This design comes from an exercise in tuning for small area and a short achievable clock period on the open sky130 flow, not from production work. Function was checked by simulation only, so behaviour that the tests miss may differ from the original. The series may have gaps, and a smaller design here may also do less where the tests do not look. Power figures rest on the tool's default switching activity, not on a simulated workload.

==> flow/design.v <==
module alu (
  input  logic [31:0] a, b,
  input  logic [3:0]  op,
  output logic [31:0] res
);
  always_comb begin
    logic [31:0] tmp;
    res = '0;
    tmp = '0;
    case (op)
      4'b0000: res = a + b;
      4'b1000: res = a + (~b + 1);
      4'b0010: {res[0], tmp} = {a[31], a} + (~{b[31], b} + 1);
      4'b0011: {res[0], tmp} = {1'b0, a} + (~{1'b0, b} + 1);
      4'b0100: res = a ^ b;
      4'b0110: res = a | b;	
      4'b0111: res = a & b;
      4'b0001: begin
        res = a;
        res = b[0] ? {res[30:0], 1'b0} : res;
        res = b[1] ? {res[29:0], 2'b0} : res;
        res = b[2] ? {res[27:0], 4'b0} : res;
        res = b[3] ? {res[23:0], 8'b0} : res;
        res = b[4] ? {res[15:0], 16'b0} : res;
      end
      4'b0101,
      4'b1101: begin
        res = a;
        if (op[3] && a[31]) tmp = '1;
        else tmp = '0;
        res = b[0] ? {tmp[0:0], res[31:1]} : res;
        res = b[1] ? {tmp[1:0], res[31:2]} : res;
        res = b[2] ? {tmp[3:0], res[31:4]} : res;
        res = b[3] ? {tmp[7:0], res[31:8]} : res;
        res = b[4] ? {tmp[15:0], res[31:16]} : res;
      end
      4'b1001: res = b;
      default: res = '0;
    endcase
  end
endmodule
module brcmp (
  input [31:0] a, b,
  input        brun,
  output       brlt,
  output       breq
);
  logic signed [31:0] tmp;
  assign {brlt, tmp} = brun ? {1'b0, a} + (~{1'b0, b} + 1) : {a[31], a} + (~{b[31], b} + 1);
  assign breq = ~(|tmp);
endmodule
module ctrlunit (
  input  logic [31:0] instr,
  input  logic        brlt, breq,
  output logic        pcsel, asel, bsel, brun, regwen, wren,
  output logic [4:0]  immsel,
  output logic [3:0]  op,
  output logic [2:0]  rwsel,
  output logic [1:0]  wbsel
);
  logic [4:0] opcode;
  logic [2:0] funct3;
  logic       funct7, brTrue;
  assign opcode = instr[6:2];
  assign funct3 = instr[14:12];
  assign funct7 = instr[30];
  assign brTrue = (funct3 == 3'b000 & breq) |                          
                  (funct3 == 3'b001 & ~breq) |                         
                  ({funct3[2], funct3[0]} == 2'b10 & brlt) |           
                  ({funct3[2], funct3[0]} == 2'b11 & (breq | ~brlt));  
  logic Rtype, Itype, Stype, Btype, Jtype, JItype, Utype, Ltype;
  assign Rtype  = (opcode == 5'b01100);
  assign Itype  = ({opcode[4:3], opcode[1:0]} == 4'b0000);
  assign Stype  = (opcode == 5'b01000);
  assign Btype  = (opcode == 5'b11000);
  assign Jtype  = (opcode == 5'b11011);                      
  assign Utype  = ({opcode[4], opcode[2:0]} == 4'b0101);     
  assign JItype = (opcode == 5'b11001);                      
  assign Ltype  = ~(|opcode);                                
  assign pcsel  = Jtype | JItype | (Btype & brTrue);
  assign immsel = {Jtype, Utype, Btype, Stype, Itype | JItype};
  assign brun   = funct3[1];
  assign asel   = Btype | Jtype | Utype;
  assign bsel   = ~Rtype;
  assign wren   = Stype;
  assign regwen = ~Btype & ~Stype;
  assign wbsel  = Ltype ? 2'b00 : (Jtype | JItype) ? 2'b10 : 2'b01;
  assign rwsel  = funct3;
  assign op     = (Rtype) ? {funct7, funct3} :
                  ((Itype & ~Ltype) ? ((funct3 == 3'b101) ? {funct7, funct3} : {1'b0, funct3}) :
                  ((opcode == 5'b01101) ? 4'b1001 : 4'b0000));
endmodule
module immgen (
  input  [31:7] instr,
  input  [4:0]	immsel,
  output logic [31:0] imm
);
  logic [31:11] sign;
  always_comb begin
    if (instr[31]) sign = '1; else sign = '0;
         if (immsel[0])	imm = {sign[31:11], instr[30:20]};                                 
    else if (immsel[1])	imm = {sign[31:11], instr[30:25], instr[11:7]};                    
    else if (immsel[2])	imm = {sign[31:12], instr[7], instr[30:25], instr[11:8], 1'b0};    
    else if (immsel[3])	imm = {instr[31:12], 12'b0};                                       
    else if (immsel[4])	imm = {sign[31:20], instr[19:12], instr[20], instr[30:21], 1'b0};  
    else								imm = '0;
  end
endmodule
module outperiph (
  input  logic        clk,
  input  logic        rst,
  input  logic [7:0]  addr,
  input  logic [31:0] sdata,
  input  logic        wren,
  output logic [31:0] ldata,
  output logic [31:0] hex0, hex1, hex2, hex3, hex4, hex5, hex6, hex7, ledr, ledg, lcd
);
  always_ff @(posedge clk or negedge rst) begin
    if (~rst) begin
      hex0 <= 32'b0;
      hex1 <= 32'b0;
      hex2 <= 32'b0;
      hex3 <= 32'b0;
      hex4 <= 32'b0;
      hex5 <= 32'b0;
      hex6 <= 32'b0;
      hex7 <= 32'b0;
      ledr <= 32'b0;
      ledg <= 32'b0;
      lcd  <= 32'b0;
    end else if (wren) begin
      case (addr)
        8'h00: hex0 <= sdata;
        8'h10: hex1 <= sdata;
        8'h20: hex2 <= sdata;
        8'h30: hex3 <= sdata;
        8'h40: hex4 <= sdata;
        8'h50: hex5 <= sdata;
        8'h60: hex6 <= sdata;
        8'h70: hex7 <= sdata;
        8'h80: ledr <= sdata;
        8'h90: ledg <= sdata;
        8'hA0: lcd  <= sdata;
        default: begin
          hex0 <= hex0;
          hex1 <= hex1;
          hex2 <= hex2;
          hex3 <= hex3;
          hex4 <= hex4;
          hex5 <= hex5;
          hex6 <= hex6;
          hex7 <= hex7;
          ledr <= ledr;
          ledg <= ledg;
          lcd  <= lcd;
        end
      endcase
    end
  end
  always_comb begin
    case (addr)
      8'h00: ldata = hex0;
      8'h10: ldata = hex1;
      8'h20: ldata = hex2;
      8'h30: ldata = hex3;
      8'h40: ldata = hex4;
      8'h50: ldata = hex5;
      8'h60: ldata = hex6;
      8'h70: ldata = hex7;
      8'h80: ldata = ledr;
      8'h90: ldata = ledg;
      8'hA0: ldata = lcd;
      default: ldata = 32'd0;
    endcase
  end
endmodule
module regfile (
  input  logic        clk, rst,
  input  logic [4:0]  addr1, addr2, waddr,
  input  logic [31:0] wdata,
  input  logic        regwen,
  output logic [31:0] reg1, reg2
);
  logic [31:0] rs [31:0];
  always_ff @(posedge clk or negedge rst) begin
    if (~rst) for (int i = 0; i < 32; i++) rs[i] <= '0;
    else if (regwen & (|waddr)) rs[waddr] <= wdata;
  end
  always_comb begin
    reg1 = |addr1 ? rs[addr1] : '0;
    reg2 = |addr2 ? rs[addr2] : '0;
  end
endmodule
module lsu (
  input  logic        clk,
  input  logic        rst,
  input  logic [11:0] addr,
  input  logic [31:0] sdata,
  input  logic        wren,
  input  logic [31:0] sw, btn,
  input  logic [31:0] dmem_rdata,
  output logic [8:0]  dmem_addr,
  output logic [31:0] dmem_wdata,
  output logic        dmem_we,
  input  logic [2:0]  rwsel,
  output logic [31:0] ldata,
  output logic [31:0] hex0, hex1, hex2, hex3, hex4, hex5, hex6, hex7, ledr, ledg, lcd
);
  logic mwren, periphen;
  logic [31:0] idata, odata, newdata, mrdata, periphrdata;
  assign mwren = ~addr[11] & wren;
  assign periphen = (addr[11:8] == 4'b1000) & wren;
  assign idata = (addr[7:0] == 8'h00) ? sw : (addr[7:0] == 8'h10) ? btn : 32'd0;
  always_comb begin
    casez(rwsel)
      3'b000  : newdata = {odata[31:8], sdata[7:0]};     
      3'b001  : newdata = {odata[31:16], sdata[15:0]};   
      3'b010  : newdata = sdata;                         
      default : newdata = 32'd0;
    endcase
  end
  assign dmem_addr  = addr[10:2];
  assign dmem_wdata = newdata;
  assign dmem_we    = mwren;
  assign mrdata     = dmem_rdata;
  outperiph output_peripherals (
    .clk  (clk),
    .rst  (rst),
    .addr (addr[7:0]),
    .sdata(newdata),
    .wren (periphen),
    .ldata(periphrdata),
    .hex0 (hex0),
    .hex1 (hex1),
    .hex2 (hex2),
    .hex3 (hex3),
    .hex4 (hex4),
    .hex5 (hex5),
    .hex6 (hex6),
    .hex7 (hex7),
    .ledr (ledr),
    .ledg (ledg),
    .lcd  (lcd)
  );
  assign odata = (~addr[11]) ? mrdata :
                 (addr[10:8] == 3'b000) ? periphrdata :
                 (addr[10:8] == 3'b001) ? idata : 32'd0;
  always_comb begin
    casez(rwsel)
      3'b000 : ldata = {{24{odata[7]}}, odata[7:0]};     
      3'b001 : ldata = {{16{odata[15]}}, odata[15:0]};   
      3'b010 : ldata = odata;                            
      3'b100 : ldata = {24'd0, odata[7:0]};              
      3'b101 : ldata = {16'd0, odata[15:0]};             
      default: ldata = 32'd0;
    endcase
  end
endmodule
module singlecycle (
  input  logic  clk, rst,
  input  logic [31:0] sw, btn,
  input  logic [31:0] instr,
  input  logic [31:0] dmem_rdata,
  output logic [8:0]  dmem_addr,
  output logic [31:0] dmem_wdata,
  output logic        dmem_we,
  output logic [31:0] hex0, hex1, hex2, hex3, hex4, hex5, hex6, hex7, ledr, ledg, lcd,
  output logic [31:0] pcdebug
);
  logic        pcsel, asel, bsel, brun, brlt, breq, regwen, wren;
  logic [4:0]  immsel;
  logic [3:0]  op;
  logic [2:0]  rwsel;
  logic [1:0]  wbsel;
  logic [31:0] pc, reg1, reg2, imm, a, b, res, ldata, wdata;
  assign wdata = (wbsel == 2'b01) ? res : (wbsel == 2'b10) ? pc + 32'd4 : ldata;
  assign a = asel ? pc : reg1;
  assign b = bsel ? imm : reg2;
  assign pcdebug = pc;
  regfile reg_file (
    .clk   (clk),
    .rst   (rst),
    .addr1 (instr[19:15]),
    .addr2 (instr[24:20]),
    .waddr (instr[11:7]),
    .wdata (wdata),
    .regwen(regwen),
    .reg1  (reg1),
    .reg2  (reg2)
  );
  brcmp branch_comp (
    .a   (reg1),
    .b   (reg2),
    .brun(brun),
    .brlt(brlt),
    .breq(breq)
  );
  ctrlunit control_unit (
    .instr (instr),
    .brlt  (brlt),
    .breq  (breq),
    .immsel(immsel),
    .op    (op),
    .pcsel (pcsel),
    .regwen(regwen),
    .brun  (brun),
    .asel  (asel),
    .bsel  (bsel),
    .wren  (wren),
    .wbsel (wbsel),
    .rwsel (rwsel)
  );
  immgen imm_gen (
    .instr (instr[31:7]),
    .immsel(immsel),
    .imm   (imm)
  );
  alu alu (
    .a  (a),
    .b  (b),
    .op (op),
    .res(res)
  );
  lsu lsu (
    .clk  (clk),
    .rst  (rst),
    .addr (res[11:0]),
    .sdata(reg2),
    .wren (wren),
    .sw   (sw),
    .btn  (btn),
    .dmem_rdata(dmem_rdata),
    .dmem_addr (dmem_addr),
    .dmem_wdata(dmem_wdata),
    .dmem_we   (dmem_we),
    .rwsel(rwsel),
    .ldata(ldata),
    .hex0 (hex0),
    .hex1 (hex1),
    .hex2 (hex2),
    .hex3 (hex3),
    .hex4 (hex4),
    .hex5 (hex5),
    .hex6 (hex6),
    .hex7 (hex7),
    .ledr (ledr),
    .ledg (ledg),
    .lcd  (lcd)
  );
  always_ff @(posedge clk or negedge rst) begin
    if(~rst) pc <= 32'd0; else pc <= pcsel ? res : pc + 32'd4;
  end
endmodule
==> flow/run.sh <==
#!/bin/bash
# synth_recipe.tcl (not shown) runs the flow's synth.tcl, then flattens the netlist and writes it again
# the make line also repeats each setting of config.mk as NAME=value (left out here)
make -C /OpenROAD-flow-scripts/flow DESIGN_CONFIG=/design/flow/config.mk WORK_HOME=/design/flow/orfs CLKGATE_MAP_FILE= SYNTH_SCRIPT=/design/flow/synth_recipe.tcl finish
==> flow/config.mk <==
export PLATFORM = sky130hd
export DESIGN_NAME = singlecycle
export DESIGN_NICKNAME = singlecycle
export VERILOG_FILES = /design/flow/design.v
export SDC_FILE = /design/flow/constraint.sdc
export NUM_CORES = 4
export LEC_CHECK = 0
export CAP_MARGIN = 20
export CORE_MARGIN = 2
export CORE_UTILIZATION = 45
export PLACE_DENSITY = 0.6
export SETUP_SLACK_MARGIN = 0.7
export SLEW_MARGIN = 20
==> flow/constraint.sdc <==
create_clock -name core_clock -period 14.0 [get_ports {clk}]
set_input_delay 2.8000 -clock core_clock [delete_from_list [all_inputs] [get_ports {clk}]]
set_output_delay 2.8000 -clock core_clock [all_outputs]
set_load 0.01 [all_outputs]
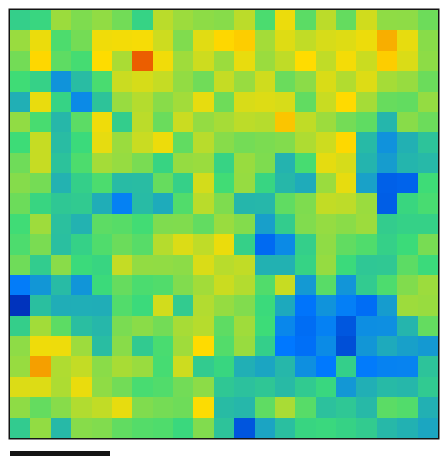
Figure 1: run 1, placement density heat map.
Bar = 100 microns. The die is cut into 21 by 21 equal tiles; dark blue is low, red is high, 0 to 100% covered.
The fullest tile reaches 89%. The mean over all tiles is 54%. 2.7% of the tiles are over 75% full. The emptiest ninth of the die: bottom right.
fin util: 56.9%
core outline area: 180,000 sq um
initial core utilization: 45.2%

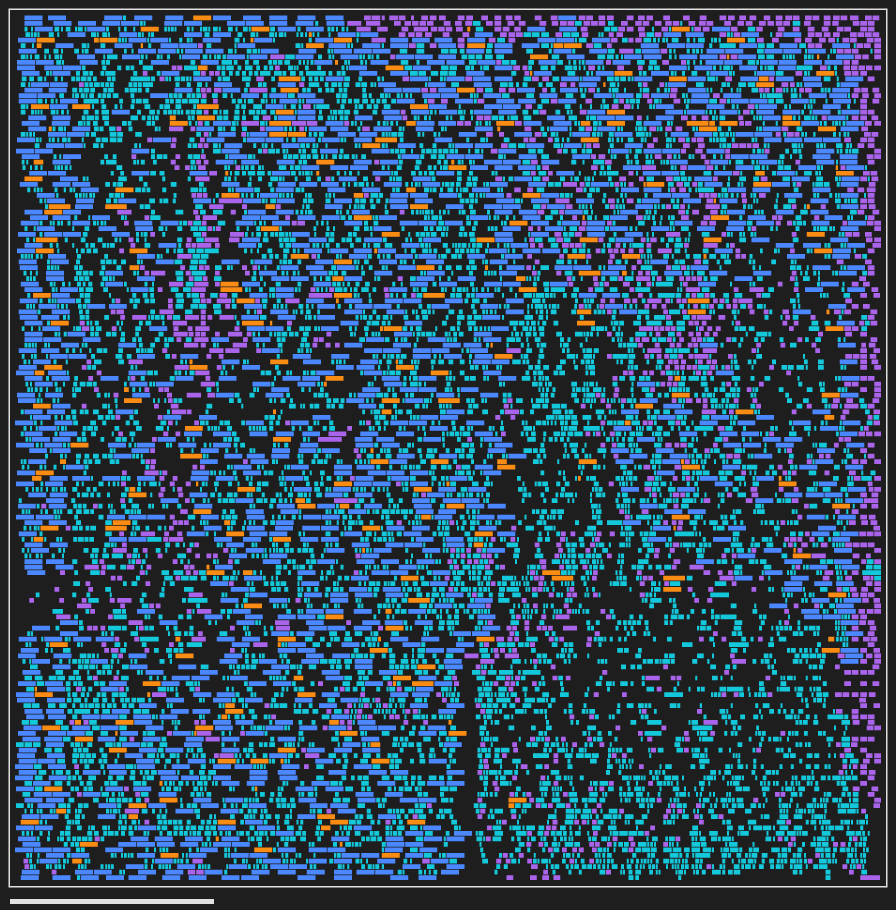
Figure 2: run 1, cells colored by class.
Bar = 100 microns.
Key: all other logic = cyan [cells 7,104, share of their area 45%]; other buffers and delay cells = purple [cells 1,600, share of their area 15%]; clock drivers and dummy loads = orange [cells 283, share of their area 5.4%]; flops = blue [cells 1,376, share of their area 35%]
site row count: 156
Seq area share: 33.6%
fin area: 103,000 sq um

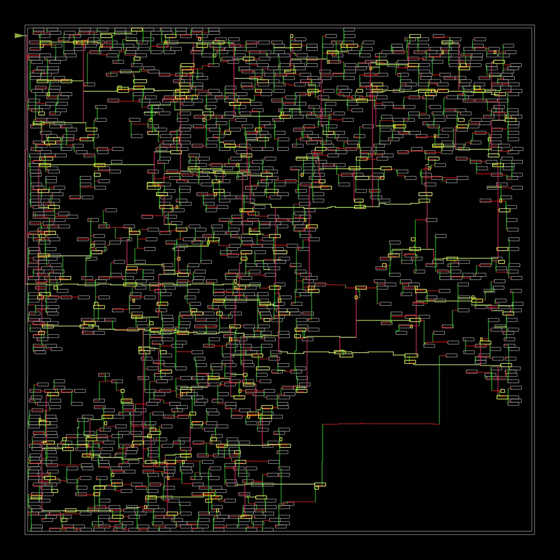
Figure 3: run 1, the clock network.
FF+latch count: 1,376
Num CTS Buffers: 156
Clock Skews: 66.3 ps
CLK BUF: 209
clk pwr: 0.00442 W

==> results.py, run 1 <==
metrics = {
    "run_status": {
        "outcome": "complete, no violations",
    },
    "critical_path": {
        "end_kind": "primary output",
        "crit_top_cell": "buf_4",
        "critPathRequiredTime_ps": 11200,
        "worstSetupPathType": "primary input to primary output",
        "slowest_delay_ps": 670,
    },
    "worst_hold_path": {
        "hold_path.class": "flip-flop to flip-flop",
    },
    "route": {
        "vias": 91800,
        "avgViaCountPerCell": 7.18,
        "totalWireLength_microns": 520000,
        "met3WireLength_microns": 75100,
    },
    "place": {
        "pre_cts_slack_ps": -179,
        "port_buffers": 553,
        "gp_congestion": 1.08,
        "dpl-instance-area_sq_um": 95200,
        "post-dp-hpwl_microns": 368000,
    },
    "logic_synthesis": {
        "yosysUniqueCellTypes": 121,
        "synth.avg_cell_area_sq_um": 8.73,
        "ys_seq_elements": 1376,
        "synth_cells": 9339,
        "syn_area_sq_um": 81500,
        "ys_warn_count": 7,
        "yosysSeqAreaShare_pct": 42.2,
        "synth_edf_count": 0,
        "ys.flop_type": "dfrtp_1",
        "async_reset_ff_share_pct": 100,
        "synth.net_count": 9602,
    },
    "clocking": {
        "numClockSinks": 1376,
        "h-tree-depth": 4,
        "hold_buffers": 0,
        "clk_pin_slew_ps": 60,
        "cts_tree": "built",
    },
    "power": {
        "p_sw_share_pct": 43.7,
        "power.density_nw_per_um2": 180,
        "power_w": 0.0185,
        "combPwrFrac_pct": 40.9,
        "p_leak_nw": 47.0,
        "ir_drop_mv": 0.161,
        "seqPwrFrac_pct": 35.3,
        "p_int_w": 0.0104,
        "power_switching_w": 0.00809,
        "pwr-share-clk_pct": 23.9,
    },
    "timing": {
        "period_minus_slack_ps": 13480,
        "setup_violations": 0,
        "rsz0062_at_grt": "true",
        "hold_viol_final": 0,
        "fmax_mhz": 74.2,
        "setup_ws_ps": 516,
        "fin_crit_sh_pct": 96.3,
    },
    "finish": {
        "syn2layout_area_growth_pct": 25.9,
        "mostFrequentLayoutCells": "dfrtp_1, nand2_1, buf_4, o21ai_0, and3_1",
        "drive_gt1_share_pct": 18.8,
    },
    "die": {
        "fp.dieArea_sq_um": 185000,
        "die_w_microns": 430,
    },
    "global_routing": {
        "grt_pass1_wl_microns": 703000,
        "grt_max_degree": 177,
        "antenna_found_initial": 50,
        "grt.total_usage_pct": 54.5,
    },
}
## run 1: worst max-delay path, delay by kind of cell
family | cells | cell delay (ps)
compound gates | 9 | 3380
simple gates | 8 | 2280
buf+inv | 7 | 1920
## run 1: routing by layer
layer,track usage [%],vias up
li1,-,36300
met1,64.0,44300
met2,76.1,8470
met5,0,-
met4,48.8,32
met3,22.4,2657
## run 1: state kept, by name (all words and copies together) (netlist names)
| name | cells |
|---|---|
| lsu.output_peripherals.hex0 | 32 |
| lsu.output_peripherals.hex1 | 32 |
| lsu.output_peripherals.hex2 | 32 |
| lsu.output_peripherals.hex3 | 32 |
| lsu.output_peripherals.hex4 | 32 |
| lsu.output_peripherals.hex5 | 32 |
| lsu.output_peripherals.hex6 | 32 |
| lsu.output_peripherals.hex7 | 32 |
| lsu.output_peripherals.lcd | 32 |
| lsu.output_peripherals.ledg | 32 |
| lsu.output_peripherals.ledr | 32 |
| pc | 32 |
| reg_file.rs | 992 |
## run 1: synth_stat cells (49+ instances only)
master / count / share of area (%)
nand2_1: 1409 / 6.5
dfrtp_1: 1376 / 42
o21ai_0: 847 / 5.2
and3_1: 681 / 5.2
clkbuf_1: 608 / 2.8
nor2_1: 555 / 2.6
a22oi_1: 437 / 4.0
a21oi_1: 383 / 2.4
mux2_2: 262 / 3.6
o21ai_1: 188 / 1.2
nand3_1: 182 / 1.1
inv_1: 170 / 0.78
a2111oi_0: 164 / 1.8
buf_2: 157 / 0.96
nand4_1: 133 / 1.0
ha_1: 130 / 2.0
a221oi_1: 127 / 1.4
o31ai_1: 103 / 0.95
mux2i_1: 100 / 1.2
a31oi_1: 95 / 0.73
nor3_1: 71 / 0.44
a22o_1: 57 / 0.61
nor4_1: 56 / 0.43
a211oi_1: 49 / 0.45
## run 1: power by group through the flow
stage                     combinational, W  clock [W]  sequential [W]
after floorplan                    0.00372          0         0.00594
after global placement             0.00694          0         0.00641
after detailed placement           0.00704          0         0.00645
after CTS                          0.00715    0.00440         0.00639
after global routing               0.00785    0.00456         0.00658
final                              0.00756    0.00442         0.00652
## run 1: layout make-up
class	count	area, sq um
antenna	55	138
clock buffer	209	4470
clock inverter	74	955
fill	16400	77800
inverter	179	676
multi-input combinational	6925	44100
sequential	1376	34400
tap	2370	2970
timing repair buffer	1600	14900
## run 1: through the flow
step | hold slack, ps | instances | setup TNS (ps)
finish | 495 | 12800 | 0
CTS | 498 | 12700 | 0
global placement | 476 | 12300 | -3130
detailed placement | 485 | 12300 | -782
floorplan | 454 | 9339 | 0
global route | 522 | 12700 | 0
## run 1: repair_timing
| item | 4_1_cts | 5_1_grt |
|---|---|---|
| gates resized for setup | 92 | 106 |
| pin swaps | 24 | 44 |
| cloned | 5 | 3 |
| endpoints found under the hold margin | 0 | 0 |
| setup endpoints to repair | 24 | 23 |
| setup buffers | 46 | 54 |
## run 1: final timing paths
check                                         startpoint  slack, ps                            end  cells past startpoint
min in group asynchronous                            rst       1900               pc[30]$_DFF_PN0_                      1
hold reg to reg            reg_file.rs[6][4]$_DFFE_PN0P_        490  reg_file.rs[6][4]$_DFFE_PN0P_                      2
setup / recovery                               instr[19]        520                 dmem_wdata[13]                     24
hold / removal             reg_file.rs[6][4]$_DFFE_PN0P_        490  reg_file.rs[6][4]$_DFFE_PN0P_                      2
max in group asynchronous                            rst       8930  reg_file.rs[4][3]$_DFFE_PN0P_                      4
setup reg to reg           reg_file.rs[9][0]$_DFFE_PN0P_       4820                pc[7]$_DFF_PN0_                     30
## run 1: cell families after synthesis
kind of cell,Yosys count,synth area share [%]
xor+xnor,70,0.752
fa+ha+maj,133,2.07
simple gates,3447,20.8
flops,1376,42.2
compound gates,2902,23.7
buf+inv,1039,5.33
mux,372,5.11
--- run 2 (changed files replaced; the others as in run 1) ---
==> flow/design.v <==
module alu (
  input  logic [31:0] a, b,
  input  logic        sub,      
  input  logic        unsgn,    
  input  logic        arith,    
  input  logic [2:0]  funct3,
  output logic [31:0] res,
  output logic        lt, eq
);
  logic [32:0] diff;
  logic [31:0] sum, shin, shr, rev;
  logic        fill;
  assign diff = {1'b0, a} + {1'b0, b ^ {32{sub}}} + 33'(sub);
  assign sum  = diff[31:0];
  assign lt   = unsgn ? ~diff[32] : ((a[31] ^ b[31]) ? a[31] : diff[31]);
  assign eq   = (a == b);
  always_comb
    for (int i = 0; i < 32; i++) rev[i] = a[31 - i];
  assign shin = (funct3[2]) ? a : rev;
  assign fill = arith & a[31] & funct3[2];
  always_comb begin
    shr = shin;
    shr = b[0] ? {{ 1{fill}}, shr[31:1]}  : shr;
    shr = b[1] ? {{ 2{fill}}, shr[31:2]}  : shr;
    shr = b[2] ? {{ 4{fill}}, shr[31:4]}  : shr;
    shr = b[3] ? {{ 8{fill}}, shr[31:8]}  : shr;
    shr = b[4] ? {{16{fill}}, shr[31:16]} : shr;
  end
  always_comb begin
    case (funct3)
      3'b000: res = sum;
      3'b001: for (int i = 0; i < 32; i++) res[i] = shr[31 - i];
      3'b010: res = {31'd0, lt};
      3'b011: res = {31'd0, lt};
      3'b100: res = a ^ b;
      3'b101: res = shr;
      3'b110: res = a | b;
      default: res = a & b;
    endcase
  end
endmodule
module brcmp (
  input  logic [2:0] funct3,
  input  logic       lt, eq,
  output logic       taken
);
  always_comb
    case (funct3[2:1])
      2'b00:   taken = eq ^ funct3[0];    
      default: taken = lt ^ funct3[0];    
    endcase
endmodule
module ctrlunit (
  input  logic [31:0] instr,
  output logic        load, store, branch, jal, jalr, lui, auipc, opimm, op,
  output logic        regwen, sub, unsgn, arith, bsel
);
  logic [4:0] opc;
  logic [2:0] f3;
  assign opc = instr[6:2];
  assign f3  = instr[14:12];
  assign load   = (opc == 5'b00000);
  assign store  = (opc == 5'b01000);
  assign branch = (opc == 5'b11000);
  assign jal    = (opc == 5'b11011);
  assign jalr   = (opc == 5'b11001);
  assign lui    = (opc == 5'b01101);
  assign auipc  = (opc == 5'b00101);
  assign opimm  = (opc == 5'b00100);
  assign op     = (opc == 5'b01100);
  assign regwen = ~branch & ~store;
  assign bsel   = op | branch;
  assign sub    = branch | ((op | opimm) & (f3 == 3'b010 | f3 == 3'b011)) |
                  (op & f3 == 3'b000 & instr[30]);
  assign unsgn  = branch ? f3[1] : f3[0];
  assign arith  = instr[30];
endmodule
module immgen (
  input  logic [31:0] instr,
  input  logic        store, branch, jal,
  output logic [31:0] imm_alu,
  output logic [31:0] imm_pc
);
  logic [31:0] immI, immS, immB, immJ, immU;
  assign immI = {{21{instr[31]}}, instr[30:20]};
  assign immS = {{21{instr[31]}}, instr[30:25], instr[11:7]};
  assign immB = {{20{instr[31]}}, instr[7], instr[30:25], instr[11:8], 1'b0};
  assign immJ = {{12{instr[31]}}, instr[19:12], instr[20], instr[30:21], 1'b0};
  assign immU = {instr[31:12], 12'b0};
  assign imm_alu = store ? immS : immI;
  assign imm_pc  = branch ? immB : jal ? immJ : immU;
endmodule
module outperiph (
  input  logic        clk,
  input  logic        rst,
  input  logic [7:0]  addr,
  input  logic [31:0] sdata,
  input  logic [3:0]  lanes,
  input  logic        wren,
  output logic [31:0] ldata,
  output logic [31:0] hex0, hex1, hex2, hex3, hex4, hex5, hex6, hex7, ledr, ledg, lcd
);
  logic [10:0][31:0] r;
  logic [10:0] sel;
  always_comb
    for (int i = 0; i < 11; i++) sel[i] = (addr == 8'(i * 16));
  for (genvar i = 0; i < 11; i++) begin : g_reg
    for (genvar l = 0; l < 4; l++) begin : g_lane
      always_ff @(posedge clk or negedge rst) begin
        if (~rst) r[i][8*l +: 8] <= '0;
        else if (wren & sel[i] & lanes[l]) r[i][8*l +: 8] <= sdata[8*l +: 8];
      end
    end
  end
  always_comb begin
    ldata = '0;
    for (int i = 0; i < 11; i++) ldata = ldata | ({32{sel[i]}} & r[i]);
  end
  assign hex0 = r[0];
  assign hex1 = r[1];
  assign hex2 = r[2];
  assign hex3 = r[3];
  assign hex4 = r[4];
  assign hex5 = r[5];
  assign hex6 = r[6];
  assign hex7 = r[7];
  assign ledr = r[8];
  assign ledg = r[9];
  assign lcd  = r[10];
endmodule
module regfile (
  input  logic        clk, rst,
  input  logic [4:0]  addr1, addr2, waddr,
  input  logic [31:0] wdata,
  input  logic        regwen,
  output logic [31:0] reg1, reg2
);
  logic [31:0] rs [1:31];
  logic [31:1] vld;
  logic [31:1] we;
  always_comb
    for (int i = 1; i < 32; i++) we[i] = regwen & (waddr == 5'(i));
  always_ff @(posedge clk or negedge rst) begin
    if (~rst) vld <= '0;
    else vld <= vld | we;
  end
  always_ff @(posedge clk)
    for (int i = 1; i < 32; i++) if (we[i]) rs[i] <= wdata;
  always_comb begin
    reg1 = '0;
    reg2 = '0;
    for (int i = 1; i < 32; i++) begin
      reg1 = reg1 | ({32{vld[i] & (addr1 == 5'(i))}} & rs[i]);
      reg2 = reg2 | ({32{vld[i] & (addr2 == 5'(i))}} & rs[i]);
    end
  end
endmodule
module lsu (
  input  logic        clk,
  input  logic        rst,
  input  logic [11:0] addr,
  input  logic [31:0] sdata,
  input  logic        store,
  input  logic [31:0] sw, btn,
  input  logic [31:0] dmem_rdata,
  output logic [8:0]  dmem_addr,
  output logic [31:0] dmem_wdata,
  output logic        dmem_we,
  input  logic [2:0]  rwsel,
  output logic [31:0] ldata,
  output logic [31:0] hex0, hex1, hex2, hex3, hex4, hex5, hex6, hex7, ledr, ledg, lcd
);
  logic [31:0] idata, odata, periphrdata, wword;
  logic [3:0]  lanes;
  always_comb begin
    case (rwsel)
      3'b000:  begin lanes = 4'b0001; wword = sdata; end
      3'b001:  begin lanes = 4'b0011; wword = sdata; end
      3'b010:  begin lanes = 4'b1111; wword = sdata; end
      default: begin lanes = 4'b1111; wword = '0; end
    endcase
  end
  assign dmem_addr = addr[10:2];
  assign dmem_we   = store & ~addr[11];
  always_comb
    for (int l = 0; l < 4; l++)
      dmem_wdata[8*l +: 8] = lanes[l] ? wword[8*l +: 8] : dmem_rdata[8*l +: 8];
  outperiph output_peripherals (
    .clk  (clk),
    .rst  (rst),
    .addr (addr[7:0]),
    .sdata(wword),
    .lanes(lanes),
    .wren (store & (addr[11:8] == 4'b1000)),
    .ldata(periphrdata),
    .hex0 (hex0),
    .hex1 (hex1),
    .hex2 (hex2),
    .hex3 (hex3),
    .hex4 (hex4),
    .hex5 (hex5),
    .hex6 (hex6),
    .hex7 (hex7),
    .ledr (ledr),
    .ledg (ledg),
    .lcd  (lcd)
  );
  assign idata = (addr[7:0] == 8'h00) ? sw : (addr[7:0] == 8'h10) ? btn : 32'd0;
  assign odata = (~addr[11]) ? dmem_rdata :
                 (addr[10:8] == 3'b000) ? periphrdata :
                 (addr[10:8] == 3'b001) ? idata : 32'd0;
  always_comb begin
    case (rwsel)
      3'b000 : ldata = {{24{odata[7]}}, odata[7:0]};     
      3'b001 : ldata = {{16{odata[15]}}, odata[15:0]};   
      3'b010 : ldata = odata;                            
      3'b100 : ldata = {24'd0, odata[7:0]};              
      3'b101 : ldata = {16'd0, odata[15:0]};             
      default: ldata = 32'd0;
    endcase
  end
endmodule
module singlecycle (
  input  logic  clk, rst,
  input  logic [31:0] sw, btn,
  input  logic [31:0] instr,
  input  logic [31:0] dmem_rdata,
  output logic [8:0]  dmem_addr,
  output logic [31:0] dmem_wdata,
  output logic        dmem_we,
  output logic [31:0] hex0, hex1, hex2, hex3, hex4, hex5, hex6, hex7, ledr, ledg, lcd,
  output logic [31:0] pcdebug
);
  logic        load, store, branch, jal, jalr, lui, auipc, opimm, op;
  logic        regwen, sub, unsgn, arith, bsel, lt, eq, taken;
  logic [2:0]  funct3;
  logic [31:0] pc, pc4, pcimm, reg1, reg2, imm_alu, imm_pc, b, res, ldata, wdata;
  logic [11:0] addr;
  assign funct3  = instr[14:12];
  assign pcdebug = pc;
  ctrlunit control_unit (
    .instr (instr),
    .load  (load),
    .store (store),
    .branch(branch),
    .jal   (jal),
    .jalr  (jalr),
    .lui   (lui),
    .auipc (auipc),
    .opimm (opimm),
    .op    (op),
    .regwen(regwen),
    .sub   (sub),
    .unsgn (unsgn),
    .arith (arith),
    .bsel  (bsel)
  );
  immgen imm_gen (
    .instr  (instr),
    .store  (store),
    .branch (branch),
    .jal    (jal),
    .imm_alu(imm_alu),
    .imm_pc (imm_pc)
  );
  regfile reg_file (
    .clk   (clk),
    .rst   (rst),
    .addr1 (instr[19:15]),
    .addr2 (instr[24:20]),
    .waddr (instr[11:7]),
    .wdata (wdata),
    .regwen(regwen),
    .reg1  (reg1),
    .reg2  (reg2)
  );
  assign b = bsel ? reg2 : imm_alu;
  alu alu (
    .a     (reg1),
    .b     (b),
    .sub   (sub),
    .unsgn (unsgn),
    .arith (arith),
    .funct3((op | opimm) ? funct3 : 3'b000),
    .res   (res),
    .lt    (lt),
    .eq    (eq)
  );
  brcmp branch_comp (
    .funct3(funct3),
    .lt    (lt),
    .eq    (eq),
    .taken (taken)
  );
  assign pc4   = pc + 32'd4;
  assign pcimm = pc + imm_pc;
  assign addr  = reg1[11:0] + imm_alu[11:0];
  lsu lsu (
    .clk  (clk),
    .rst  (rst),
    .addr (addr),
    .sdata(reg2),
    .store(store),
    .sw   (sw),
    .btn  (btn),
    .dmem_rdata(dmem_rdata),
    .dmem_addr (dmem_addr),
    .dmem_wdata(dmem_wdata),
    .dmem_we   (dmem_we),
    .rwsel(funct3),
    .ldata(ldata),
    .hex0 (hex0),
    .hex1 (hex1),
    .hex2 (hex2),
    .hex3 (hex3),
    .hex4 (hex4),
    .hex5 (hex5),
    .hex6 (hex6),
    .hex7 (hex7),
    .ledr (ledr),
    .ledg (ledg),
    .lcd  (lcd)
  );
  always_comb begin
    if (load)             wdata = ldata;
    else if (jal | jalr)  wdata = pc4;
    else if (lui)         wdata = imm_pc;
    else if (auipc)       wdata = pcimm;
    else                  wdata = res;
  end
  always_ff @(posedge clk or negedge rst) begin
    if (~rst)                    pc <= 32'd0;
    else if (jal | (branch & taken)) pc <= pcimm;
    else if (jalr)               pc <= res;
    else                         pc <= pc4;
  end
endmodule
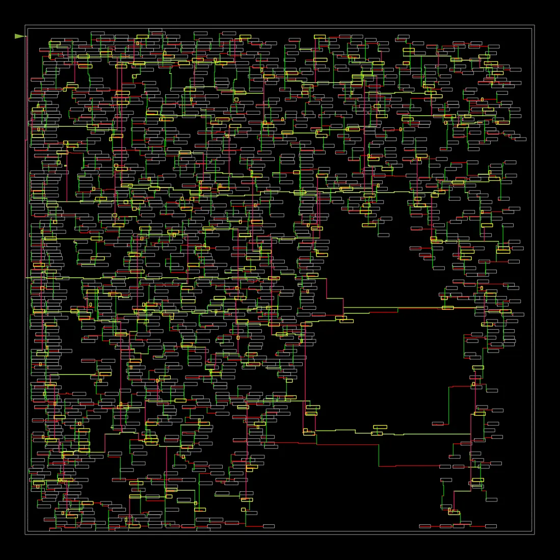
Figure 4: run 2, the clock network.
FF+latch count: 1,407
clk sink count: 1,407
CLK BUF: 211
Clock Skews: 59.8 ps
later-pin clock latency in the skew report: 880 ps

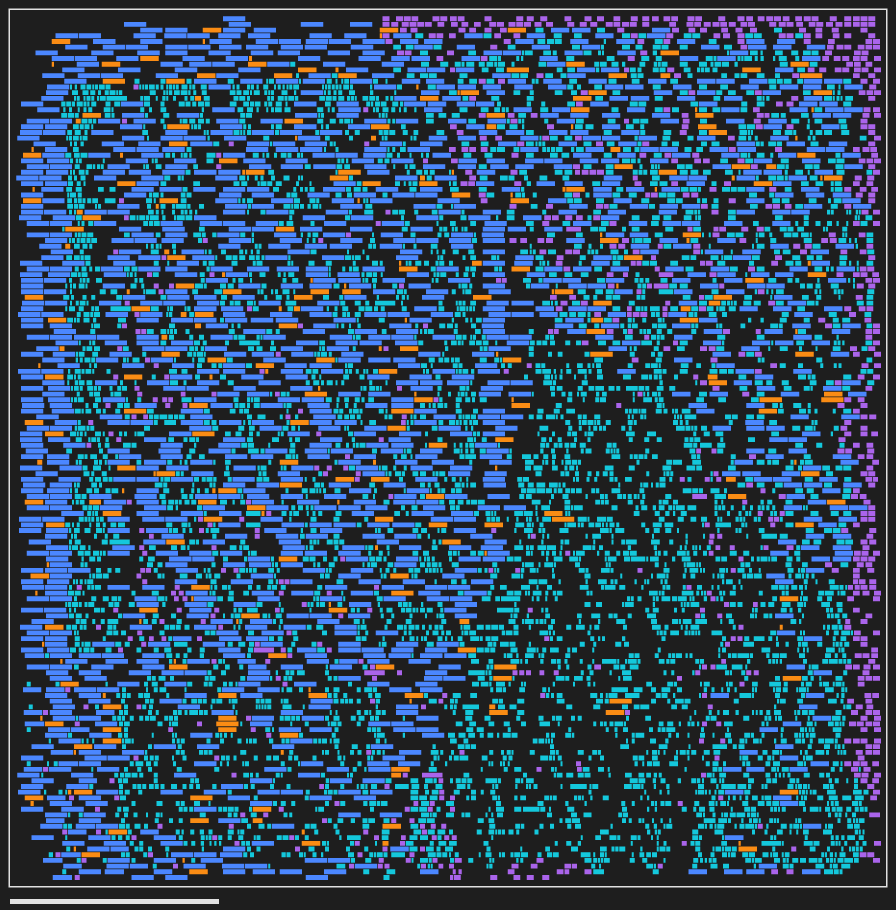
Figure 5: run 2, cells colored by class.
Bar = 100 microns.
Key: other buffers and delay cells = purple [cells 900, share of their area 9.3%]; flops = blue [cells 1,407, share of their area 45%]; clock drivers and dummy loads = orange [cells 287, share of their area 5.9%]; all other logic = cyan [cells 4,995, share of their area 39%]

==> results.py, run 2 <==
metrics = {
    "clocking": {
        "h-tree-depth": 4,
        "hold_buffers": 0,
    },
    "logic_synthesis": {
        "synth.net_count": 7287,
        "synth_cells": 7017,
        "ys_warn_count": 7,
        "async_reset_ff_share_pct": 29.5,
        "yosysUniqueCellTypes": 124,
    },
    "power": {
        "power.density_nw_per_um2": 149,
        "p_leak_nw": 34.7,
    },
    "place": {
        "dpl-instance-area_sq_um": 86100,
        "gp_congestion": 1.04,
        "port_buffers": 553,
    },
    "worst_hold_path": {
        "hold_path.class": "flip-flop to flip-flop",
        "holdPathStages": 1,
    },
    "timing": {
        "fin_crit_sh_pct": 88.7,
        "period_minus_slack_ps": 12420,
        "setup_violations": 0,
        "tns_ps": 0,
    },
    "run_status": {
        "outcome": "complete, no violations",
    },
    "global_routing": {
        "grt_max_degree": 144,
        "grt.total_usage_pct": 54.5,
        "grt_pass1_wl_microns": 644000,
    },
    "critical_path": {
        "critPathRequiredTime_ps": 11200,
        "cp-endpoint": "dmem_we",
        "cp_top_family": "buffers and inverters",
        "r2r_setup_slack_ps": 4760,
        "crit_path_start": "instr[19]",
    },
    "finish": {
        "largest_registers": "reg_file.rs x992, lsu.output_peripherals.r x352, pc x32",
        "syn2layout_area_growth_pct": 18.3,
        "fillers": 15200,
        "largest_register_ffs": 992,
    },
}
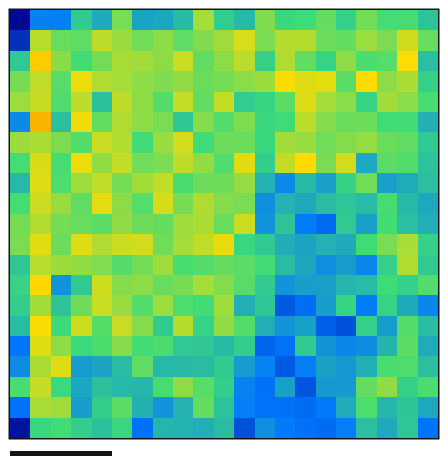
Figure 6: run 2, placement density heat map.
Bar = 100 microns. The die is cut into 21 by 21 equal tiles; dark blue is low, red is high, 0 to 100% covered.
0.90% of the tiles are over 75% full. The fullest tile reaches 80%. 0.20% of the tiles are nearly empty. The mean over all tiles is 51%.

[run 2: layout make-up]
cell class	count	area share [%]
Tap cell	2310	3.15
Antenna cell	69	0.188
Timing Repair Buffer	900	8.99
Sequential cell	1407	43.8
Multi-Input combinational cell	4894	37.7
Inverter	101	0.419
Clock buffer	211	4.74
Clock inverter	76	1.00
[run 2: per-layer routing]
| layer | GRT usage (%) | up-vias | routed length, microns |
|---|---|---|---|
| li1 | - | 28700 | - |
| met1 | 62.3 | 38200 | 160000 |
| met2 | 74.8 | 8878 | 195000 |
| met3 | 25.9 | 2981 | 78400 |
| met4 | 48.9 | 26 | 58000 |
| met5 | 3.45 | - | 640 |
[run 2: kinds of logic (layout without fill, tap and decap cells)]
logic type,after synthesis,in the layout,share of synthesized area [%]
AOI/OAI and AO/OA,1752,1752,17.3
xor gates and xnor gates,122,122,1.38
adders and majority gates,140,140,2.29
buffers and inverters,716,1288,4.36
DFF,1407,1407,51.8
muxes,452,452,6.55
other,0,69,0
and+or+nand+nor,2428,2428,16.2
[run 2: through the flow]
| stage | worst slack [ps] | hold WS (ps) |
|---|---|---|
| 2_1_floorplan | 3550 | 534 |
| 3_3_place_gp | 1810 | 454 |
| 3_5_place_dp | 1860 | 458 |
| 4_1_cts | 1820 | 472 |
| 5_1_grt | 1410 | 506 |
| 6_report | 1580 | 475 |
[run 2: report_power, final]
part | internal, W | switching, W
clock network | 0.00248 | 0.00187
registers | 0.00502 | 0.000190
logic | 0.00106 | 0.00306
total | 0.00856 | 0.00512
[run 2: worst register-to-register path: cells and delay by family (launching register included)]
kind / cells / cell delay, ps
AOI/OAI and AO/OA: 10 / 3770
and+or+nand+nor: 5 / 2870
adders and majority gates: 1 / 480
DFF: 1 / 740
xor gates and xnor gates: 1 / 210
buffers and inverters: 2 / 700
[run 2: worst min path at each step]
stage                                          from                   endpoint  slack, ps
after detailed placement  reg_file.vld[3]$_DFF_PN0_  reg_file.vld[3]$_DFF_PN0_        460
after floorplan                   pc[0]$_DFFE_PN0P_          pc[0]$_DFFE_PN0P_        530
after CTS                 reg_file.vld[3]$_DFF_PN0_  reg_file.vld[3]$_DFF_PN0_        470
after global routing      reg_file.vld[3]$_DFF_PN0_  reg_file.vld[3]$_DFF_PN0_        510
after global placement    reg_file.vld[3]$_DFF_PN0_  reg_file.vld[3]$_DFF_PN0_        450
final                     reg_file.vld[3]$_DFF_PN0_  reg_file.vld[3]$_DFF_PN0_        470
==> inputs of run 3 (changes only) <==
--- a/flow/design.v
+++ b/flow/design.v
@@ -18,14 +18,9 @@
     for (int i = 0; i < 32; i++) rev[i] = a[31 - i];
   assign shin = (funct3[2]) ? a : rev;
   assign fill = arith & a[31] & funct3[2];
-  always_comb begin
-    shr = shin;
-    shr = b[0] ? {{ 1{fill}}, shr[31:1]}  : shr;
-    shr = b[1] ? {{ 2{fill}}, shr[31:2]}  : shr;
-    shr = b[2] ? {{ 4{fill}}, shr[31:4]}  : shr;
-    shr = b[3] ? {{ 8{fill}}, shr[31:8]}  : shr;
-    shr = b[4] ? {{16{fill}}, shr[31:16]} : shr;
-  end
+  logic [63:0] shx;
+  assign shx = {{32{fill}}, shin} >> b[4:0];
+  assign shr = shx[31:0];
   always_comb begin
     case (funct3)
       3'b000: res = sum;
@@ -146,14 +141,22 @@
   end
   always_ff @(posedge clk)
     for (int i = 1; i < 32; i++) if (we[i]) rs[i] <= wdata;
-  always_comb begin
-    reg1 = '0;
-    reg2 = '0;
-    for (int i = 1; i < 32; i++) begin
-      reg1 = reg1 | ({32{vld[i] & (addr1 == 5'(i))}} & rs[i]);
-      reg2 = reg2 | ({32{vld[i] & (addr2 == 5'(i))}} & rs[i]);
+  function automatic logic [31:0] rdport(input logic [4:0] a,
+                                         input logic [31:1] v,
+                                         input logic [31:1][31:0] d);
+    logic [3:0][31:0] g;
+    for (int j = 0; j < 4; j++) begin
+      g[j] = '0;
+      for (int k = 0; k < 8; k++)
+        if (8*j+k != 0) g[j] = g[j] | ({32{v[8*j+k] & (a[2:0] == 3'(k))}} & d[8*j+k]);
     end
-  end
+    rdport = g[a[4:3]];
+  endfunction
+  logic [31:1][31:0] rsp;
+  always_comb
+    for (int i = 1; i < 32; i++) rsp[i] = rs[i];
+  assign reg1 = rdport(addr1, vld, rsp);
+  assign reg2 = rdport(addr2, vld, rsp);
 endmodule
 module lsu (
   input  logic        clk,
--- a/flow/config.mk
+++ b/flow/config.mk
@@ -8,6 +8,7 @@
 export CAP_MARGIN = 20
 export CORE_MARGIN = 2
 export CORE_UTILIZATION = 45
+export CTS_BUF_LIST = sky130_fd_sc_hd__clkbuf_8
 export PLACE_DENSITY = 0.6
-export SETUP_SLACK_MARGIN = 0.7
+export SETUP_SLACK_MARGIN = 5
 export SLEW_MARGIN = 20
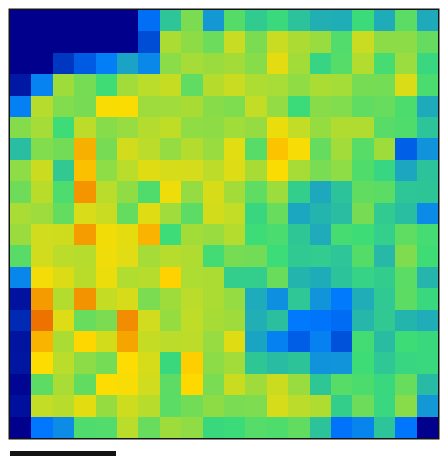
Figure 7: run 3, placement density heat map.
Bar = 100 microns. The die is cut into 20 by 20 equal tiles; dark blue is low, red is high, 0 to 100% covered.
The mean over all tiles is 53%. 4.3% of the tiles are nearly empty. The fullest tile reaches 87%. The emptiest ninth of the die: top left. 4.0% of the tiles are over 75% full.
initial core utilization: 45.4%
core outline area: 159,000 sq um
fin util: 56.0%

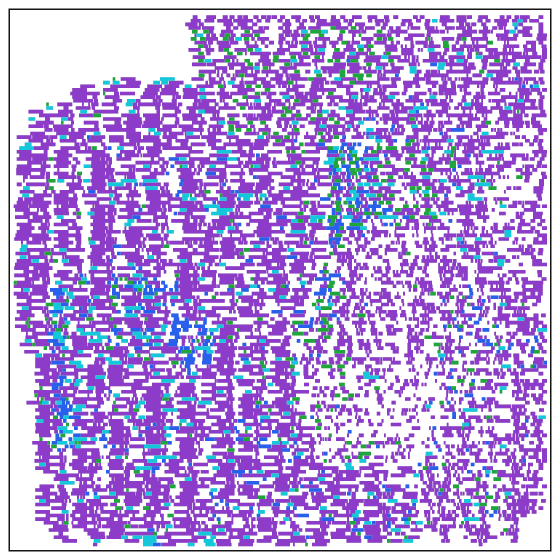
Figure 8: run 3, cells by drive strength.
Key: drive 3 to 4 = blue [cells 480, share 6.7%, most used buf_4]; drive 2 = green [cells 421, share 5.9%, most used mux2_2]; drive 1 or less = purple [cells 5,852, share 82%, most used edfxtp_1]; drive 6 and up = cyan [cells 395, share 5.5%, most used clkbuf_8]

==> results.py, run 3 <==
metrics = {
    "run_status": {
        "outcome": "complete, no violations",
    },
    "clocking": {
        "numClockSinks": 1407,
        "clk_pin_slew_ps": 60,
        "clockRootBuffer": "clkbuf_8",
        "clockBufferDepth": 3,
        "h-tree-depth": 4,
    },
    "finish": {
        "largest_register_ffs": 992,
        "syn2layout_area_growth_pct": 23.5,
        "fin_nets": 7222,
        "largest_registers": "reg_file.rs x992, lsu.output_peripherals.r x352, pc x32",
        "mostFrequentLayoutCells": "edfxtp_1, nand2_1, clkdlybuf4s50_1, dfrtp_1, a22oi_1",
        "final_cells": 9248,
        "drive_gt1_share_pct": 18.1,
    },
    "logic_synthesis": {
        "yosysUniqueCellTypes": 100,
        "synth_common_cells": "edfxtp_1, nand2_1, a22oi_1",
        "ys_warn_count": 7,
        "syn_area_sq_um": 71900,
        "yosysSeqAreaShare_pct": 55.9,
        "synth.net_count": 6527,
        "netlist_top_cells_area": "edfxtp_1, dfrtp_1, a22oi_1",
        "ys_seq_elements": 1407,
        "yosysTopAreaCellShare_pct": 41.4,
        "async_reset_ff_share_pct": 29.5,
        "synth_cells": 6257,
        "synth_most_common_cell": "edfxtp_1",
        "synth_edf_count": 992,
    },
    "critical_path": {
        "cp_max_fo": 24,
        "r2r_cells": 28,
        "critPathRequiredTime_ps": 11200,
        "worstSetupPathType": "primary input to primary output",
    },
    "timing": {
        "tns_ps": 0,
        "hold_ws_ps": 494,
        "setup_violations": 0,
        "rsz0062_at_grt": "true",
        "fin_crit_sh_pct": 69.1,
        "period_minus_slack_ps": 9680,
        "fmax_mhz": 103,
        "slew_viol_final": 0,
    },
    "global_routing": {
        "grt.total_usage_pct": 45.9,
        "antenna_found_initial": 40,
        "grt_pass1_wl_microns": 518000,
        "grt_max_degree": 165,
    },
    "power": {
        "power.density_nw_per_um2": 139,
        "p_leak_nw": 32.8,
        "ir_drop_mv": 0.104,
    },
    "route": {
        "vias": 67300,
        "ant_nets": 0,
    },
    "die": {
        "fp.dieH_microns": 404,
        "fp.dieArea_sq_um": 163000,
    },
    "worst_hold_path": {
        "hold_path.class": "flip-flop to flip-flop",
        "holdPathStages": 1,
    },
    "place": {
        "port_buffers": 553,
        "gp_congestion": 1.06,
    },
}
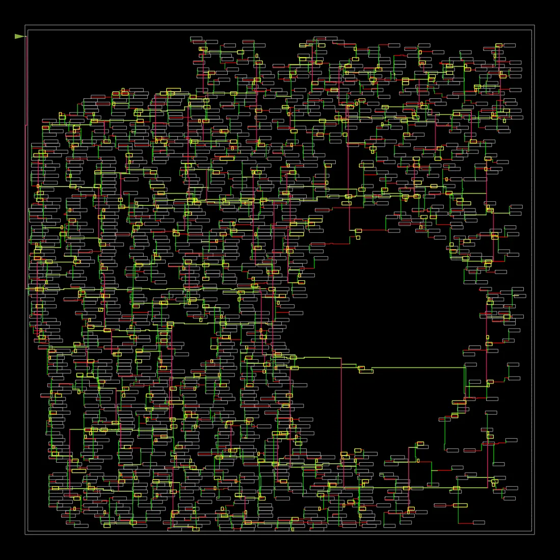
Figure 9: run 3, the clock network.
Num CTS Buffers: 229
Clock Skews: 78.1 ps
later-pin clock latency in the skew report: 1030 ps
CLK BUF: 249
clk pwr: 0.00370 W

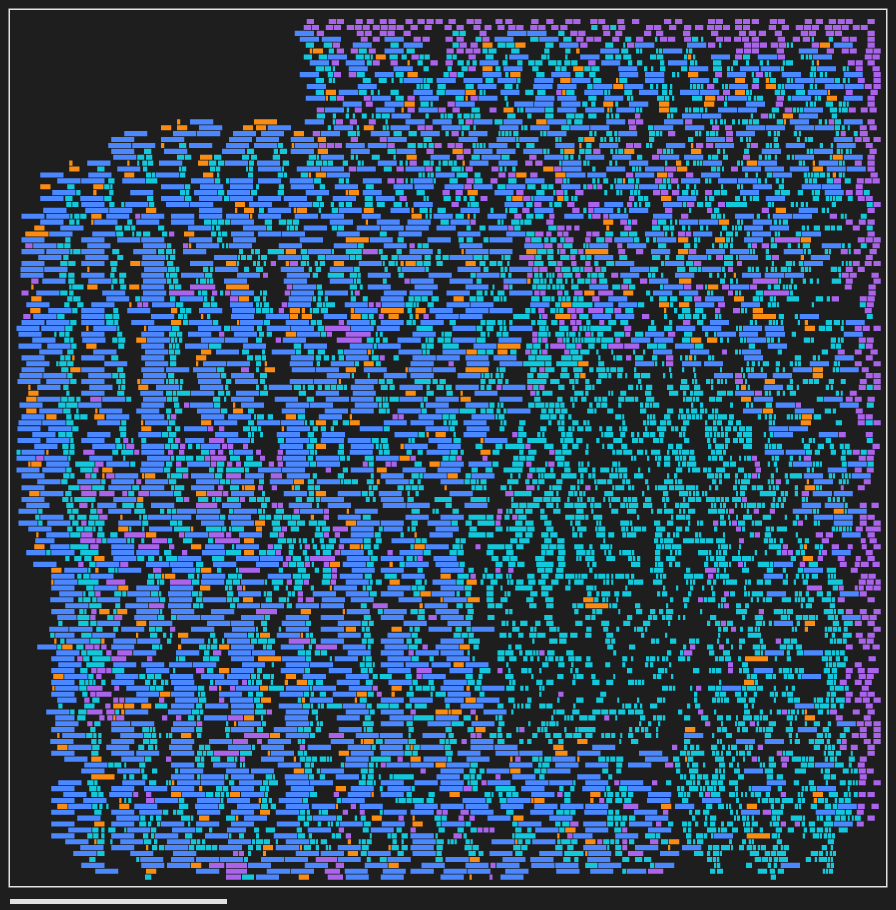
Figure 10: run 3, cells colored by class.
Bar = 100 microns.
Key: flops = blue [cells 1,407, share of their area 47%]; other buffers and delay cells = purple [cells 999, share of their area 12%]; all other logic = cyan [cells 4,315, share of their area 36%]; clock drivers and dummy loads = orange [cells 427, share of their area 5.4%]

run 3: path summary, 6_finish.rpt:
kind / start / end / slack, ps
setup / recovery: instr[15] / dmem_addr[8] / 4320
min in group asynchronous: rst / pc[9]$_DFF_PN0_ / 1830
max in group asynchronous: rst / lsu.output_peripherals.r[226]$_DFFE_PN0P_ / 9720
setup reg to reg: reg_file.vld[14]$_DFF_PN0_ / reg_file.rs[19][2]$_DFFE_PP_ / 6550
hold / removal: reg_file.vld[6]$_DFF_PN0_ / reg_file.vld[6]$_DFF_PN0_ / 490
hold reg to reg: reg_file.vld[6]$_DFF_PN0_ / reg_file.vld[6]$_DFF_PN0_ / 490
run 3: layout make-up:
class,instances,area (sq um)
Clock buffer,249,3430
Inverter,140,551
Fill cell,13500,69700
Clock inverter,178,1220
Sequential cell,1407,40200
Antenna cell,28,70.1
Tap cell,2072,2590
Timing Repair Buffer,999,10100
Multi-Input combinational cell,4175,30700
run 3: metal layers:
| layer | track usage [%] | vias up | share of wire, % |
|---|---|---|---|
| met4 | 35.9 | 28 | 9.8 |
| met3 | 16.2 | 1349 | 15 |
| met2 | 64.7 | 6236 | 41 |
| met1 | 57.3 | 33300 | 34 |
| li1 | - | 26500 | - |
| met5 | 0.268 | - | 0.049 |
run 3: per-stage QoR:
step | area, sq um | worst slack (ps) | util, %
floorplan | 72100 | 4660 | -
global placement | 80600 | 2240 | 50.9
detailed placement | 80700 | 2170 | 50.9
CTS | 88100 | 4490 | 55.5
global route | 88800 | 4340 | 56.0
finish | 88800 | 4320 | 56.0
run 3: power breakdown:
part	switching (W)	internal (W)	total [W]
Combinational	0.00246	0.00106	0.00352
Sequential	0.000144	0.00494	0.00509
Clock	0.00181	0.00190	0.00370
Total	0.00441	0.00790	0.0123
run 3: repair_timing:
item,4_1_cts,5_1_grt
gates cloned,18,1
pin swaps,76,50
endpoints found under the setup margin,1418,796
buffers inserted,99,33
hold buffers,0,0
gates resized for setup,400,94
run 3: worst max-delay path, cell delays in order:
cell and delay, ps:
buf_12 130, bufbuf_16 280, and4b_4 250, buf_6 220, a22o_1 260, a221oi_1 260, nand4_1 650, a32o_2 540
ha_1 320, inv_1 110, a21o_1 210, buf_4 150, a311oi_4 320, buf_12 170, inv_1 60, buf_6 110
run 3: cells by family (layout without fill, tap and decap cells):
| kind of cell | after synthesis | count (layout) | share of synthesized area, % |
|---|---|---|---|
| buffers and inverters | 675 | 1566 | 3.84 |
| adders and majority gates | 140 | 140 | 2.47 |
| muxes | 269 | 269 | 4.13 |
| and+or+nand+nor | 1450 | 1450 | 9.71 |
| other | 0 | 28 | 0 |
| xor gates and xnor gates | 119 | 119 | 1.46 |
| DFF | 1407 | 1407 | 55.9 |
| AOI/OAI and AO/OA | 2197 | 2197 | 22.5 |
==> inputs of run 4 (changes only) <==
==> flow/flow/run.sh (new file) <==
#!/bin/bash
# The standard layout (standard.sh, all ORFS steps unchanged) with one
# difference: the buffers that buffer_ports puts on every input and output
# port are buf_1 cells (resized later by repair where timing needs it)
# instead of the default clkdlybuf4s50_1 delay cells.
set -euo pipefail
bash standard.sh 'BUFFER_PORTS_ARGS=-buffer_cell sky130_fd_sc_hd__buf_1' finish > standard.log 2>&1
==> flow/standard.sh (new file) <==
#!/bin/bash
# synth_recipe.tcl (not shown) runs the flow's synth.tcl, then flattens the netlist and writes it again
# the make line also repeats each setting of config.mk as NAME=value (left out here)
make -C /OpenROAD-flow-scripts/flow DESIGN_CONFIG=/design/flow/config.mk WORK_HOME=/design/flow/orfs CLKGATE_MAP_FILE= SYNTH_SCRIPT=/design/flow/synth_recipe.tcl "${@:-finish}"
removed: flow/run.sh
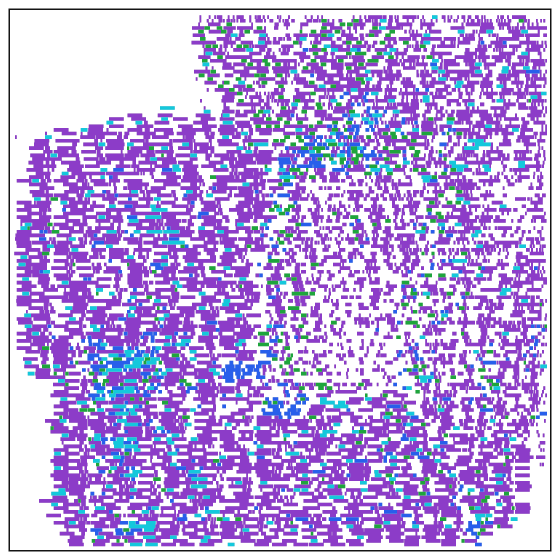
Figure 11: run 4, cells by drive strength.
Key: drive 3 to 4 = blue [cells 513, share 7.2%, most used buf_4]; drive 1 or less = purple [cells 5,860, share 82%, most used edfxtp_1]; drive 6 and up = cyan [cells 400, share 5.6%, most used clkbuf_8]; drive 2 = green [cells 395, share 5.5%, most used mux2_2]
area grow syn2layout: 19.2%
Non-clock buffers: 1,019
Final Worst Setup Slack: 4310 ps
fin area: 85,700 sq um

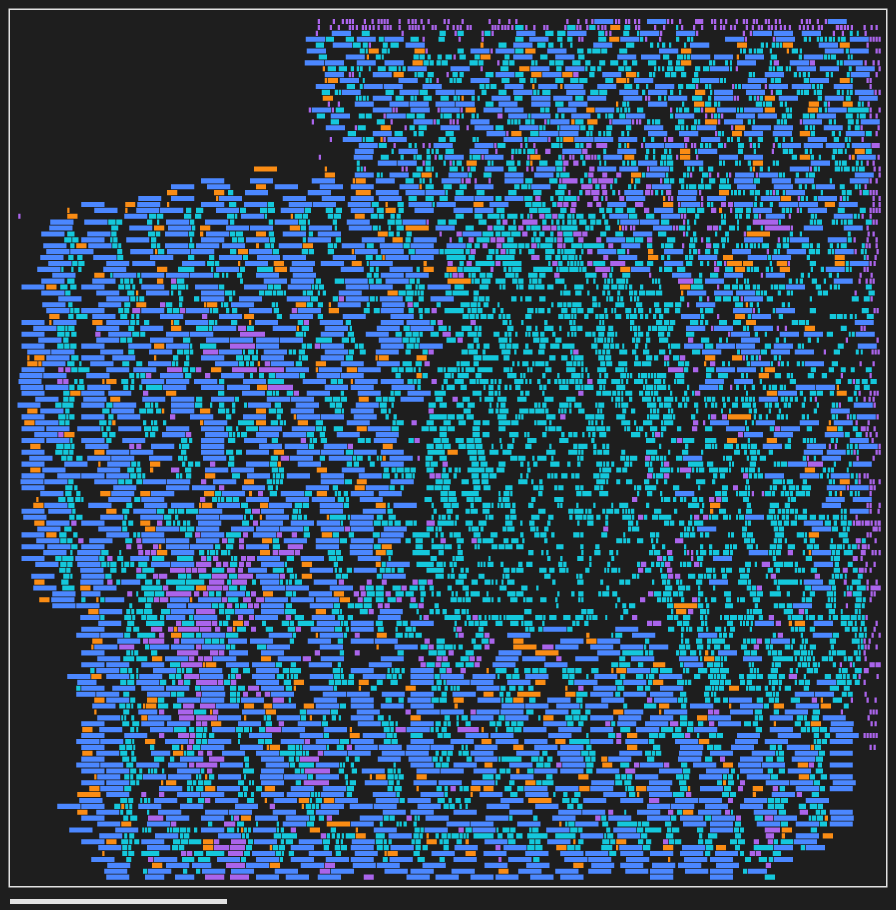
Figure 12: run 4, cells colored by class.
Bar = 100 microns.
Key: other buffers and delay cells = purple [cells 1,019, share of their area 8.2%]; clock drivers and dummy loads = orange [cells 426, share of their area 5.7%]; flops = blue [cells 1,407, share of their area 48%]; all other logic = cyan [cells 4,316, share of their area 38%]

==> results.py, run 4 <==
metrics = {
    "timing": {
        "setup_violations": 0,
        "rsz0062_at_grt": "true",
        "fin_crit_sh_pct": 69.2,
        "slew_viol_final": 0,
        "tns_ps": 0,
    },
    "logic_synthesis": {
        "yosysUniqueCellTypes": 100,
        "ys_warn_count": 7,
        "ys_seq_elements": 1407,
        "synth.net_count": 6527,
        "synth_most_common_cell": "edfxtp_1",
        "synth_common_cells": "edfxtp_1, nand2_1, a22oi_1",
        "synth_edf_count": 992,
        "yosysTopAreaCellShare_pct": 41.4,
        "syn_area_sq_um": 71900,
    },
    "global_routing": {
        "met3_usage_pct": 19.3,
        "grt_max_degree": 173,
        "grt.busiest_layer": "met2",
        "grt.total_usage_pct": 45.1,
        "antenna_found_initial": 30,
    },
    "critical_path": {
        "worstSetupPathType": "primary input to primary output",
        "critPathRequiredTime_ps": 11200,
        "slowest_delay_ps": 360,
        "cp_cell_sequence": "clkbuf_16, buf_16, and4b_2, buf_6, a222oi_1, nand4_1, o22ai_4, mux2i_1, buf_4, ha_4, a21o_1, a21o_1, a211o_1, a211oi_4, o31ai_2, a21oi_2, o2bb2ai_2, xnor2_2, buf_12, nor2b_4, buf_6",
    },
    "clocking": {
        "clockRootBuffer": "clkbuf_8",
        "numClockSinks": 1407,
        "clk_latency_ps": 1070,
        "clk_pin_slew_ps": 70,
    },
    "route": {
        "ant_nets": 0,
        "vias": 67700,
    },
    "die": {
        "fp.dieArea_sq_um": 163000,
        "core_region_area_sq_um": 159000,
        "initial_core_util_pct": 45.4,
    },
    "finish": {
        "mostFrequentLayoutCells": "edfxtp_1, nand2_1, buf_1, a22oi_1, dfrtp_1",
        "largest_registers": "reg_file.rs x992, lsu.output_peripherals.r x352, pc x32",
        "drive_gt1_share_pct": 18.2,
    },
    "place": {
        "port_buffers": 553,
        "dpl-instance-area_sq_um": 77500,
    },
    "run_status": {
        "outcome": "complete, no violations",
    },
    "worst_hold_path": {
        "hold_path.class": "flip-flop to flip-flop",
    },
    "power": {
        "ir_drop_mv": 0.119,
        "p_leak_nw": 31.6,
    },
}
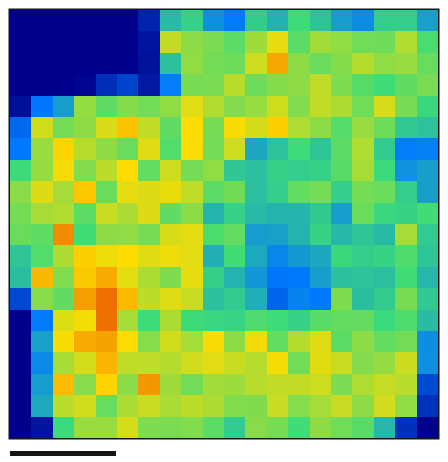
Figure 13: run 4, placement density heat map.
Bar = 100 microns. The die is cut into 20 by 20 equal tiles; dark blue is low, red is high, 0 to 100% covered.
The emptiest ninth of the die: top left. The fullest tile reaches 87%. 5.5% of the tiles are over 75% full. 7.2% of the tiles are nearly empty. The mean over all tiles is 51%.

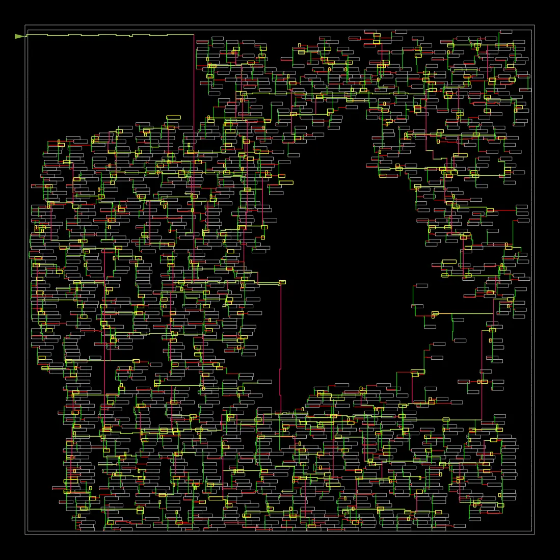
Figure 14: run 4, the clock network.
Clock Skews: 97.1 ps
Num CTS Buffers: 228
CLK BUF: 267
clk pwr: 0.00373 W

==> run 4: final cells by class <==
| type | instances | area (sq um) |
|---|---|---|
| antenna | 25 | 62.6 |
| clock buffer | 267 | 3670 |
| clock inverter | 159 | 1070 |
| fill | 13800 | 72800 |
| inverter | 140 | 557 |
| multi-input combinational | 4176 | 30800 |
| sequential | 1407 | 40200 |
| tap | 2072 | 2590 |
| timing repair buffer | 1019 | 6790 |
==> run 4: path summary, 6_finish.rpt <==
path / startpoint / end / slack, ps / cells past startpoint
min: reg_file.vld[31]$_DFF_PN0_ / reg_file.vld[31]$_DFF_PN0_ / 500 / 1
max reg2reg: reg_file.vld[5]$_DFF_PN0_ / reg_file.rs[30][23]$_DFFE_PP_ / 6060 / 22
min reg2reg: reg_file.vld[31]$_DFF_PN0_ / reg_file.vld[31]$_DFF_PN0_ / 500 / 1
max in group asynchronous: rst / lsu.output_peripherals.r[188]$_DFFE_PN0P_ / 10620 / 2
max: instr[16] / dmem_we / 4310 / 21
min in group asynchronous: rst / pc[28]$_DFF_PN0_ / 1830 / 1
==> run 4: routing by layer <==
layer / routed length [microns] / vias to the layer above
met5: 242 / -
met4: 36200 / 22
met3: 63000 / 1454
met2: 152000 / 6436
met1: 130000 / 33300
li1: - / 26500
==> run 4: what timing repair did <==
action	4_1_cts	5_1_grt
gates cloned	20	2
resized for setup	298	104
pin swaps	53	35
endpoints found under the setup margin	1418	947
setup buffers	107	28
==> run 4: report_power, final <==
| part | internal, W | total, W | switching (W) |
|---|---|---|---|
| Combinational | 0.000977 | 0.00340 | 0.00242 |
| Sequential | 0.00494 | 0.00510 | 0.000158 |
| Clock | 0.00192 | 0.00373 | 0.00181 |
==> run 4: logic make-up (layout without fill, tap and decap cells) <==
family | Yosys count | in the layout | synth area share, %
xor+xnor | 119 | 119 | 1.46
flops | 1407 | 1407 | 55.9
other cells | 0 | 25 | 0
fa+ha+maj | 140 | 140 | 2.47
mux | 269 | 269 | 4.13
buf+inv | 675 | 1585 | 3.84
simple gates | 1450 | 1451 | 9.71
compound gates | 2197 | 2197 | 22.5
==> run 4: metrics by stage <==
stage | std cells | hold WS [ps] | utilization [%]
3_3_place_gp | 8651 | 459 | 48.8
6_report | 9265 | 500 | 54.1
3_5_place_dp | 8654 | 465 | 48.9
4_1_cts | 9207 | 488 | 53.6
5_1_grt | 9247 | 512 | 54.0
2_1_floorplan | 6257 | 445 | -
==> run 4: worst max-delay path: cells and delay by family <==
kind / cells / cell delay [ps]
compound gates: 9 / 2050
xor+xnor: 1 / 160
fa+ha+maj: 1 / 160
buf+inv: 6 / 940
mux: 1 / 140
simple gates: 3 / 630
==> inputs of run 5 (changes only) <==
--- a/flow/config.mk
+++ b/flow/config.mk
@@ -8,7 +8,7 @@
 export CAP_MARGIN = 20
 export CORE_MARGIN = 2
 export CORE_UTILIZATION = 45
-export CTS_BUF_LIST = sky130_fd_sc_hd__clkbuf_8
+export CTS_BUF_LIST = sky130_fd_sc_hd__clkbuf_4
 export PLACE_DENSITY = 0.6
 export SETUP_SLACK_MARGIN = 5
 export SLEW_MARGIN = 20
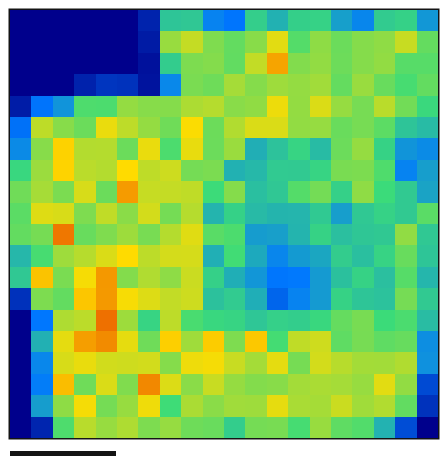
Figure 15: run 5, placement density heat map.
Bar = 100 microns. The die is cut into 20 by 20 equal tiles; dark blue is low, red is high, 0 to 100% covered.
The mean over all tiles is 51%. 4.8% of the tiles are over 75% full. 7.0% of the tiles are nearly empty. The fullest tile reaches 87%.

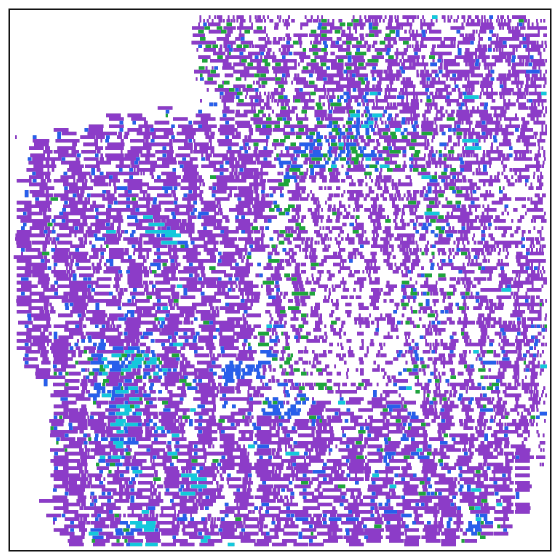
Figure 16: run 5, cells by drive strength.
Key: drive 2 = green [cells 371, share 5.0%, most used mux2_2]; drive 1 or less = purple [cells 5,855, share 80%, most used edfxtp_1]; drive 3 to 4 = blue [cells 1,038, share 14%, most used clkbuf_4]; drive 6 and up = cyan [cells 95, share 1.3%, most used buf_12]

==> results.py, run 5 <==
metrics = {
    "critical_path": {
        "worstSetupPathType": "primary input to primary output",
        "critPathRequiredTime_ps": 11200,
        "r2r_setup_slack_ps": 5730,
        "rr_endpoint": "reg_file.rs[27][22]$_DFFE_PP_",
        "cp_cell_sequence": "clkbuf_16, buf_16, buf_4, and4bb_4, buf_4, a22o_1, a221oi_1, nand3_1, a32o_4, ha_1, o21a_1, a211oi_4, o31ai_2, a21oi_2, buf_4, buf_6, xnor2_4, inv_1, buf_2",
    },
    "finish": {
        "finalCoreUtilization_pct": 53.6,
        "syn2layout_area_growth_pct": 18.2,
        "final_cells": 9455,
        "largest_registers": "reg_file.rs x992, lsu.output_peripherals.r x352, pc x32",
        "fillers": 14100,
    },
    "worst_hold_path": {
        "holdPathStages": 1,
        "hold_path.class": "flip-flop to flip-flop",
    },
    "logic_synthesis": {
        "ys_seq_elements": 1407,
        "ys_warn_count": 7,
        "synthXorXnorAreaFrac_pct": 1.46,
        "yosysTopAreaCellShare_pct": 41.4,
        "synth_edf_count": 992,
    },
    "die": {
        "core_region_area_sq_um": 159000,
        "initial_core_util_pct": 45.4,
        "fp.dieArea_sq_um": 163000,
    },
    "route": {
        "ant_nets": 0,
    },
    "global_routing": {
        "grt_max_degree": 173,
        "grt.total_usage_pct": 45.2,
    },
    "timing": {
        "hold_ws_ps": 505,
        "fin_crit_sh_pct": 69.3,
        "tns_ps": 0,
    },
    "run_status": {
        "outcome": "complete, no violations",
    },
    "power": {
        "ir_drop_mv": 0.0947,
    },
    "place": {
        "placedCellCount": 8654,
    },
    "clocking": {
        "numClockSinks": 1407,
    },
}
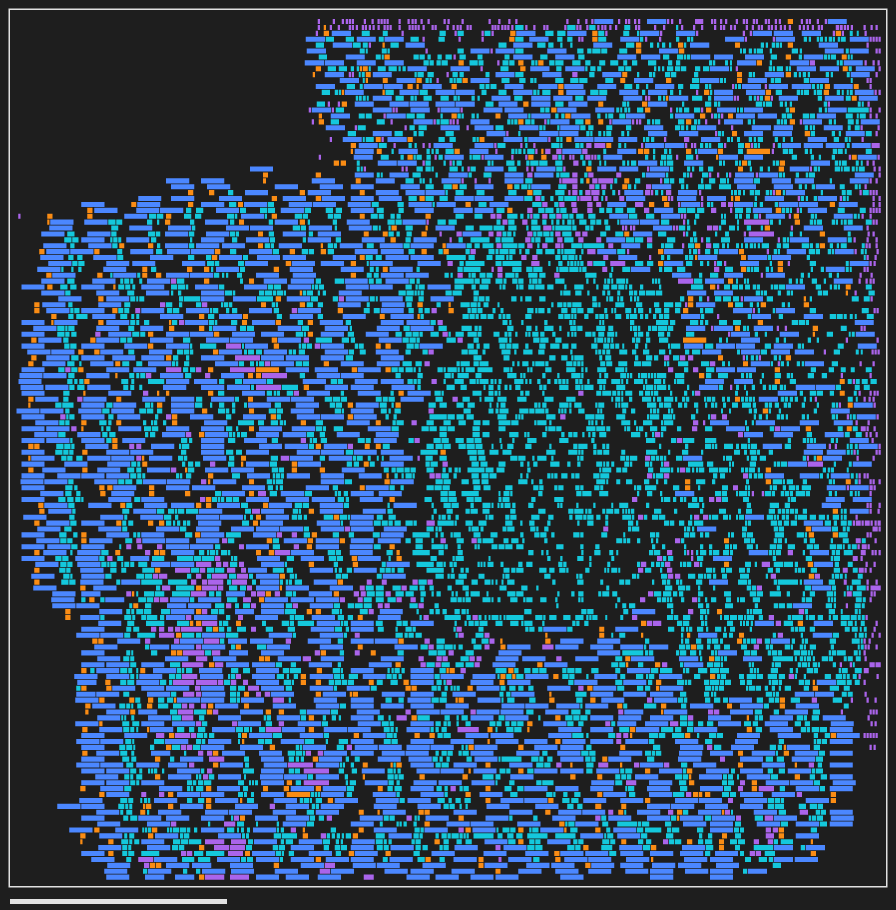
Figure 17: run 5, cells colored by class.
Bar = 100 microns.
Key: flops = blue [cells 1,407, share of their area 49%]; other buffers and delay cells = purple [cells 986, share of their area 7.7%]; clock drivers and dummy loads = orange [cells 650, share of their area 5.7%]; all other logic = cyan [cells 4,316, share of their area 38%]

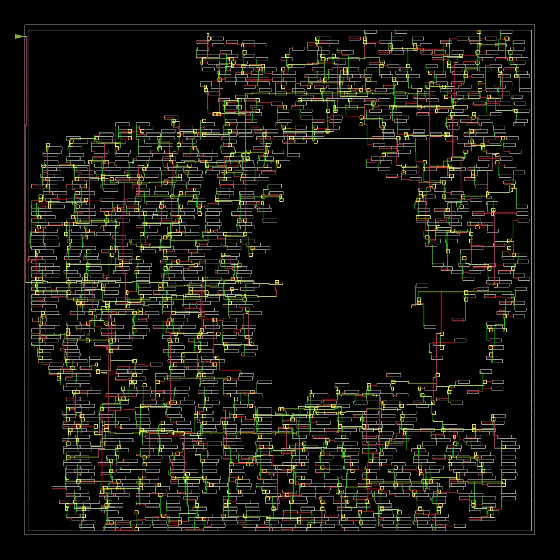
Figure 18: run 5, the clock network.
CLK BUF: 558
clk pwr: 0.00368 W
Clock Skews: 154 ps
later-pin clock latency in the skew report: 1440 ps

run 5: cell type report:
type	instances	area, sq um	area share, %
Inverter	140	548	0.645
Antenna cell	24	60.1	0.0707
Clock buffer	558	4190	4.93
Multi-Input combinational cell	4176	30600	36.0
Clock inverter	92	472	0.555
Timing Repair Buffer	986	6370	7.50
Tap cell	2072	2590	3.05
Sequential cell	1407	40200	47.3
run 5: worst register-to-register path, stage by stage, from the launching register on:
cell	delay, ps
dfrtp_1	420
and4b_2	330
buf_6	220
a22oi_1	270
nand3_2	390
a32o_4	550
ha_1	480
o21a_1	240
a211oi_4	90
buf_4	140
buf_6	120
nor3_1	690
o21ai_2	430
nor2_4	750
buf_4	460
a22oi_1	120
a31oi_1	490
a22o_1	520
a21oi_1	350
o221ai_4	260
buf_4	520
run 5: how the worst min path moves through the flow:
| stage | slack (ps) | startpoint | to |
|---|---|---|---|
| 6_report | 510 | reg_file.vld[29]$_DFF_PN0_ | reg_file.vld[29]$_DFF_PN0_ |
| 5_1_grt | 510 | reg_file.vld[29]$_DFF_PN0_ | reg_file.vld[29]$_DFF_PN0_ |
| 4_1_cts | 490 | reg_file.vld[29]$_DFF_PN0_ | reg_file.vld[29]$_DFF_PN0_ |
| 3_5_place_dp | 470 | reg_file.vld[6]$_DFF_PN0_ | reg_file.vld[6]$_DFF_PN0_ |
| 3_3_place_gp | 460 | reg_file.vld[17]$_DFF_PN0_ | reg_file.vld[17]$_DFF_PN0_ |
| 2_1_floorplan | 450 | reg_file.vld[24]$_DFF_PN0_ | reg_file.vld[24]$_DFF_PN0_ |
run 5: what timing repair did:
item,in CTS,in global routing
endpoints found under the setup margin,1401,748
pin swaps,46,32
resized for setup,262,75
buffers inserted,80,28
gates cloned,18,0
run 5: per-layer routing:
metal  vias to the layer above  part of all wire, %  global-route usage, %
met3                      1491                   16                   19.9
met4                        38                  9.2                   33.4
li1                      26900                    -                      -
met2                      6543                   40                   61.8
met5                         -                 0.15                      0
met1                     33600                   34                   56.2
run 5: cell families after synthesis:
family,after synthesis
AO/OA/AOI/OAI,2197
XOR/XNOR,119
adder cells (fa/ha/maj),140
buffers and inverters,675
flip-flops,1407
multiplexers,269
AND/OR/NAND/NOR,1450
run 5: through the flow:
stage | power, W | worst slack (ps)
global placement | 0.00805 | 2360
floorplan | 0.00666 | 4660
finish | 0.0121 | 4300
detailed placement | 0.00810 | 2390
CTS | 0.0119 | 4430
global route | 0.0124 | 4260
run 5: report_power, final:
group          switching, W  internal [W]
Clock               0.00180       0.00188
Sequential         0.000158       0.00494
Combinational       0.00240      0.000959
Total               0.00436       0.00778
==> inputs of run 6 (changes only) <==
--- a/flow/config.mk
+++ b/flow/config.mk
@@ -12,3 +12,5 @@
 export PLACE_DENSITY = 0.6
 export SETUP_SLACK_MARGIN = 5
 export SLEW_MARGIN = 20
+export SYNTH_HIERARCHICAL = 1
+export SYNTH_MINIMUM_KEEP_SIZE = 3000
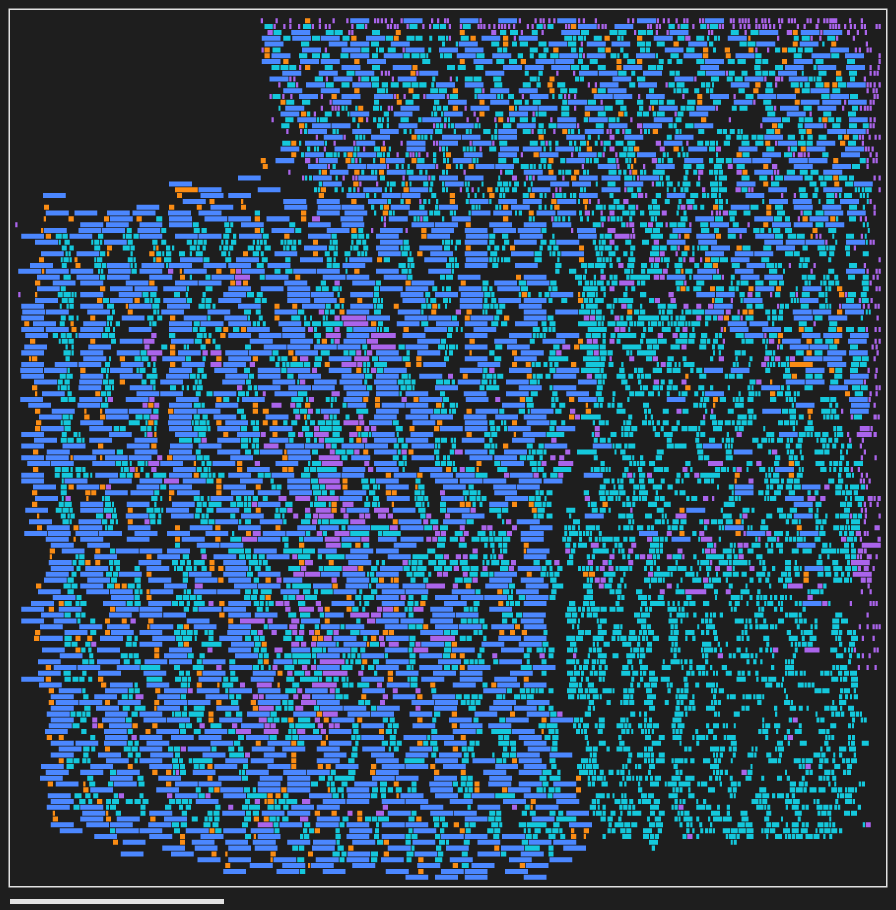
Figure 19: run 6, cells colored by class.
Bar = 100 microns.
Key: clock drivers and dummy loads = orange [cells 630, share of their area 5.4%]; all other logic = cyan [cells 4,431, share of their area 39%]; flops = blue [cells 1,407, share of their area 48%]; other buffers and delay cells = purple [cells 991, share of their area 7.8%]
Seq area share: 46.3%
fin util: 53.3%
fin area: 86,800 sq um
core outline area: 163,000 sq um

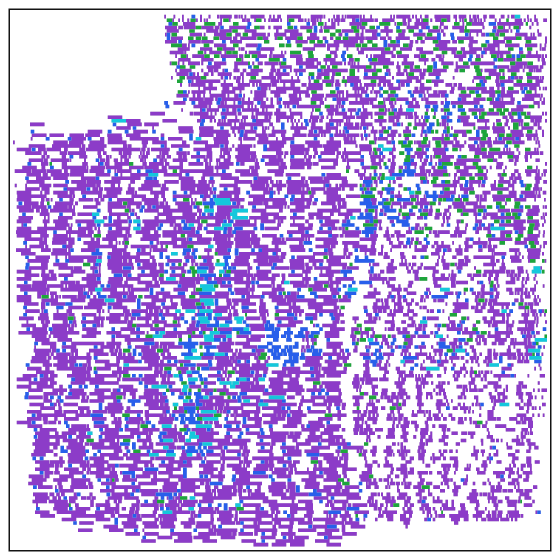
Figure 20: run 6, cells by drive strength.
Key: drive 3 to 4 = blue [cells 1,030, share 14%, most used clkbuf_4]; drive 6 and up = cyan [cells 111, share 1.5%, most used buf_12]; drive 1 or less = purple [cells 5,827, share 78%, most used edfxtp_1]; drive 2 = green [cells 491, share 6.6%, most used mux2_2]

==> results.py, run 6 <==
metrics = {
    "global_routing": {
        "grt.total_usage_pct": 44.4,
        "grt_max_degree": 87,
    },
    "timing": {
        "tns_ps": 0,
        "finClkSkew_ps": 195,
        "worst_pin_slew_ps": 1310,
    },
    "run_status": {
        "outcome": "complete, no violations",
    },
    "critical_path": {
        "worstSetupPathType": "primary input to primary output",
        "rr_endpoint": "reg_file.rs[22][31]$_DFFE_PP_",
        "cp_max_fo": 8,
        "r2r_setup_slack_ps": 6320,
        "critPathRequiredTime_ps": 11200,
    },
    "route": {
        "ant_nets": 0,
    },
    "die": {
        "die_w_microns": 409,
        "io_pins": 556,
    },
    "worst_hold_path": {
        "hold_path.class": "flip-flop to flip-flop",
        "hold_end": "reg_file.vld[13]$_DFF_PN0_",
        "holdPathStages": 1,
    },
    "logic_synthesis": {
        "ys_seq_elements": 1407,
        "synth_edf_count": 992,
        "yosysTopAreaCellShare_pct": 40.4,
        "synth.net_count": 6641,
        "ys_warn_count": 13,
    },
    "clocking": {
        "numClockSinks": 1407,
    },
    "finish": {
        "final_cells": 9660,
        "syn2layout_area_growth_pct": 17.7,
        "largest_registers": "reg_file.rs x992, lsu.output_peripherals.r x352, pc x32",
    },
    "place": {
        "placedCellCount": 8841,
    },
    "power": {
        "ir_drop_mv": 0.103,
    },
}
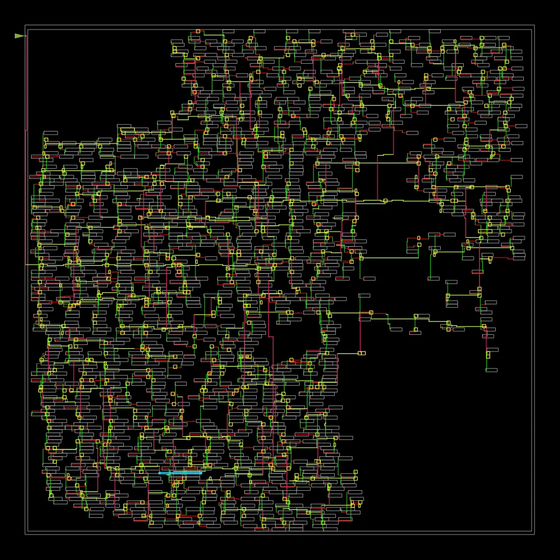
Figure 21: run 6, the clock network.
CLK BUF: 549
clk pwr: 0.00360 W
later-pin clock latency in the skew report: 1520 ps

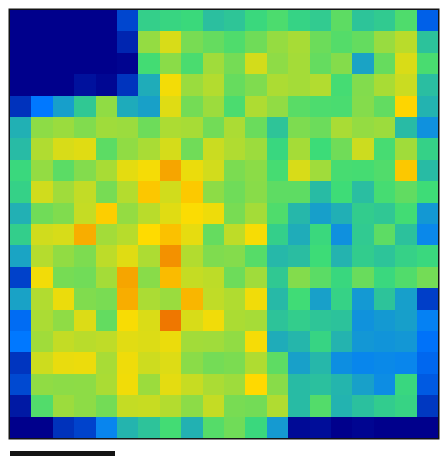
Figure 22: run 6, placement density heat map.
Bar = 100 microns. The die is cut into 20 by 20 equal tiles; dark blue is low, red is high, 0 to 100% covered.
4.0% of the tiles are over 75% full. The emptiest ninth of the die: top left. The fullest tile reaches 87%. 6.8% of the tiles are nearly empty.
initial core utilization: 45.3%

[run 6: changes by cell type after synthesis, sizes merged, moves of 69 or more]
cell / change
mux2: +118
a21oi: +182
clkbuf: -72
a22o: +90
nand3: -69
o21ai: -146
nand2: -82
buf: +70
[run 6: routing by layer]
metal  track usage (%)  up-vias  part of all wire (%)
met5                 0        -                 0.049
met2              61.5     6618                    40
li1                  -    27300                     -
met1              55.3    34200                    35
met3              17.6     1558                    15
met4              33.7       20                   9.5
[run 6: per-module statistics from Yosys, one instance, submodules excluded]
module,cells,flip-flops and latches,times used,cell area (sq um)
regfile,2988,1023,1,44100
singlecycle,3382,384,1,29700
[run 6: kinds of logic (layout without fill, tap and decap cells)]
family / Yosys count / count (layout) / synth area share [%]
DFF: 1407 / 1407 / 54.4
other: 0 / 26 / 0
AOI/OAI and AO/OA: 2247 / 2247 / 22.2
xor gates and xnor gates: 122 / 122 / 1.45
and+or+nand+nor: 1435 / 1436 / 10.1
adders and majority gates: 141 / 141 / 2.42
buffers and inverters: 644 / 1732 / 3.87
muxes: 374 / 374 / 5.53
[run 6: through the flow]
step	hold slack, ps	setup slack [ps]	cell area [sq um]	power (W)
floorplan	445	5010	73900	0.00678
global placement	461	2260	79000	0.00820
detailed placement	471	2200	79000	0.00823
CTS	492	4640	86300	0.0119
global route	510	4470	86800	0.0124
finish	496	4440	86800	0.0122
[run 6: how the worst max path moves through the flow]
stage,endpoint,cells past startpoint,slack (ps)
after floorplan,dmem_addr[6],16,5010
after global placement,reg_file.rs[5][20]$_DFFE_PP_,19,2260
after detailed placement,reg_file.rs[5][20]$_DFFE_PP_,19,2200
after CTS,dmem_we,18,4640
after global routing,dmem_we,16,4470
final,dmem_we,16,4440
[run 6: worst max-delay path: stages]
cell and delay [ps]:
clkbuf_16 180, buf_12 160, and4bb_4 420, buf_12 170, buf_12 130, a22oi_1 90, and4_1 250, a211oi_4 480
a31o_2 440, ha_1 250, inv_1 80, a311o_1 320, mux2i_1 150, and2_4 160, nor3_4 420, buf_2 220
[run 6: area by class of cell]
cell class / instances / area (sq um)
antenna: 26 / 65.1
fill: 14500 / 75900
timing repair buffer: 991 / 6520
clock inverter: 81 / 382
multi-input combinational: 4320 / 32400
tap: 2175 / 2720
sequential: 1407 / 40200
clock buffer: 549 / 4120
inverter: 111 / 445
[run 6: where the power goes]
part / switching, W / internal, W / total, W
logic: 0.00248 / 0.000993 / 0.00348
clock network: 0.00179 / 0.00182 / 0.00360
registers: 0.000155 / 0.00494 / 0.00509
total: 0.00442 / 0.00775 / 0.0122
[run 6: repair_timing]
action / CTS / global route
setup buffers: 116 / 24
pin swaps: 65 / 41
resized for setup: 314 / 51
cloned: 20 / 0
setup endpoints to repair: 1308 / 667
==> inputs of run 7 (changes only) <==
--- a/flow/design.v
+++ b/flow/design.v
@@ -128,7 +128,9 @@
   input  logic [4:0]  addr1, addr2, waddr,
   input  logic [31:0] wdata,
   input  logic        regwen,
-  output logic [31:0] reg1, reg2
+  output logic [31:0] reg1, reg2,
+  input  logic [11:0] offs,         
+  output logic [11:0] addr          
 );
   logic [31:0] rs [1:31];
   logic [31:1] vld;
@@ -157,6 +159,7 @@
     for (int i = 1; i < 32; i++) rsp[i] = rs[i];
   assign reg1 = rdport(addr1, vld, rsp);
   assign reg2 = rdport(addr2, vld, rsp);
+  assign addr = reg1[11:0] + offs;
 endmodule
 module lsu (
   input  logic        clk,
@@ -275,7 +278,9 @@
     .wdata (wdata),
     .regwen(regwen),
     .reg1  (reg1),
-    .reg2  (reg2)
+    .reg2  (reg2),
+    .offs  (imm_alu[11:0]),
+    .addr  (addr)
   );
   assign b = bsel ? reg2 : imm_alu;
   alu alu (
@@ -297,7 +302,6 @@
   );
   assign pc4   = pc + 32'd4;
   assign pcimm = pc + imm_pc;
-  assign addr  = reg1[11:0] + imm_alu[11:0];
   lsu lsu (
     .clk  (clk),
     .rst  (rst),
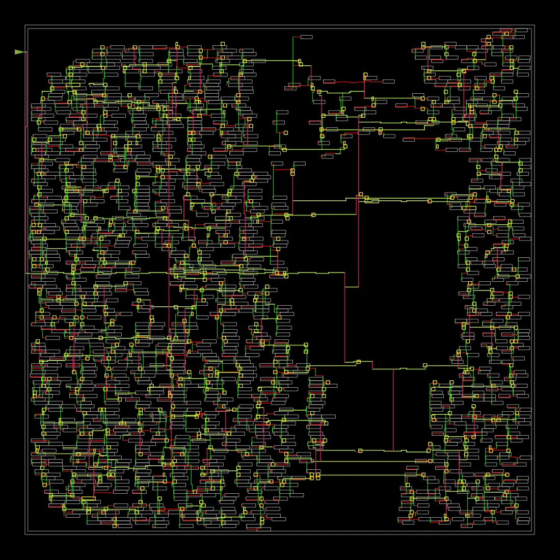
Figure 23: run 7, the clock network.
later-pin clock latency in the skew report: 1430 ps
Clock Skews: 170 ps
CLK BUF: 571
Num CTS Buffers: 384

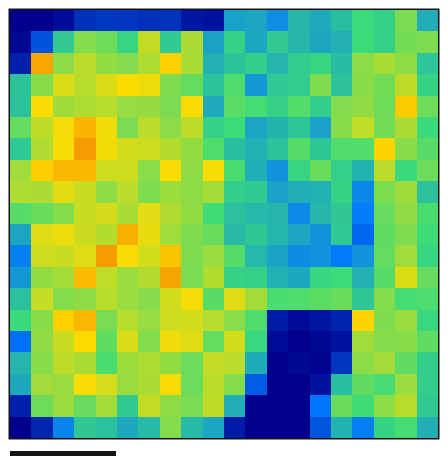
Figure 24: run 7, placement density heat map.
Bar = 100 microns. The die is cut into 20 by 20 equal tiles; dark blue is low, red is high, 0 to 100% covered.
4.5% of the tiles are over 75% full. The mean over all tiles is 50%. The emptiest ninth of the die: bottom right. The densest ninth of the die: left middle. 4.3% of the tiles are nearly empty. The fullest tile reaches 82%.
fin util: 53.5%
core outline area: 160,000 sq um

==> results.py, run 7 <==
metrics = {
    "global_routing": {
        "grt_max_degree": 164,
        "grt_pass1_vias": 63400,
        "grt.total_usage_pct": 42.3,
    },
    "finish": {
        "largest_registers": "reg_file.rs x992, lsu.output_peripherals.r x352, pc x32",
        "syn2layout_area_growth_pct": 18.2,
        "mostFrequentLayoutCell": "edfxtp_1",
        "fillers": 14300,
    },
    "timing": {
        "worst_pin_slew_ps": 1210,
        "setup_ws_ps": 4550,
        "hold_ws_ps": 492,
        "tns_ps": 0,
        "slew_viol_final": 0,
        "fmax_mhz": 106,
    },
    "logic_synthesis": {
        "ys_warn_count": 13,
        "synth.net_count": 6814,
        "synth_edf_count": 992,
        "yosysTopAreaCellShare_pct": 41.1,
        "synth.avg_cell_area_sq_um": 11.1,
        "ys_seq_elements": 1407,
        "synth_cells": 6544,
        "synth_most_common_cell": "edfxtp_1",
    },
    "die": {
        "initial_core_util_pct": 45.3,
        "io_pins": 556,
        "die_w_microns": 405,
    },
    "route": {
        "ant_nets": 0,
        "totalWireLength_microns": 357000,
    },
    "place": {
        "post-dp-hpwl_microns": 233000,
        "pre_cts_slack_ps": 2250,
    },
    "clocking": {
        "clockBufferDepth": 4,
        "cts_tree": "built",
        "clockRootBuffer": "clkbuf_4",
    },
    "power": {
        "ir_drop_mv": 0.104,
        "power_w": 0.0121,
        "p_leak_nw": 31.5,
    },
    "run_status": {
        "outcome": "complete, no violations",
    },
    "critical_path": {
        "worstSetupPathType": "primary input to primary output",
        "critPathRequiredTime_ps": 11200,
    },
    "worst_hold_path": {
        "hold_path.class": "flip-flop to flip-flop",
    },
}
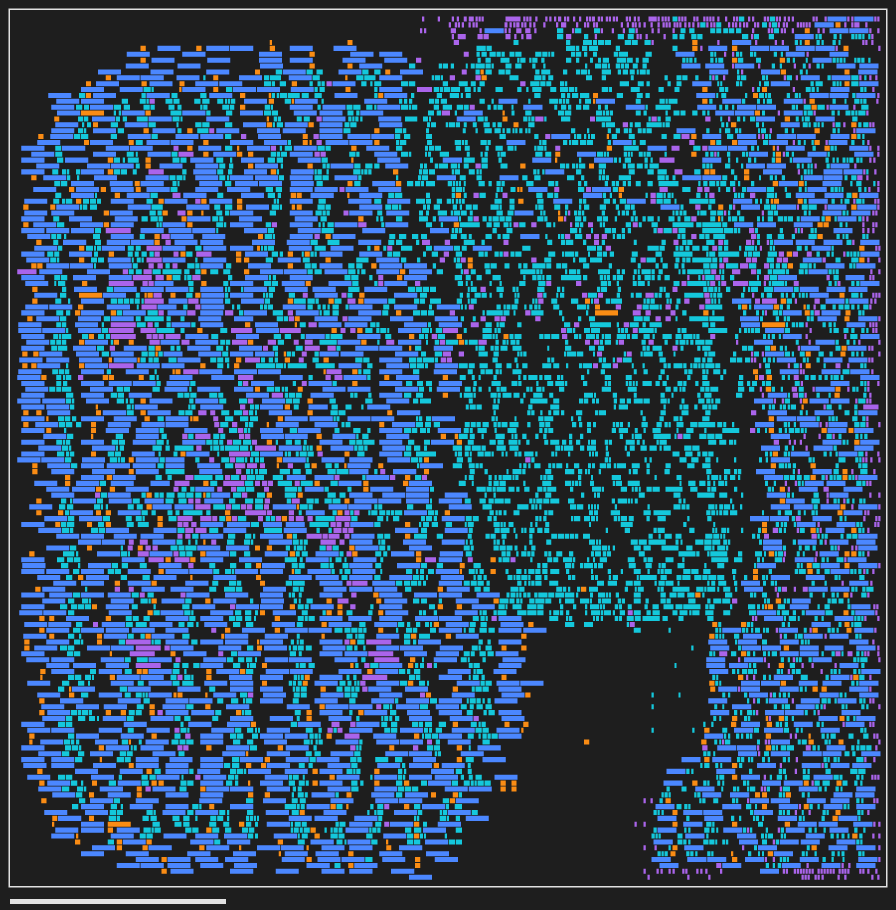
Figure 25: run 7, cells colored by class.
Bar = 100 microns.
Key: other buffers and delay cells = purple [cells 984, share of their area 7.9%]; clock drivers and dummy loads = orange [cells 653, share of their area 5.7%]; all other logic = cyan [cells 4,544, share of their area 38%]; flops = blue [cells 1,407, share of their area 48%]
site row count: 147
Seq area share: 46.9%

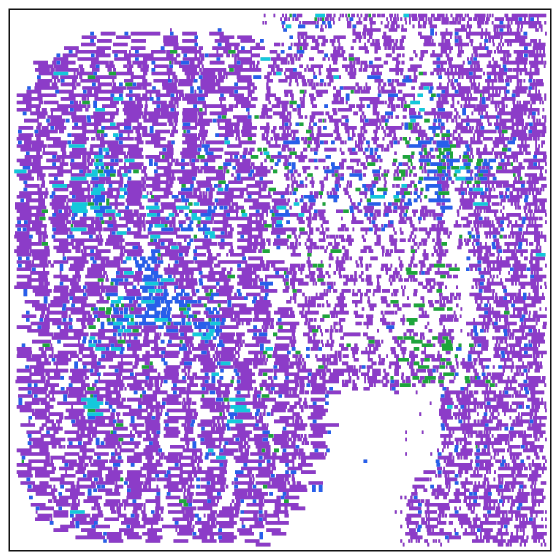
Figure 26: run 7, cells by drive strength.
Key: drive 3 to 4 = blue [cells 1,025, share 14%, most used clkbuf_4]; drive 6 and up = cyan [cells 114, share 1.5%, most used buf_6]; drive 2 = green [cells 276, share 3.6%, most used or2_2]; drive 1 or less = purple [cells 6,173, share 81%, most used edfxtp_1]

[run 7: path summary, 6_finish.rpt]
kind	startpoint	to	slack [ps]	cells past startpoint
worst max-delay path	instr[16]	dmem_we	4550	20
worst min-delay path	reg_file.vld[27]$_DFF_PN0_	reg_file.vld[27]$_DFF_PN0_	490	1
worst max register to register	reg_file.vld[9]$_DFF_PN0_	reg_file.rs[31][19]$_DFFE_PP_	6280	29
worst min register to register	reg_file.vld[27]$_DFF_PN0_	reg_file.vld[27]$_DFF_PN0_	490	1
max in group asynchronous	rst	lsu.output_peripherals.r[116]$_DFFE_PN0P_	9660	4
min in group asynchronous	rst	lsu.output_peripherals.r[291]$_DFFE_PN0P_	1410	1
[run 7: report_power, final]
group / internal, W / switching, W / leakage (nW)
Clock: 0.00194 / 0.00179 / 2.86
Combinational: 0.000951 / 0.00231 / 14.1
Sequential: 0.00493 / 0.000149 / 14.6
Total: 0.00782 / 0.00425 / 31.5
[run 7: critical path, cell delays in order]
cell and delay (ps):
clkbuf_16 150, buf_16 160, and4_4 200, buf_12 150, a221o_1 340, a221oi_2 210
nand2_2 160, nand2_4 220, mux2i_4 110, buf_6 170, ha_4 230, a211oi_4 280
o21ai_2 90, nor3_2 250, o31ai_2 130, a21o_1 180, a21oi_2 210, xnor2_2 120
nor3_4 260, buf_2 200
[run 7: metrics by stage]
step                      instance area, sq um  instances
after detailed placement                 77600       8946
final                                    85700       9771
after floorplan                          72600       6544
after global placement                   77600       8945
after CTS                                85100       9727
after global routing                     85600       9760
[run 7: final cells by class]
cell class              instances  area [sq um]  area share, %
clock inverters                82           454          0.530
repair buffers                984          6520           7.61
clock buffers                 571          4290           5.00
diodes                         23          57.6         0.0672
multi-input cells            4431         31000           36.2
inverters                     113           424          0.495
well taps                    2160          2700           3.16
flip-flops and latches       1407         40200           46.9
[run 7: logic make-up (layout without fill, tap and decap cells)]
family                     after synthesis  in the layout  share of synthesized area, %
other                                    0             23                             0
DFF                                   1407           1407                          55.4
AOI/OAI and AO/OA                     2428           2429                          24.2
xor gates and xnor gates               117            117                          1.41
muxes                                  126            126                          2.06
buffers and inverters                  707           1750                          4.13
adders and majority gates              140            140                          2.45
and+or+nand+nor                       1619           1619                          10.4
[run 7: what timing repair did]
action                     4_1_cts  5_1_grt
pin swaps                       72       15
setup buffers                  105       16
setup endpoints to repair     1139      424
cloned                          23        0
resized for setup              307       54
[run 7: routing by layer]
metal	wire [microns]	track usage, %	vias to the layer above
li1	-	-	27700
met1	121000	50.3	33000
met2	154000	62.8	5795
met3	49300	14.4	1260
met4	33000	33.1	14
met5	96	0	-
[run 7: per-module statistics from Yosys (local to each module, per instance)]
| module | flops+latches | cell area, sq um |
|---|---|---|
| regfile | 1023 | 44100 |
| singlecycle | 384 | 28400 |
==> inputs of run 8 (changes only) <==
--- a/flow/config.mk
+++ b/flow/config.mk
@@ -14,3 +14,4 @@
 export SLEW_MARGIN = 20
 export SYNTH_HIERARCHICAL = 1
 export SYNTH_MINIMUM_KEEP_SIZE = 3000
+export TNS_END_PERCENT = 10
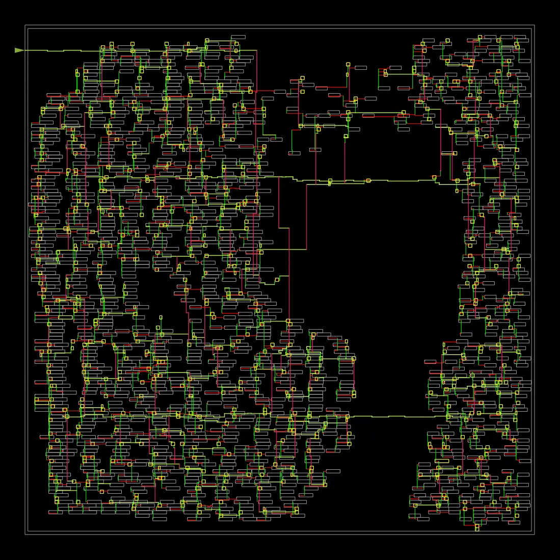
Figure 27: run 8, the clock network.
clk pwr: 0.00361 W
later-pin clock latency in the skew report: 1460 ps
CLK BUF: 544
Num CTS Buffers: 377

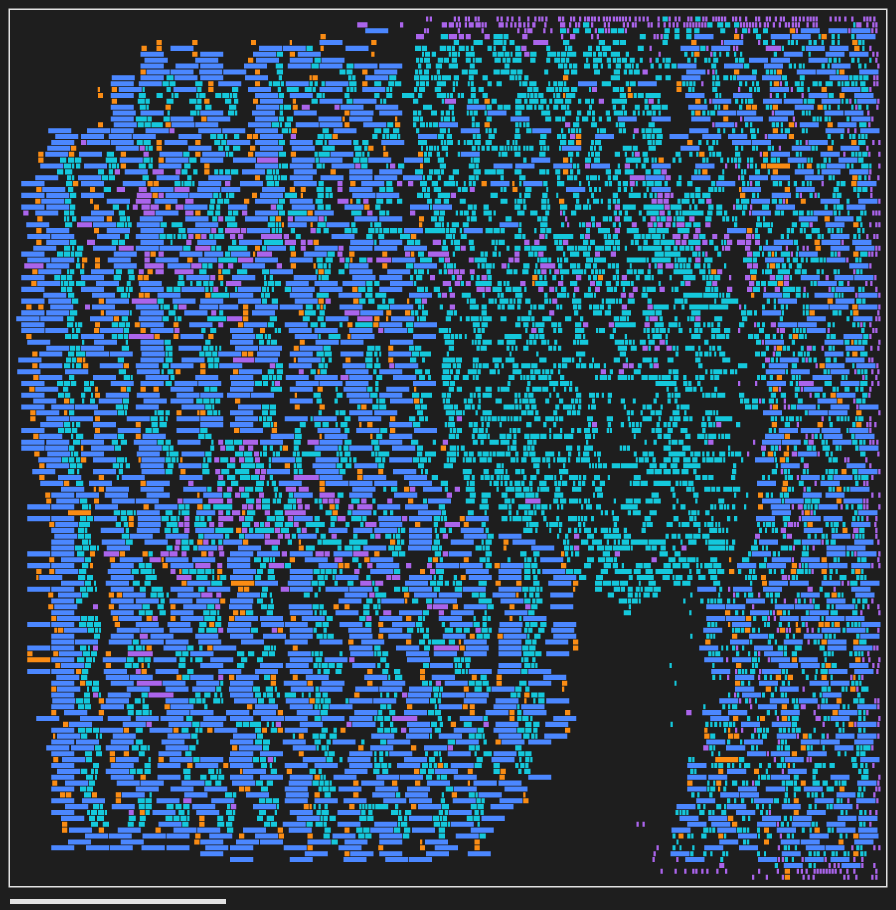
Figure 28: run 8, cells colored by class.
Bar = 100 microns.
Key: clock drivers and dummy loads = orange [cells 636, share of their area 5.6%]; all other logic = cyan [cells 4,544, share of their area 38%]; flops = blue [cells 1,407, share of their area 49%]; other buffers and delay cells = purple [cells 985, share of their area 7.7%]

==> results.py, run 8 <==
metrics = {
    "die": {
        "io_pins": 556,
        "die_w_microns": 405,
        "core_region_area_sq_um": 160000,
        "fp-row-count": 147,
    },
    "finish": {
        "fillers": 14200,
        "mostFrequentLayoutCell": "edfxtp_1",
        "largest_registers": "reg_file.rs x992, lsu.output_peripherals.r x352, pc x32",
        "fin_nets": 7585,
        "mostFrequentLayoutCells": "edfxtp_1, nand2_1, clkbuf_4, buf_1, o21ai_0",
    },
    "power": {
        "ir_drop_mv": 0.110,
        "p_leak_nw": 31.4,
    },
    "timing": {
        "hold_viol_final": 0,
        "fmax_mhz": 106,
        "tns_ps": 0,
        "finClkSkew_ps": 157,
        "worst_pin_slew_ps": 1270,
        "slew_viol_final": 0,
        "hold_ws_ps": 487,
    },
    "logic_synthesis": {
        "ys_warn_count": 13,
        "synth.avg_cell_area_sq_um": 11.1,
        "synth_most_common_cell": "edfxtp_1",
        "yosysTopAreaCell": "edfxtp_1",
        "synth_cells": 6544,
        "synth.net_count": 6814,
        "ys_seq_elements": 1407,
        "yosysTopAreaCellShare_pct": 41.1,
        "synth_edf_count": 992,
    },
    "worst_hold_path": {
        "hold_path.class": "flip-flop to flip-flop",
    },
    "clocking": {
        "cts_tree": "built",
        "clockBufferDepth": 4,
        "clockRootBuffer": "clkbuf_4",
        "h-tree-depth": 5,
        "clk_pin_slew_ps": 70,
    },
    "global_routing": {
        "grt.total_usage_pct": 41.5,
        "grt_max_degree": 136,
        "grt_pass1_vias": 62100,
    },
    "critical_path": {
        "crit_buf_inv": 6,
        "cp_cell_sequence": "clkbuf_16, buf_12, nor4bb_4, buf_4, buf_4, a22o_1, a221oi_1, nand4_1, a21oi_4, a21oi_1, buf_4, ha_4, nand2_1, o31ai_4, a21o_1, a21oi_2, xnor2_2, nor3_4, buf_2",
        "critPathRequiredTime_ps": 11200,
        "cpMaxStageDelayCell": "nand4_1",
        "cp_max_fo": 8,
        "crit_top_cell": "buf_4",
        "cp_top_family": "compound AO/OA/AOI/OAI gates",
        "slowest_delay_ps": 390,
        "worstSetupPathType": "primary input to primary output",
    },
    "route": {
        "firstDrtPassIters": 10,
        "drt_iter0_drc": 12200,
        "vias": 67600,
        "ant_nets": 0,
        "totalWireLength_microns": 352000,
    },
    "place": {
        "port_buffers": 553,
        "post-dp-hpwl_microns": 232000,
    },
    "run_status": {
        "outcome": "complete, no violations",
    },
}
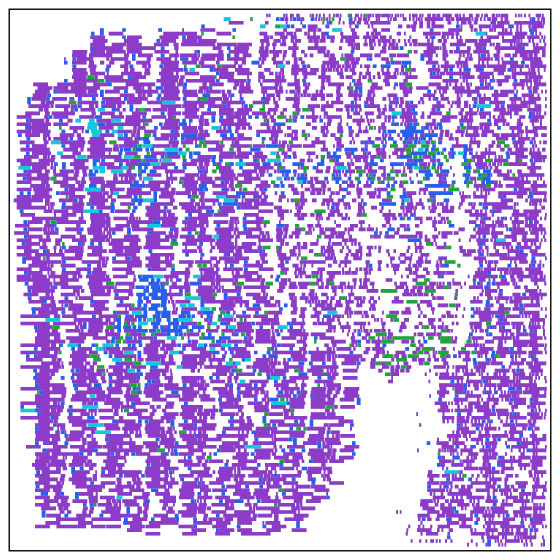
Figure 29: run 8, cells by drive strength.
Key: drive 6 and up = cyan [cells 102, share 1.3%, most used buf_6]; drive 1 or less = purple [cells 6,174, share 82%, most used edfxtp_1]; drive 2 = green [cells 289, share 3.8%, most used or2_2]; drive 3 to 4 = blue [cells 1,007, share 13%, most used clkbuf_4]
area grow syn2layout: 17.7%
Non-clock buffers: 985
fin area: 85,300 sq um
Final Worst Setup Slack: 4550 ps

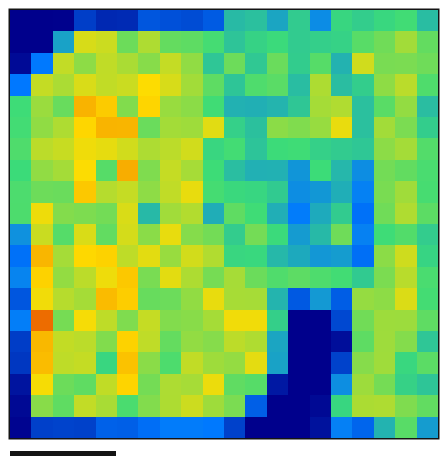
Figure 30: run 8, placement density heat map.
Bar = 100 microns. The die is cut into 20 by 20 equal tiles; dark blue is low, red is high, 0 to 100% covered.
The emptiest ninth of the die: bottom right. The fullest tile reaches 88%. The mean over all tiles is 50%. 5.2% of the tiles are over 75% full.
initial core utilization: 45.3%
fin util: 53.3%

-- run 8: cell counts after synthesis --
No cell type changed its count.
-- run 8: power breakdown --
part           total, W  switching (W)  internal [W]
Clock           0.00361        0.00175       0.00186
Sequential      0.00508       0.000147       0.00493
Combinational   0.00324        0.00229      0.000952
-- run 8: layout make-up --
cell class	instances	area [sq um]	area share, %
antenna	30	75.1	0.0880
multi-input combinational	4431	31000	36.3
clock inverter	92	508	0.595
clock buffer	544	4080	4.79
timing repair buffer	985	6360	7.45
tap	2160	2700	3.17
sequential	1407	40200	47.1
inverter	113	424	0.497
-- run 8: kinds of logic after synthesis --
kind of cell,after synthesis,synth area share [%]
AO/OA/AOI/OAI,2428,24.2
AND/OR/NAND/NOR,1619,10.4
flip-flops,1407,55.4
buffers and inverters,707,4.13
adder cells (fa/ha/maj),140,2.45
multiplexers,126,2.06
XOR/XNOR,117,1.41
-- run 8: repair_timing --
| item | in CTS | in global routing |
|---|---|---|
| setup buffers | 112 | 16 |
| setup endpoints to repair | 1189 | 777 |
| cloned | 14 | 0 |
| resized for setup | 286 | 68 |
| pin swaps | 61 | 18 |
| endpoints found under the hold margin | 0 | 0 |
-- run 8: per-module statistics from Yosys, one instance, submodules excluded --
| module | area, sq um | flip-flops and latches | cells inside | times used |
|---|---|---|---|---|
| singlecycle | 28400 | 384 | 3528 | 1 |
| regfile | 44100 | 1023 | 3016 | 1 |
-- run 8: worst register-to-register path, delay by kind of cell, from the launching register on --
family | cells | cell delay [ps]
flops | 1 | 440
fa+ha+maj | 1 | 180
simple gates | 7 | 2230
compound gates | 13 | 2930
xor+xnor | 1 | 280
buf+inv | 9 | 1550
-- run 8: final timing paths --
check | slack, ps | endpoint | start | cells past startpoint
min | 490 | reg_file.vld[31]$_DFF_PN0_ | reg_file.vld[31]$_DFF_PN0_ | 1
max reg2reg | 5910 | reg_file.rs[21][21]$_DFFE_PP_ | reg_file.vld[8]$_DFF_PN0_ | 31
max | 4550 | dmem_we | instr[17] | 19
min in group asynchronous | 1490 | lsu.output_peripherals.r[193]$_DFFE_PN0P_ | rst | 1
min reg2reg | 490 | reg_file.vld[31]$_DFF_PN0_ | reg_file.vld[31]$_DFF_PN0_ | 1
max in group asynchronous | 10220 | lsu.output_peripherals.r[83]$_DFFE_PN0P_ | rst | 3
-- run 8: per-stage QoR --
step | setup slack (ps) | std cells | area [sq um] | util [%] | power (W)
2_1_floorplan | 4500 | 6544 | 72500 | - | 0.00666
3_3_place_gp | 1330 | 8948 | 77600 | 48.5 | 0.00801
3_5_place_dp | 1660 | 8951 | 77700 | 48.5 | 0.00804
4_1_cts | 4750 | 9713 | 84700 | 52.9 | 0.0117
5_1_grt | 4560 | 9747 | 85300 | 53.2 | 0.0123
6_report | 4550 | 9762 | 85300 | 53.3 | 0.0119
-- run 8: layer usage --
metal,global-route usage (%),vias up,part of all wire [%],wire length [microns]
met5,0,-,0.043,150
met4,32.2,22,9.2,32500
met3,13.5,1234,14,49300
met2,60.7,5748,43,150000
met1,50.7,32900,34,120000
li1,-,27700,-,-
==> inputs of run 9 (changes only) <==
--- a/flow/config.mk
+++ b/flow/config.mk
@@ -5,13 +5,13 @@
 export SDC_FILE = /design/flow/constraint.sdc
 export NUM_CORES = 4
 export LEC_CHECK = 0
-export CAP_MARGIN = 20
+export CAP_MARGIN = 10
 export CORE_MARGIN = 2
 export CORE_UTILIZATION = 45
 export CTS_BUF_LIST = sky130_fd_sc_hd__clkbuf_4
 export PLACE_DENSITY = 0.6
 export SETUP_SLACK_MARGIN = 5
-export SLEW_MARGIN = 20
+export SLEW_MARGIN = 10
 export SYNTH_HIERARCHICAL = 1
 export SYNTH_MINIMUM_KEEP_SIZE = 3000
 export TNS_END_PERCENT = 10
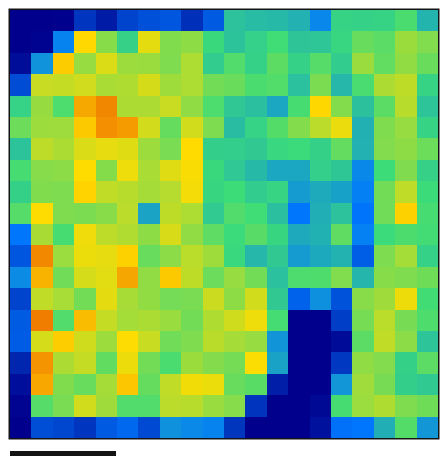
Figure 31: run 9, placement density heat map.
Bar = 100 microns. The die is cut into 20 by 20 equal tiles; dark blue is low, red is high, 0 to 100% covered.
The densest ninth of the die: left middle. The fullest tile reaches 86%. 5.2% of the tiles are nearly empty. The emptiest ninth of the die: bottom right. 5.5% of the tiles are over 75% full.

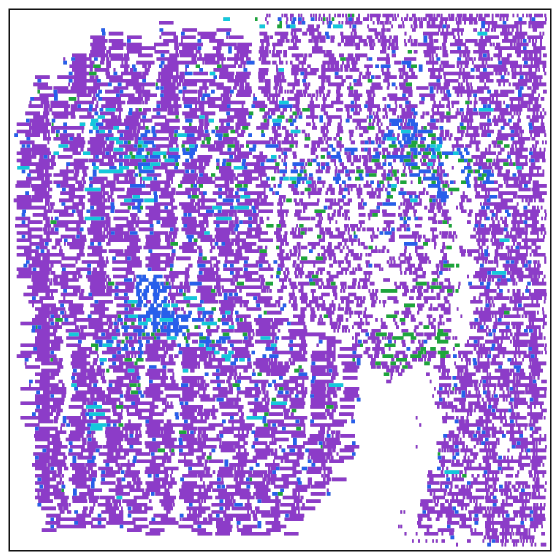
Figure 32: run 9, cells by drive strength.
Key: drive 1 or less = purple [cells 6,199, share 82%, most used edfxtp_1]; drive 6 and up = cyan [cells 111, share 1.5%, most used buf_6]; drive 3 to 4 = blue [cells 980, share 13%, most used clkbuf_4]; drive 2 = green [cells 273, share 3.6%, most used or2_2]
fin area: 85,200 sq um
Non-clock buffers: 978
area grow syn2layout: 17.5%

==> results.py, run 9 <==
metrics = {
    "finish": {
        "mostFrequentLayoutCells": "edfxtp_1, nand2_1, buf_1, clkbuf_4, o21ai_0",
        "multi_input_area_sq_um": 31000,
        "fillers": 14200,
        "ff_latch_area_sq_um": 40200,
        "fin_nets": 7581,
        "finalCoreUtilization_pct": 53.2,
        "mostFrequentLayoutCell": "edfxtp_1",
    },
    "logic_synthesis": {
        "yosysTopAreaCell": "edfxtp_1",
        "synth_edf_count": 992,
        "ys_warn_count": 13,
        "synth_most_common_cell": "edfxtp_1",
        "yosys.area_share.simple_pct": 10.4,
        "synthXorXnorAreaFrac_pct": 1.41,
        "ys_seq_elements": 1407,
        "synth.net_count": 6814,
        "synthAdderAreaFrac_pct": 2.45,
        "synth.avg_cell_area_sq_um": 11.1,
        "synth_top_family_by_area": "compound AO/OA/AOI/OAI gates",
    },
    "place": {
        "port_buffers": 553,
        "post-dp-hpwl_microns": 231000,
    },
    "critical_path": {
        "cp_max_fo": 34,
        "critPathRequiredTime_ps": 15020,
        "cpMaxStageDelayCell": "o21ai_0",
        "worstSetupPathType": "primary input to flip-flop",
    },
    "die": {
        "core_region_area_sq_um": 160000,
        "initial_core_util_pct": 45.3,
        "fp-row-count": 147,
        "die_w_microns": 405,
    },
    "run_status": {
        "outcome": "complete, no violations",
    },
    "route": {
        "vias": 67500,
        "ant_nets": 0,
        "totalWireLength_microns": 353000,
    },
    "power": {
        "seqPwrFrac_pct": 42.6,
        "p_leak_nw": 31.3,
        "pwr-share-clk_pct": 30.1,
        "power_switching_w": 0.00421,
    },
    "clocking": {
        "clk_pin_slew_ps": 60,
        "h-tree-depth": 5,
        "clockRootBuffer": "clkbuf_4",
        "clockBufferDepth": 4,
        "cts_buffers": 379,
        "cts_tree": "built",
    },
    "timing": {
        "tns_ps": 0,
        "hold_viol_final": 0,
        "slew_viol_final": 0,
        "worst_pin_slew_ps": 1330,
        "fmax_mhz": 104,
    },
    "global_routing": {
        "grt_max_degree": 136,
        "grt.total_usage_pct": 41.4,
    },
    "worst_hold_path": {
        "hold_path.class": "flip-flop to flip-flop",
    },
}
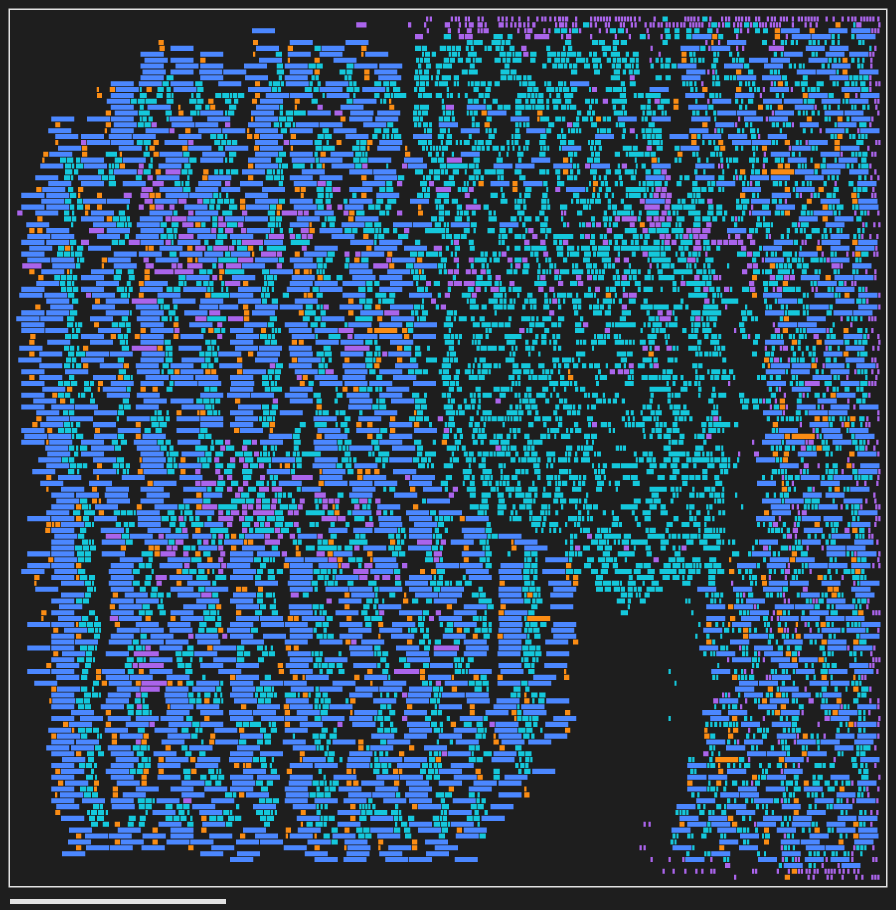
Figure 33: run 9, cells colored by class.
Bar = 100 microns.
Key: all other logic = cyan [cells 4,545, share of their area 38%]; other buffers and delay cells = purple [cells 978, share of their area 7.7%]; clock drivers and dummy loads = orange [cells 633, share of their area 5.5%]; flops = blue [cells 1,407, share of their area 49%]

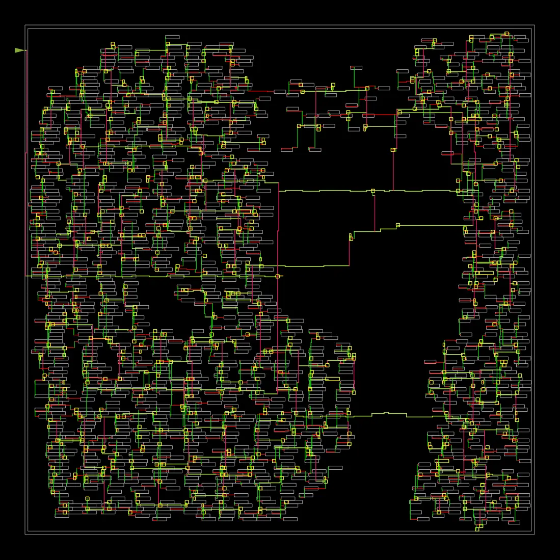
Figure 34: run 9, the clock network.
later-pin clock latency in the skew report: 1420 ps
clk pwr: 0.00359 W
Clock Skews: 173 ps
CLK BUF: 533

## run 9: cell families after synthesis
logic type,count (synthesis)
buffers and inverters,707
flip-flops,1407
AND/OR/NAND/NOR,1619
AO/OA/AOI/OAI,2428
multiplexers,126
XOR/XNOR,117
adder cells (fa/ha/maj),140
## run 9: metrics by stage
stage	cell area, sq um	hold WS [ps]	setup WS, ps	std cells	power, W
floorplan	72500	445	4500	6544	0.00666
global placement	77600	460	1330	8948	0.00801
detailed placement	77700	464	1680	8949	0.00803
CTS	84500	479	4770	9691	0.0117
global route	85100	506	4500	9739	0.0122
finish	85200	488	4390	9747	0.0119
## run 9: metal layers
metal	global-route usage, %	part of all wire (%)	up-vias
met5	0	0.020	-
met4	32.6	9.4	12
met3	14.0	14	1281
met2	60.1	42	5777
met1	50.6	34	32800
li1	-	-	27700
## run 9: what timing repair did
item,in CTS,in global routing
gates resized for setup,287,66
endpoints found under the hold margin,0,0
endpoints found under the setup margin,1198,838
cloned,15,2
pin swaps,66,21
buffers inserted,94,29
## run 9: path summary, 6_finish.rpt
path | startpoint | endpoint | slack [ps] | depth (start not counted)
max in group asynchronous | rst | lsu.output_peripherals.r[83]$_DFFE_PN0P_ | 10180 | 3
min in group asynchronous | rst | lsu.output_peripherals.r[195]$_DFFE_PN0P_ | 1520 | 1
setup reg to reg | reg_file.vld[8]$_DFF_PN0_ | reg_file.rs[19][27]$_DFFE_PP_ | 5600 | 30
hold / removal | reg_file.vld[6]$_DFF_PN0_ | reg_file.vld[6]$_DFF_PN0_ | 490 | 1
hold reg to reg | reg_file.vld[6]$_DFF_PN0_ | reg_file.vld[6]$_DFF_PN0_ | 490 | 1
setup / recovery | instr[17] | reg_file.rs[19][27]$_DFFE_PP_ | 4390 | 35
## run 9: cell type report
cell class / instances / area share, %
diodes: 24 / 0.0705
clock buffers: 533 / 4.70
clock inverters: 100 / 0.617
inverters: 113 / 0.498
multi-input cells: 4432 / 36.3
flip-flops and latches: 1407 / 47.2
well taps: 2160 / 3.17
repair buffers: 978 / 7.43
## run 9: worst max-delay path: cells and delay by family
kind,cells,cell delay (ps)
AO/OA/AOI/OAI,11,3810
adder cells (fa/ha/maj),2,430
buffers and inverters,15,2210
AND/OR/NAND/NOR,7,1240
## run 9: modules after synthesis, one instance, submodules excluded
module       flops+latches  cells inside
regfile               1023          3016
singlecycle            384          3528
## run 9: power groups by stage
stage / sequential, W / clock, W / combinational, W
floorplan: 0.00513 / 0 / 0.00153
global placement: 0.00515 / 0 / 0.00286
detailed placement: 0.00515 / 0 / 0.00288
CTS: 0.00507 / 0.00361 / 0.00303
global route: 0.00508 / 0.00382 / 0.00334
finish: 0.00508 / 0.00359 / 0.00326
==> inputs of run 10 (changes only) <==
==> flow/flow/run.sh (replaced) <==
#!/bin/bash
# The standard layout (standard.sh, all ORFS steps) with two changes:
# - synthesis runs flow/synth.tcl: the standard flow's synthesis script with a different
#   ABC script (flow/abc.script) for mapping the logic;
# - the buffers that buffer_ports puts on every input and output port are
#   buf_1 cells (resized later by repair where timing needs it) instead of the
#   default clkdlybuf4s50_1 delay cells.
# make's and the tools' full output goes to standard.log; ORFS keeps each
# step's log under orfs/logs.
set -euo pipefail
export FLOW_ABC_SCRIPT="$PWD/flow/abc.script"
bash standard.sh "SYNTH_SCRIPT=$PWD/flow/synth.tcl" \
  'BUFFER_PORTS_ARGS=-buffer_cell sky130_fd_sc_hd__buf_1' finish > standard.log 2>&1
==> flow/flow/abc.script (new file) <==
&get -n
&st
&dch
&nf
&st
&syn2
&if -g -K 6
&synch2
&nf
&st
&syn2
&if -g -K 6
&synch2
&nf -R 1000
&put
buffer -c
topo
stime -c
upsize -c
dnsize -c
==> flow/flow/synth.tcl (new file) <==
# The standard flow's synthesis script (synth_recipe.tcl), unchanged except that the ABC
# run that maps the logic to cells uses flow/abc.script: ORFS's speed script
# with two rounds of restructuring instead of five and more area-recovery
# rounds in the last mapping. Flip-flops are mapped before ABC, so the
# registers, their names and their cells are the standard synthesis's.
proc synth {args} { yosys synth -nofsm -noshare {*}$args }
proc abc {args} {
  set i [lsearch -exact $args -script]
  if {$i >= 0} { lset args [expr {$i + 1}] $::env(FLOW_ABC_SCRIPT) }
  yosys abc {*}$args
}
source $::env(SCRIPTS_DIR)/synth.tcl
# left out here: clear keep_hierarchy, flatten, clean up, hide names made inside functions, write 1_2_yosys.v
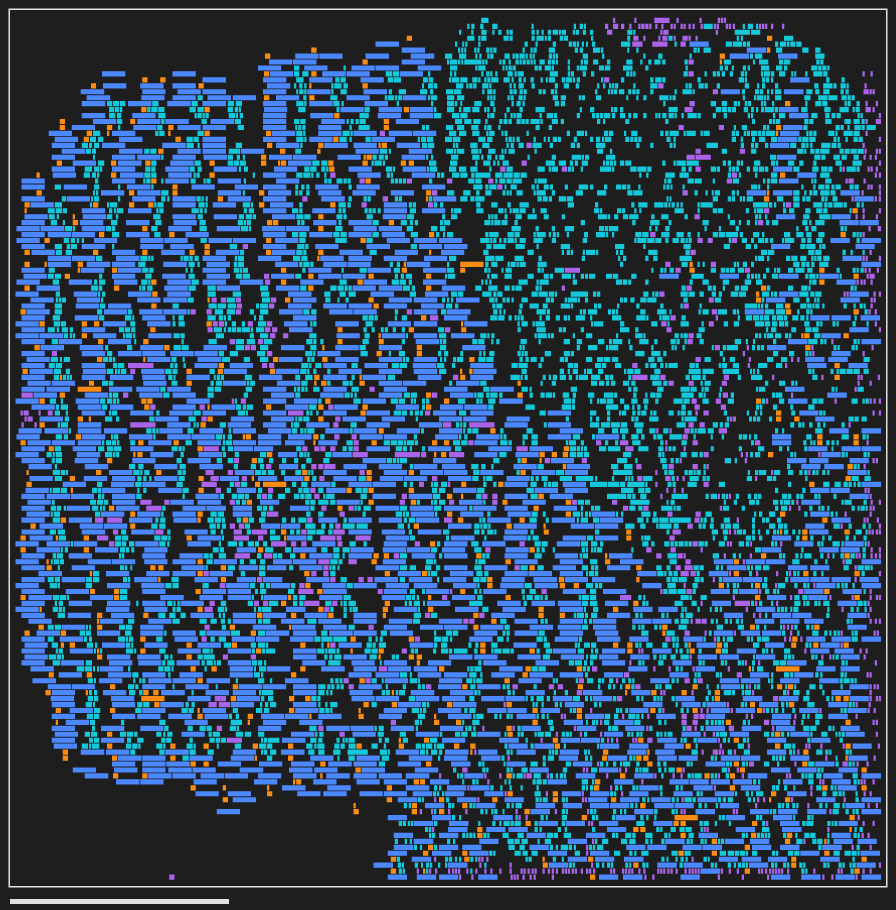
Figure 35: run 10, cells colored by class.
Bar = 100 microns.
Key: all other logic = cyan [cells 4,547, share of their area 37%]; other buffers and delay cells = purple [cells 887, share of their area 6.5%]; flops = blue [cells 1,407, share of their area 51%]; clock drivers and dummy loads = orange [cells 643, share of their area 5.8%]
fin util: 52.4%
site row count: 145
fin area: 81,800 sq um

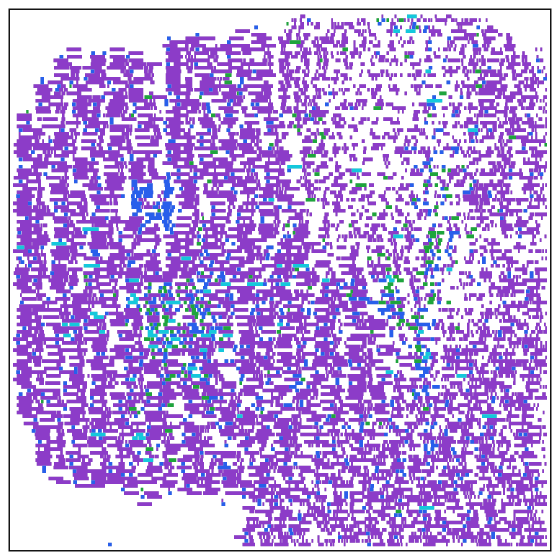
Figure 36: run 10, cells by drive strength.
Key: drive 6 and up = cyan [cells 66, share 0.88%, most used buf_12]; drive 3 to 4 = blue [cells 921, share 12%, most used clkbuf_4]; drive 1 or less = purple [cells 6,286, share 84%, most used edfxtp_1]; drive 2 = green [cells 211, share 2.8%, most used or2_2]

==> results.py, run 10 <==
metrics = {
    "place": {
        "port_buffers": 553,
        "pre_cts_slack_ps": 1870,
        "post-dp-hpwl_microns": 239000,
        "dpl-instance-area_sq_um": 75700,
    },
    "clocking": {
        "clockRootBuffer": "clkbuf_4",
        "cts_tree": "built",
        "clockBufferDepth": 4,
        "cts_buffers": 381,
        "h-tree-depth": 5,
    },
    "die": {
        "initial_core_util_pct": 45.3,
        "core_region_area_sq_um": 156000,
        "die_w_microns": 401,
        "fp.dieH_microns": 401,
    },
    "logic_synthesis": {
        "synth_edf_count": 992,
        "synth.avg_cell_area_sq_um": 10.9,
        "synth_most_common_cell": "nand2_1",
        "synth.net_count": 6784,
        "ys_seq_elements": 1407,
    },
    "power": {
        "power_switching_w": 0.00405,
        "p_leak_nw": 29.7,
        "seqPwrFrac_pct": 43.5,
    },
    "finish": {
        "final_cells": 9568,
        "mostFrequentLayoutCells": "edfxtp_1, nand2_1, o21ai_0, clkbuf_4, buf_1",
        "fin_nets": 7494,
    },
    "worst_hold_path": {
        "hold_path.class": "flip-flop to flip-flop",
    },
    "timing": {
        "slew_viol_final": 0,
        "hold_viol_final": 0,
        "setup_ws_ps": 4690,
        "tns_ps": 0,
        "fmax_mhz": 107,
    },
    "route": {
        "totalWireLength_microns": 355000,
        "vias": 66600,
    },
    "critical_path": {
        "worstSetupPathType": "primary input to primary output",
        "critPathRequiredTime_ps": 11200,
    },
    "global_routing": {
        "grt_max_degree": 130,
        "grt.total_usage_pct": 42.8,
    },
    "run_status": {
        "outcome": "complete, no violations",
    },
}
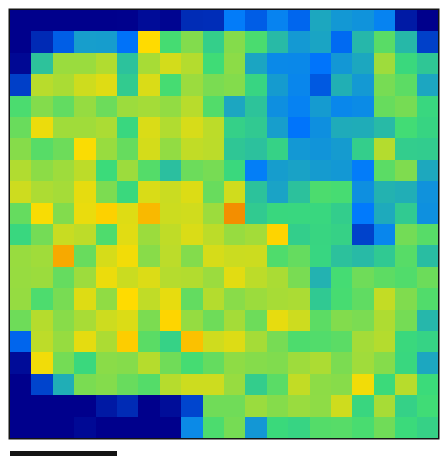
Figure 37: run 10, placement density heat map.
Bar = 100 microns. The die is cut into 20 by 20 equal tiles; dark blue is low, red is high, 0 to 100% covered.
6.0% of the tiles are nearly empty. The fullest tile reaches 84%. 2.5% of the tiles are over 75% full.

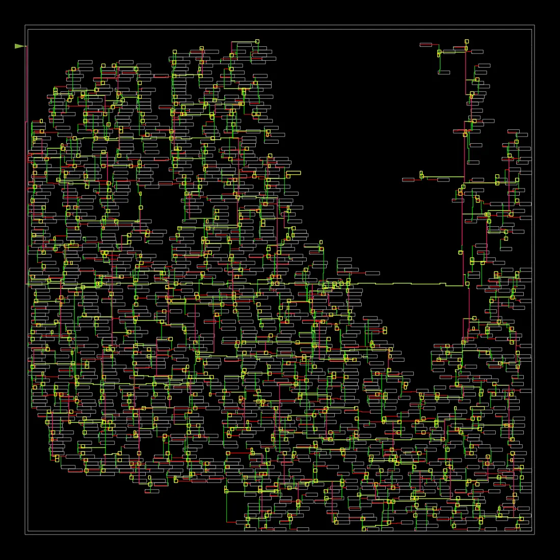
Figure 38: run 10, the clock network.
Clock Skews: 168 ps
later-pin clock latency in the skew report: 1390 ps

run 10: metal layers:
metal,global-route usage [%],share of wire (%)
met1,52.8,34
met2,62.6,43
met3,13.5,14
met4,32.9,9.2
met5,0,0.082
run 10: cell type report:
type	instances	area, sq um	share of cell area, %
well taps	2058	2570	3.15
clock inverters	101	558	0.682
diodes	26	65.1	0.0795
repair inverters	1	5.00	0.00612
multi-input cells	4436	28800	35.2
inverters	110	417	0.509
flip-flops and latches	1407	40200	49.1
clock buffers	542	4070	4.97
repair buffers	887	5180	6.33
run 10: stage by stage:
| step | power [W] | hold WS, ps |
|---|---|---|
| after floorplan | 0.00658 | 445 |
| after global placement | 0.00781 | 459 |
| after detailed placement | 0.00784 | 464 |
| after CTS | 0.0115 | 482 |
| after global routing | 0.0120 | 506 |
| final | 0.0117 | 486 |
run 10: final timing paths:
| check | from | end | slack (ps) | depth (start not counted) |
|---|---|---|---|---|
| min in group asynchronous | rst | reg_file.vld[23]$_DFF_PN0_ | 1480 | 1 |
| max | instr[16] | dmem_we | 4690 | 24 |
| min | reg_file.vld[21]$_DFF_PN0_ | reg_file.vld[21]$_DFF_PN0_ | 490 | 1 |
| min reg2reg | reg_file.vld[21]$_DFF_PN0_ | reg_file.vld[21]$_DFF_PN0_ | 490 | 1 |
| max reg2reg | reg_file.vld[27]$_DFF_PN0_ | reg_file.rs[28][1]$_DFFE_PP_ | 6260 | 27 |
| max in group asynchronous | rst | lsu.output_peripherals.r[304]$_DFFE_PN0P_ | 9540 | 4 |
run 10: cell families (layout without fill, tap and decap cells):
kind of cell	Yosys count	after routing	share of synthesized area (%)
buf+inv	673	1641	3.95
xor+xnor	133	133	1.66
compound gates	2261	2261	22.4
fa+ha+maj	140	140	2.51
simple gates	1814	1816	11.5
flops	1407	1407	56.8
other cells	0	26	0
mux	86	86	1.27
run 10: power groups by stage:
stage                     clock (W)  sequential (W)  combinational, W
after floorplan                   0         0.00514           0.00144
after global placement            0         0.00515           0.00266
after detailed placement          0         0.00515           0.00268
after CTS                   0.00367         0.00507           0.00276
after global routing        0.00390         0.00508           0.00301
final                       0.00365         0.00508           0.00293
run 10: worst max-delay path, delay by kind of cell:
family	cells	cell delay, ps
compound gates	8	1340
xor+xnor	1	120
buf+inv	4	560
simple gates	10	1390
fa+ha+maj	1	270
run 10: repair_timing:
action | CTS | global route
pin swaps | 40 | 22
hold buffers | 0 | 0
buffers inserted | 49 | 4
endpoints found under the setup margin | 1418 | 524
cloned | 6 | 1
resized for setup | 224 | 26
hold endpoints to repair | 0 | 0
run 10: per-module statistics from Yosys, one instance, submodules excluded:
module       flip-flops and latches  cells inside  cell area [sq um]
regfile                        1023          3099              43600
singlecycle                     384          3415              27100

-- what the ideal ports hide --
How much do the figures lean on ideal ports? The routed layouts below were timed once more, with nothing changed but the port constraints. Step 1 assumes that a clkbuf_16 drives the clock port and a buf_2 every other input. Step 2, shift: input delay + t, output delay - t, t = (earliest + latest rising clock arrival at the registers) / 2. This alone moves slack from input paths to output paths. Slacks: ideal / step 1 / step 2; pairs: ideal / step 1.
| run | t (ns) | slack for setup (ns) | worst setup path at the end | worst register clock-pin slew, ns |
|---|---|---|---|---|
| run 1 | 0.947 | 0.516 / 0.467 / 0.467 | input to output | 0.09 / 0.09 |
| run 2 | 0.943 | 1.577 / 1.550 / 1.387 | input to register | 0.09 / 0.09 |
| run 3 | 1.076 | 4.322 / 4.276 / 3.777 | input to register | 0.07 / 0.07 |
| run 4 | 1.103 | 4.308 / 4.072 / 3.235 | input to register | 0.07 / 0.07 |
| run 5 | 1.441 | 4.301 / 4.046 / 2.810 | input to register | 0.08 / 0.08 |
| run 6 | 1.502 | 4.437 / 4.104 / 3.371 | input to register | 0.08 / 0.08 |
| run 7 | 1.424 | 4.547 / 4.351 / 3.414 | input to register | 0.08 / 0.08 |
| run 8 | 1.470 | 4.547 / 4.296 / 3.006 | input to register | 0.08 / 0.08 |
| run 9 | 1.409 | 4.392 / 4.204 / 2.795 | input to register | 0.08 / 0.08 |
| run 10 | 1.384 | 4.694 / 4.593 / 3.272 | input to register | 0.08 / 0.08 |
After both steps every run listed still meets setup and hold. For run 9, which loses most, drivers alone change the setup slack by -0.188 ns; drivers and shift together by -1.597 ns.
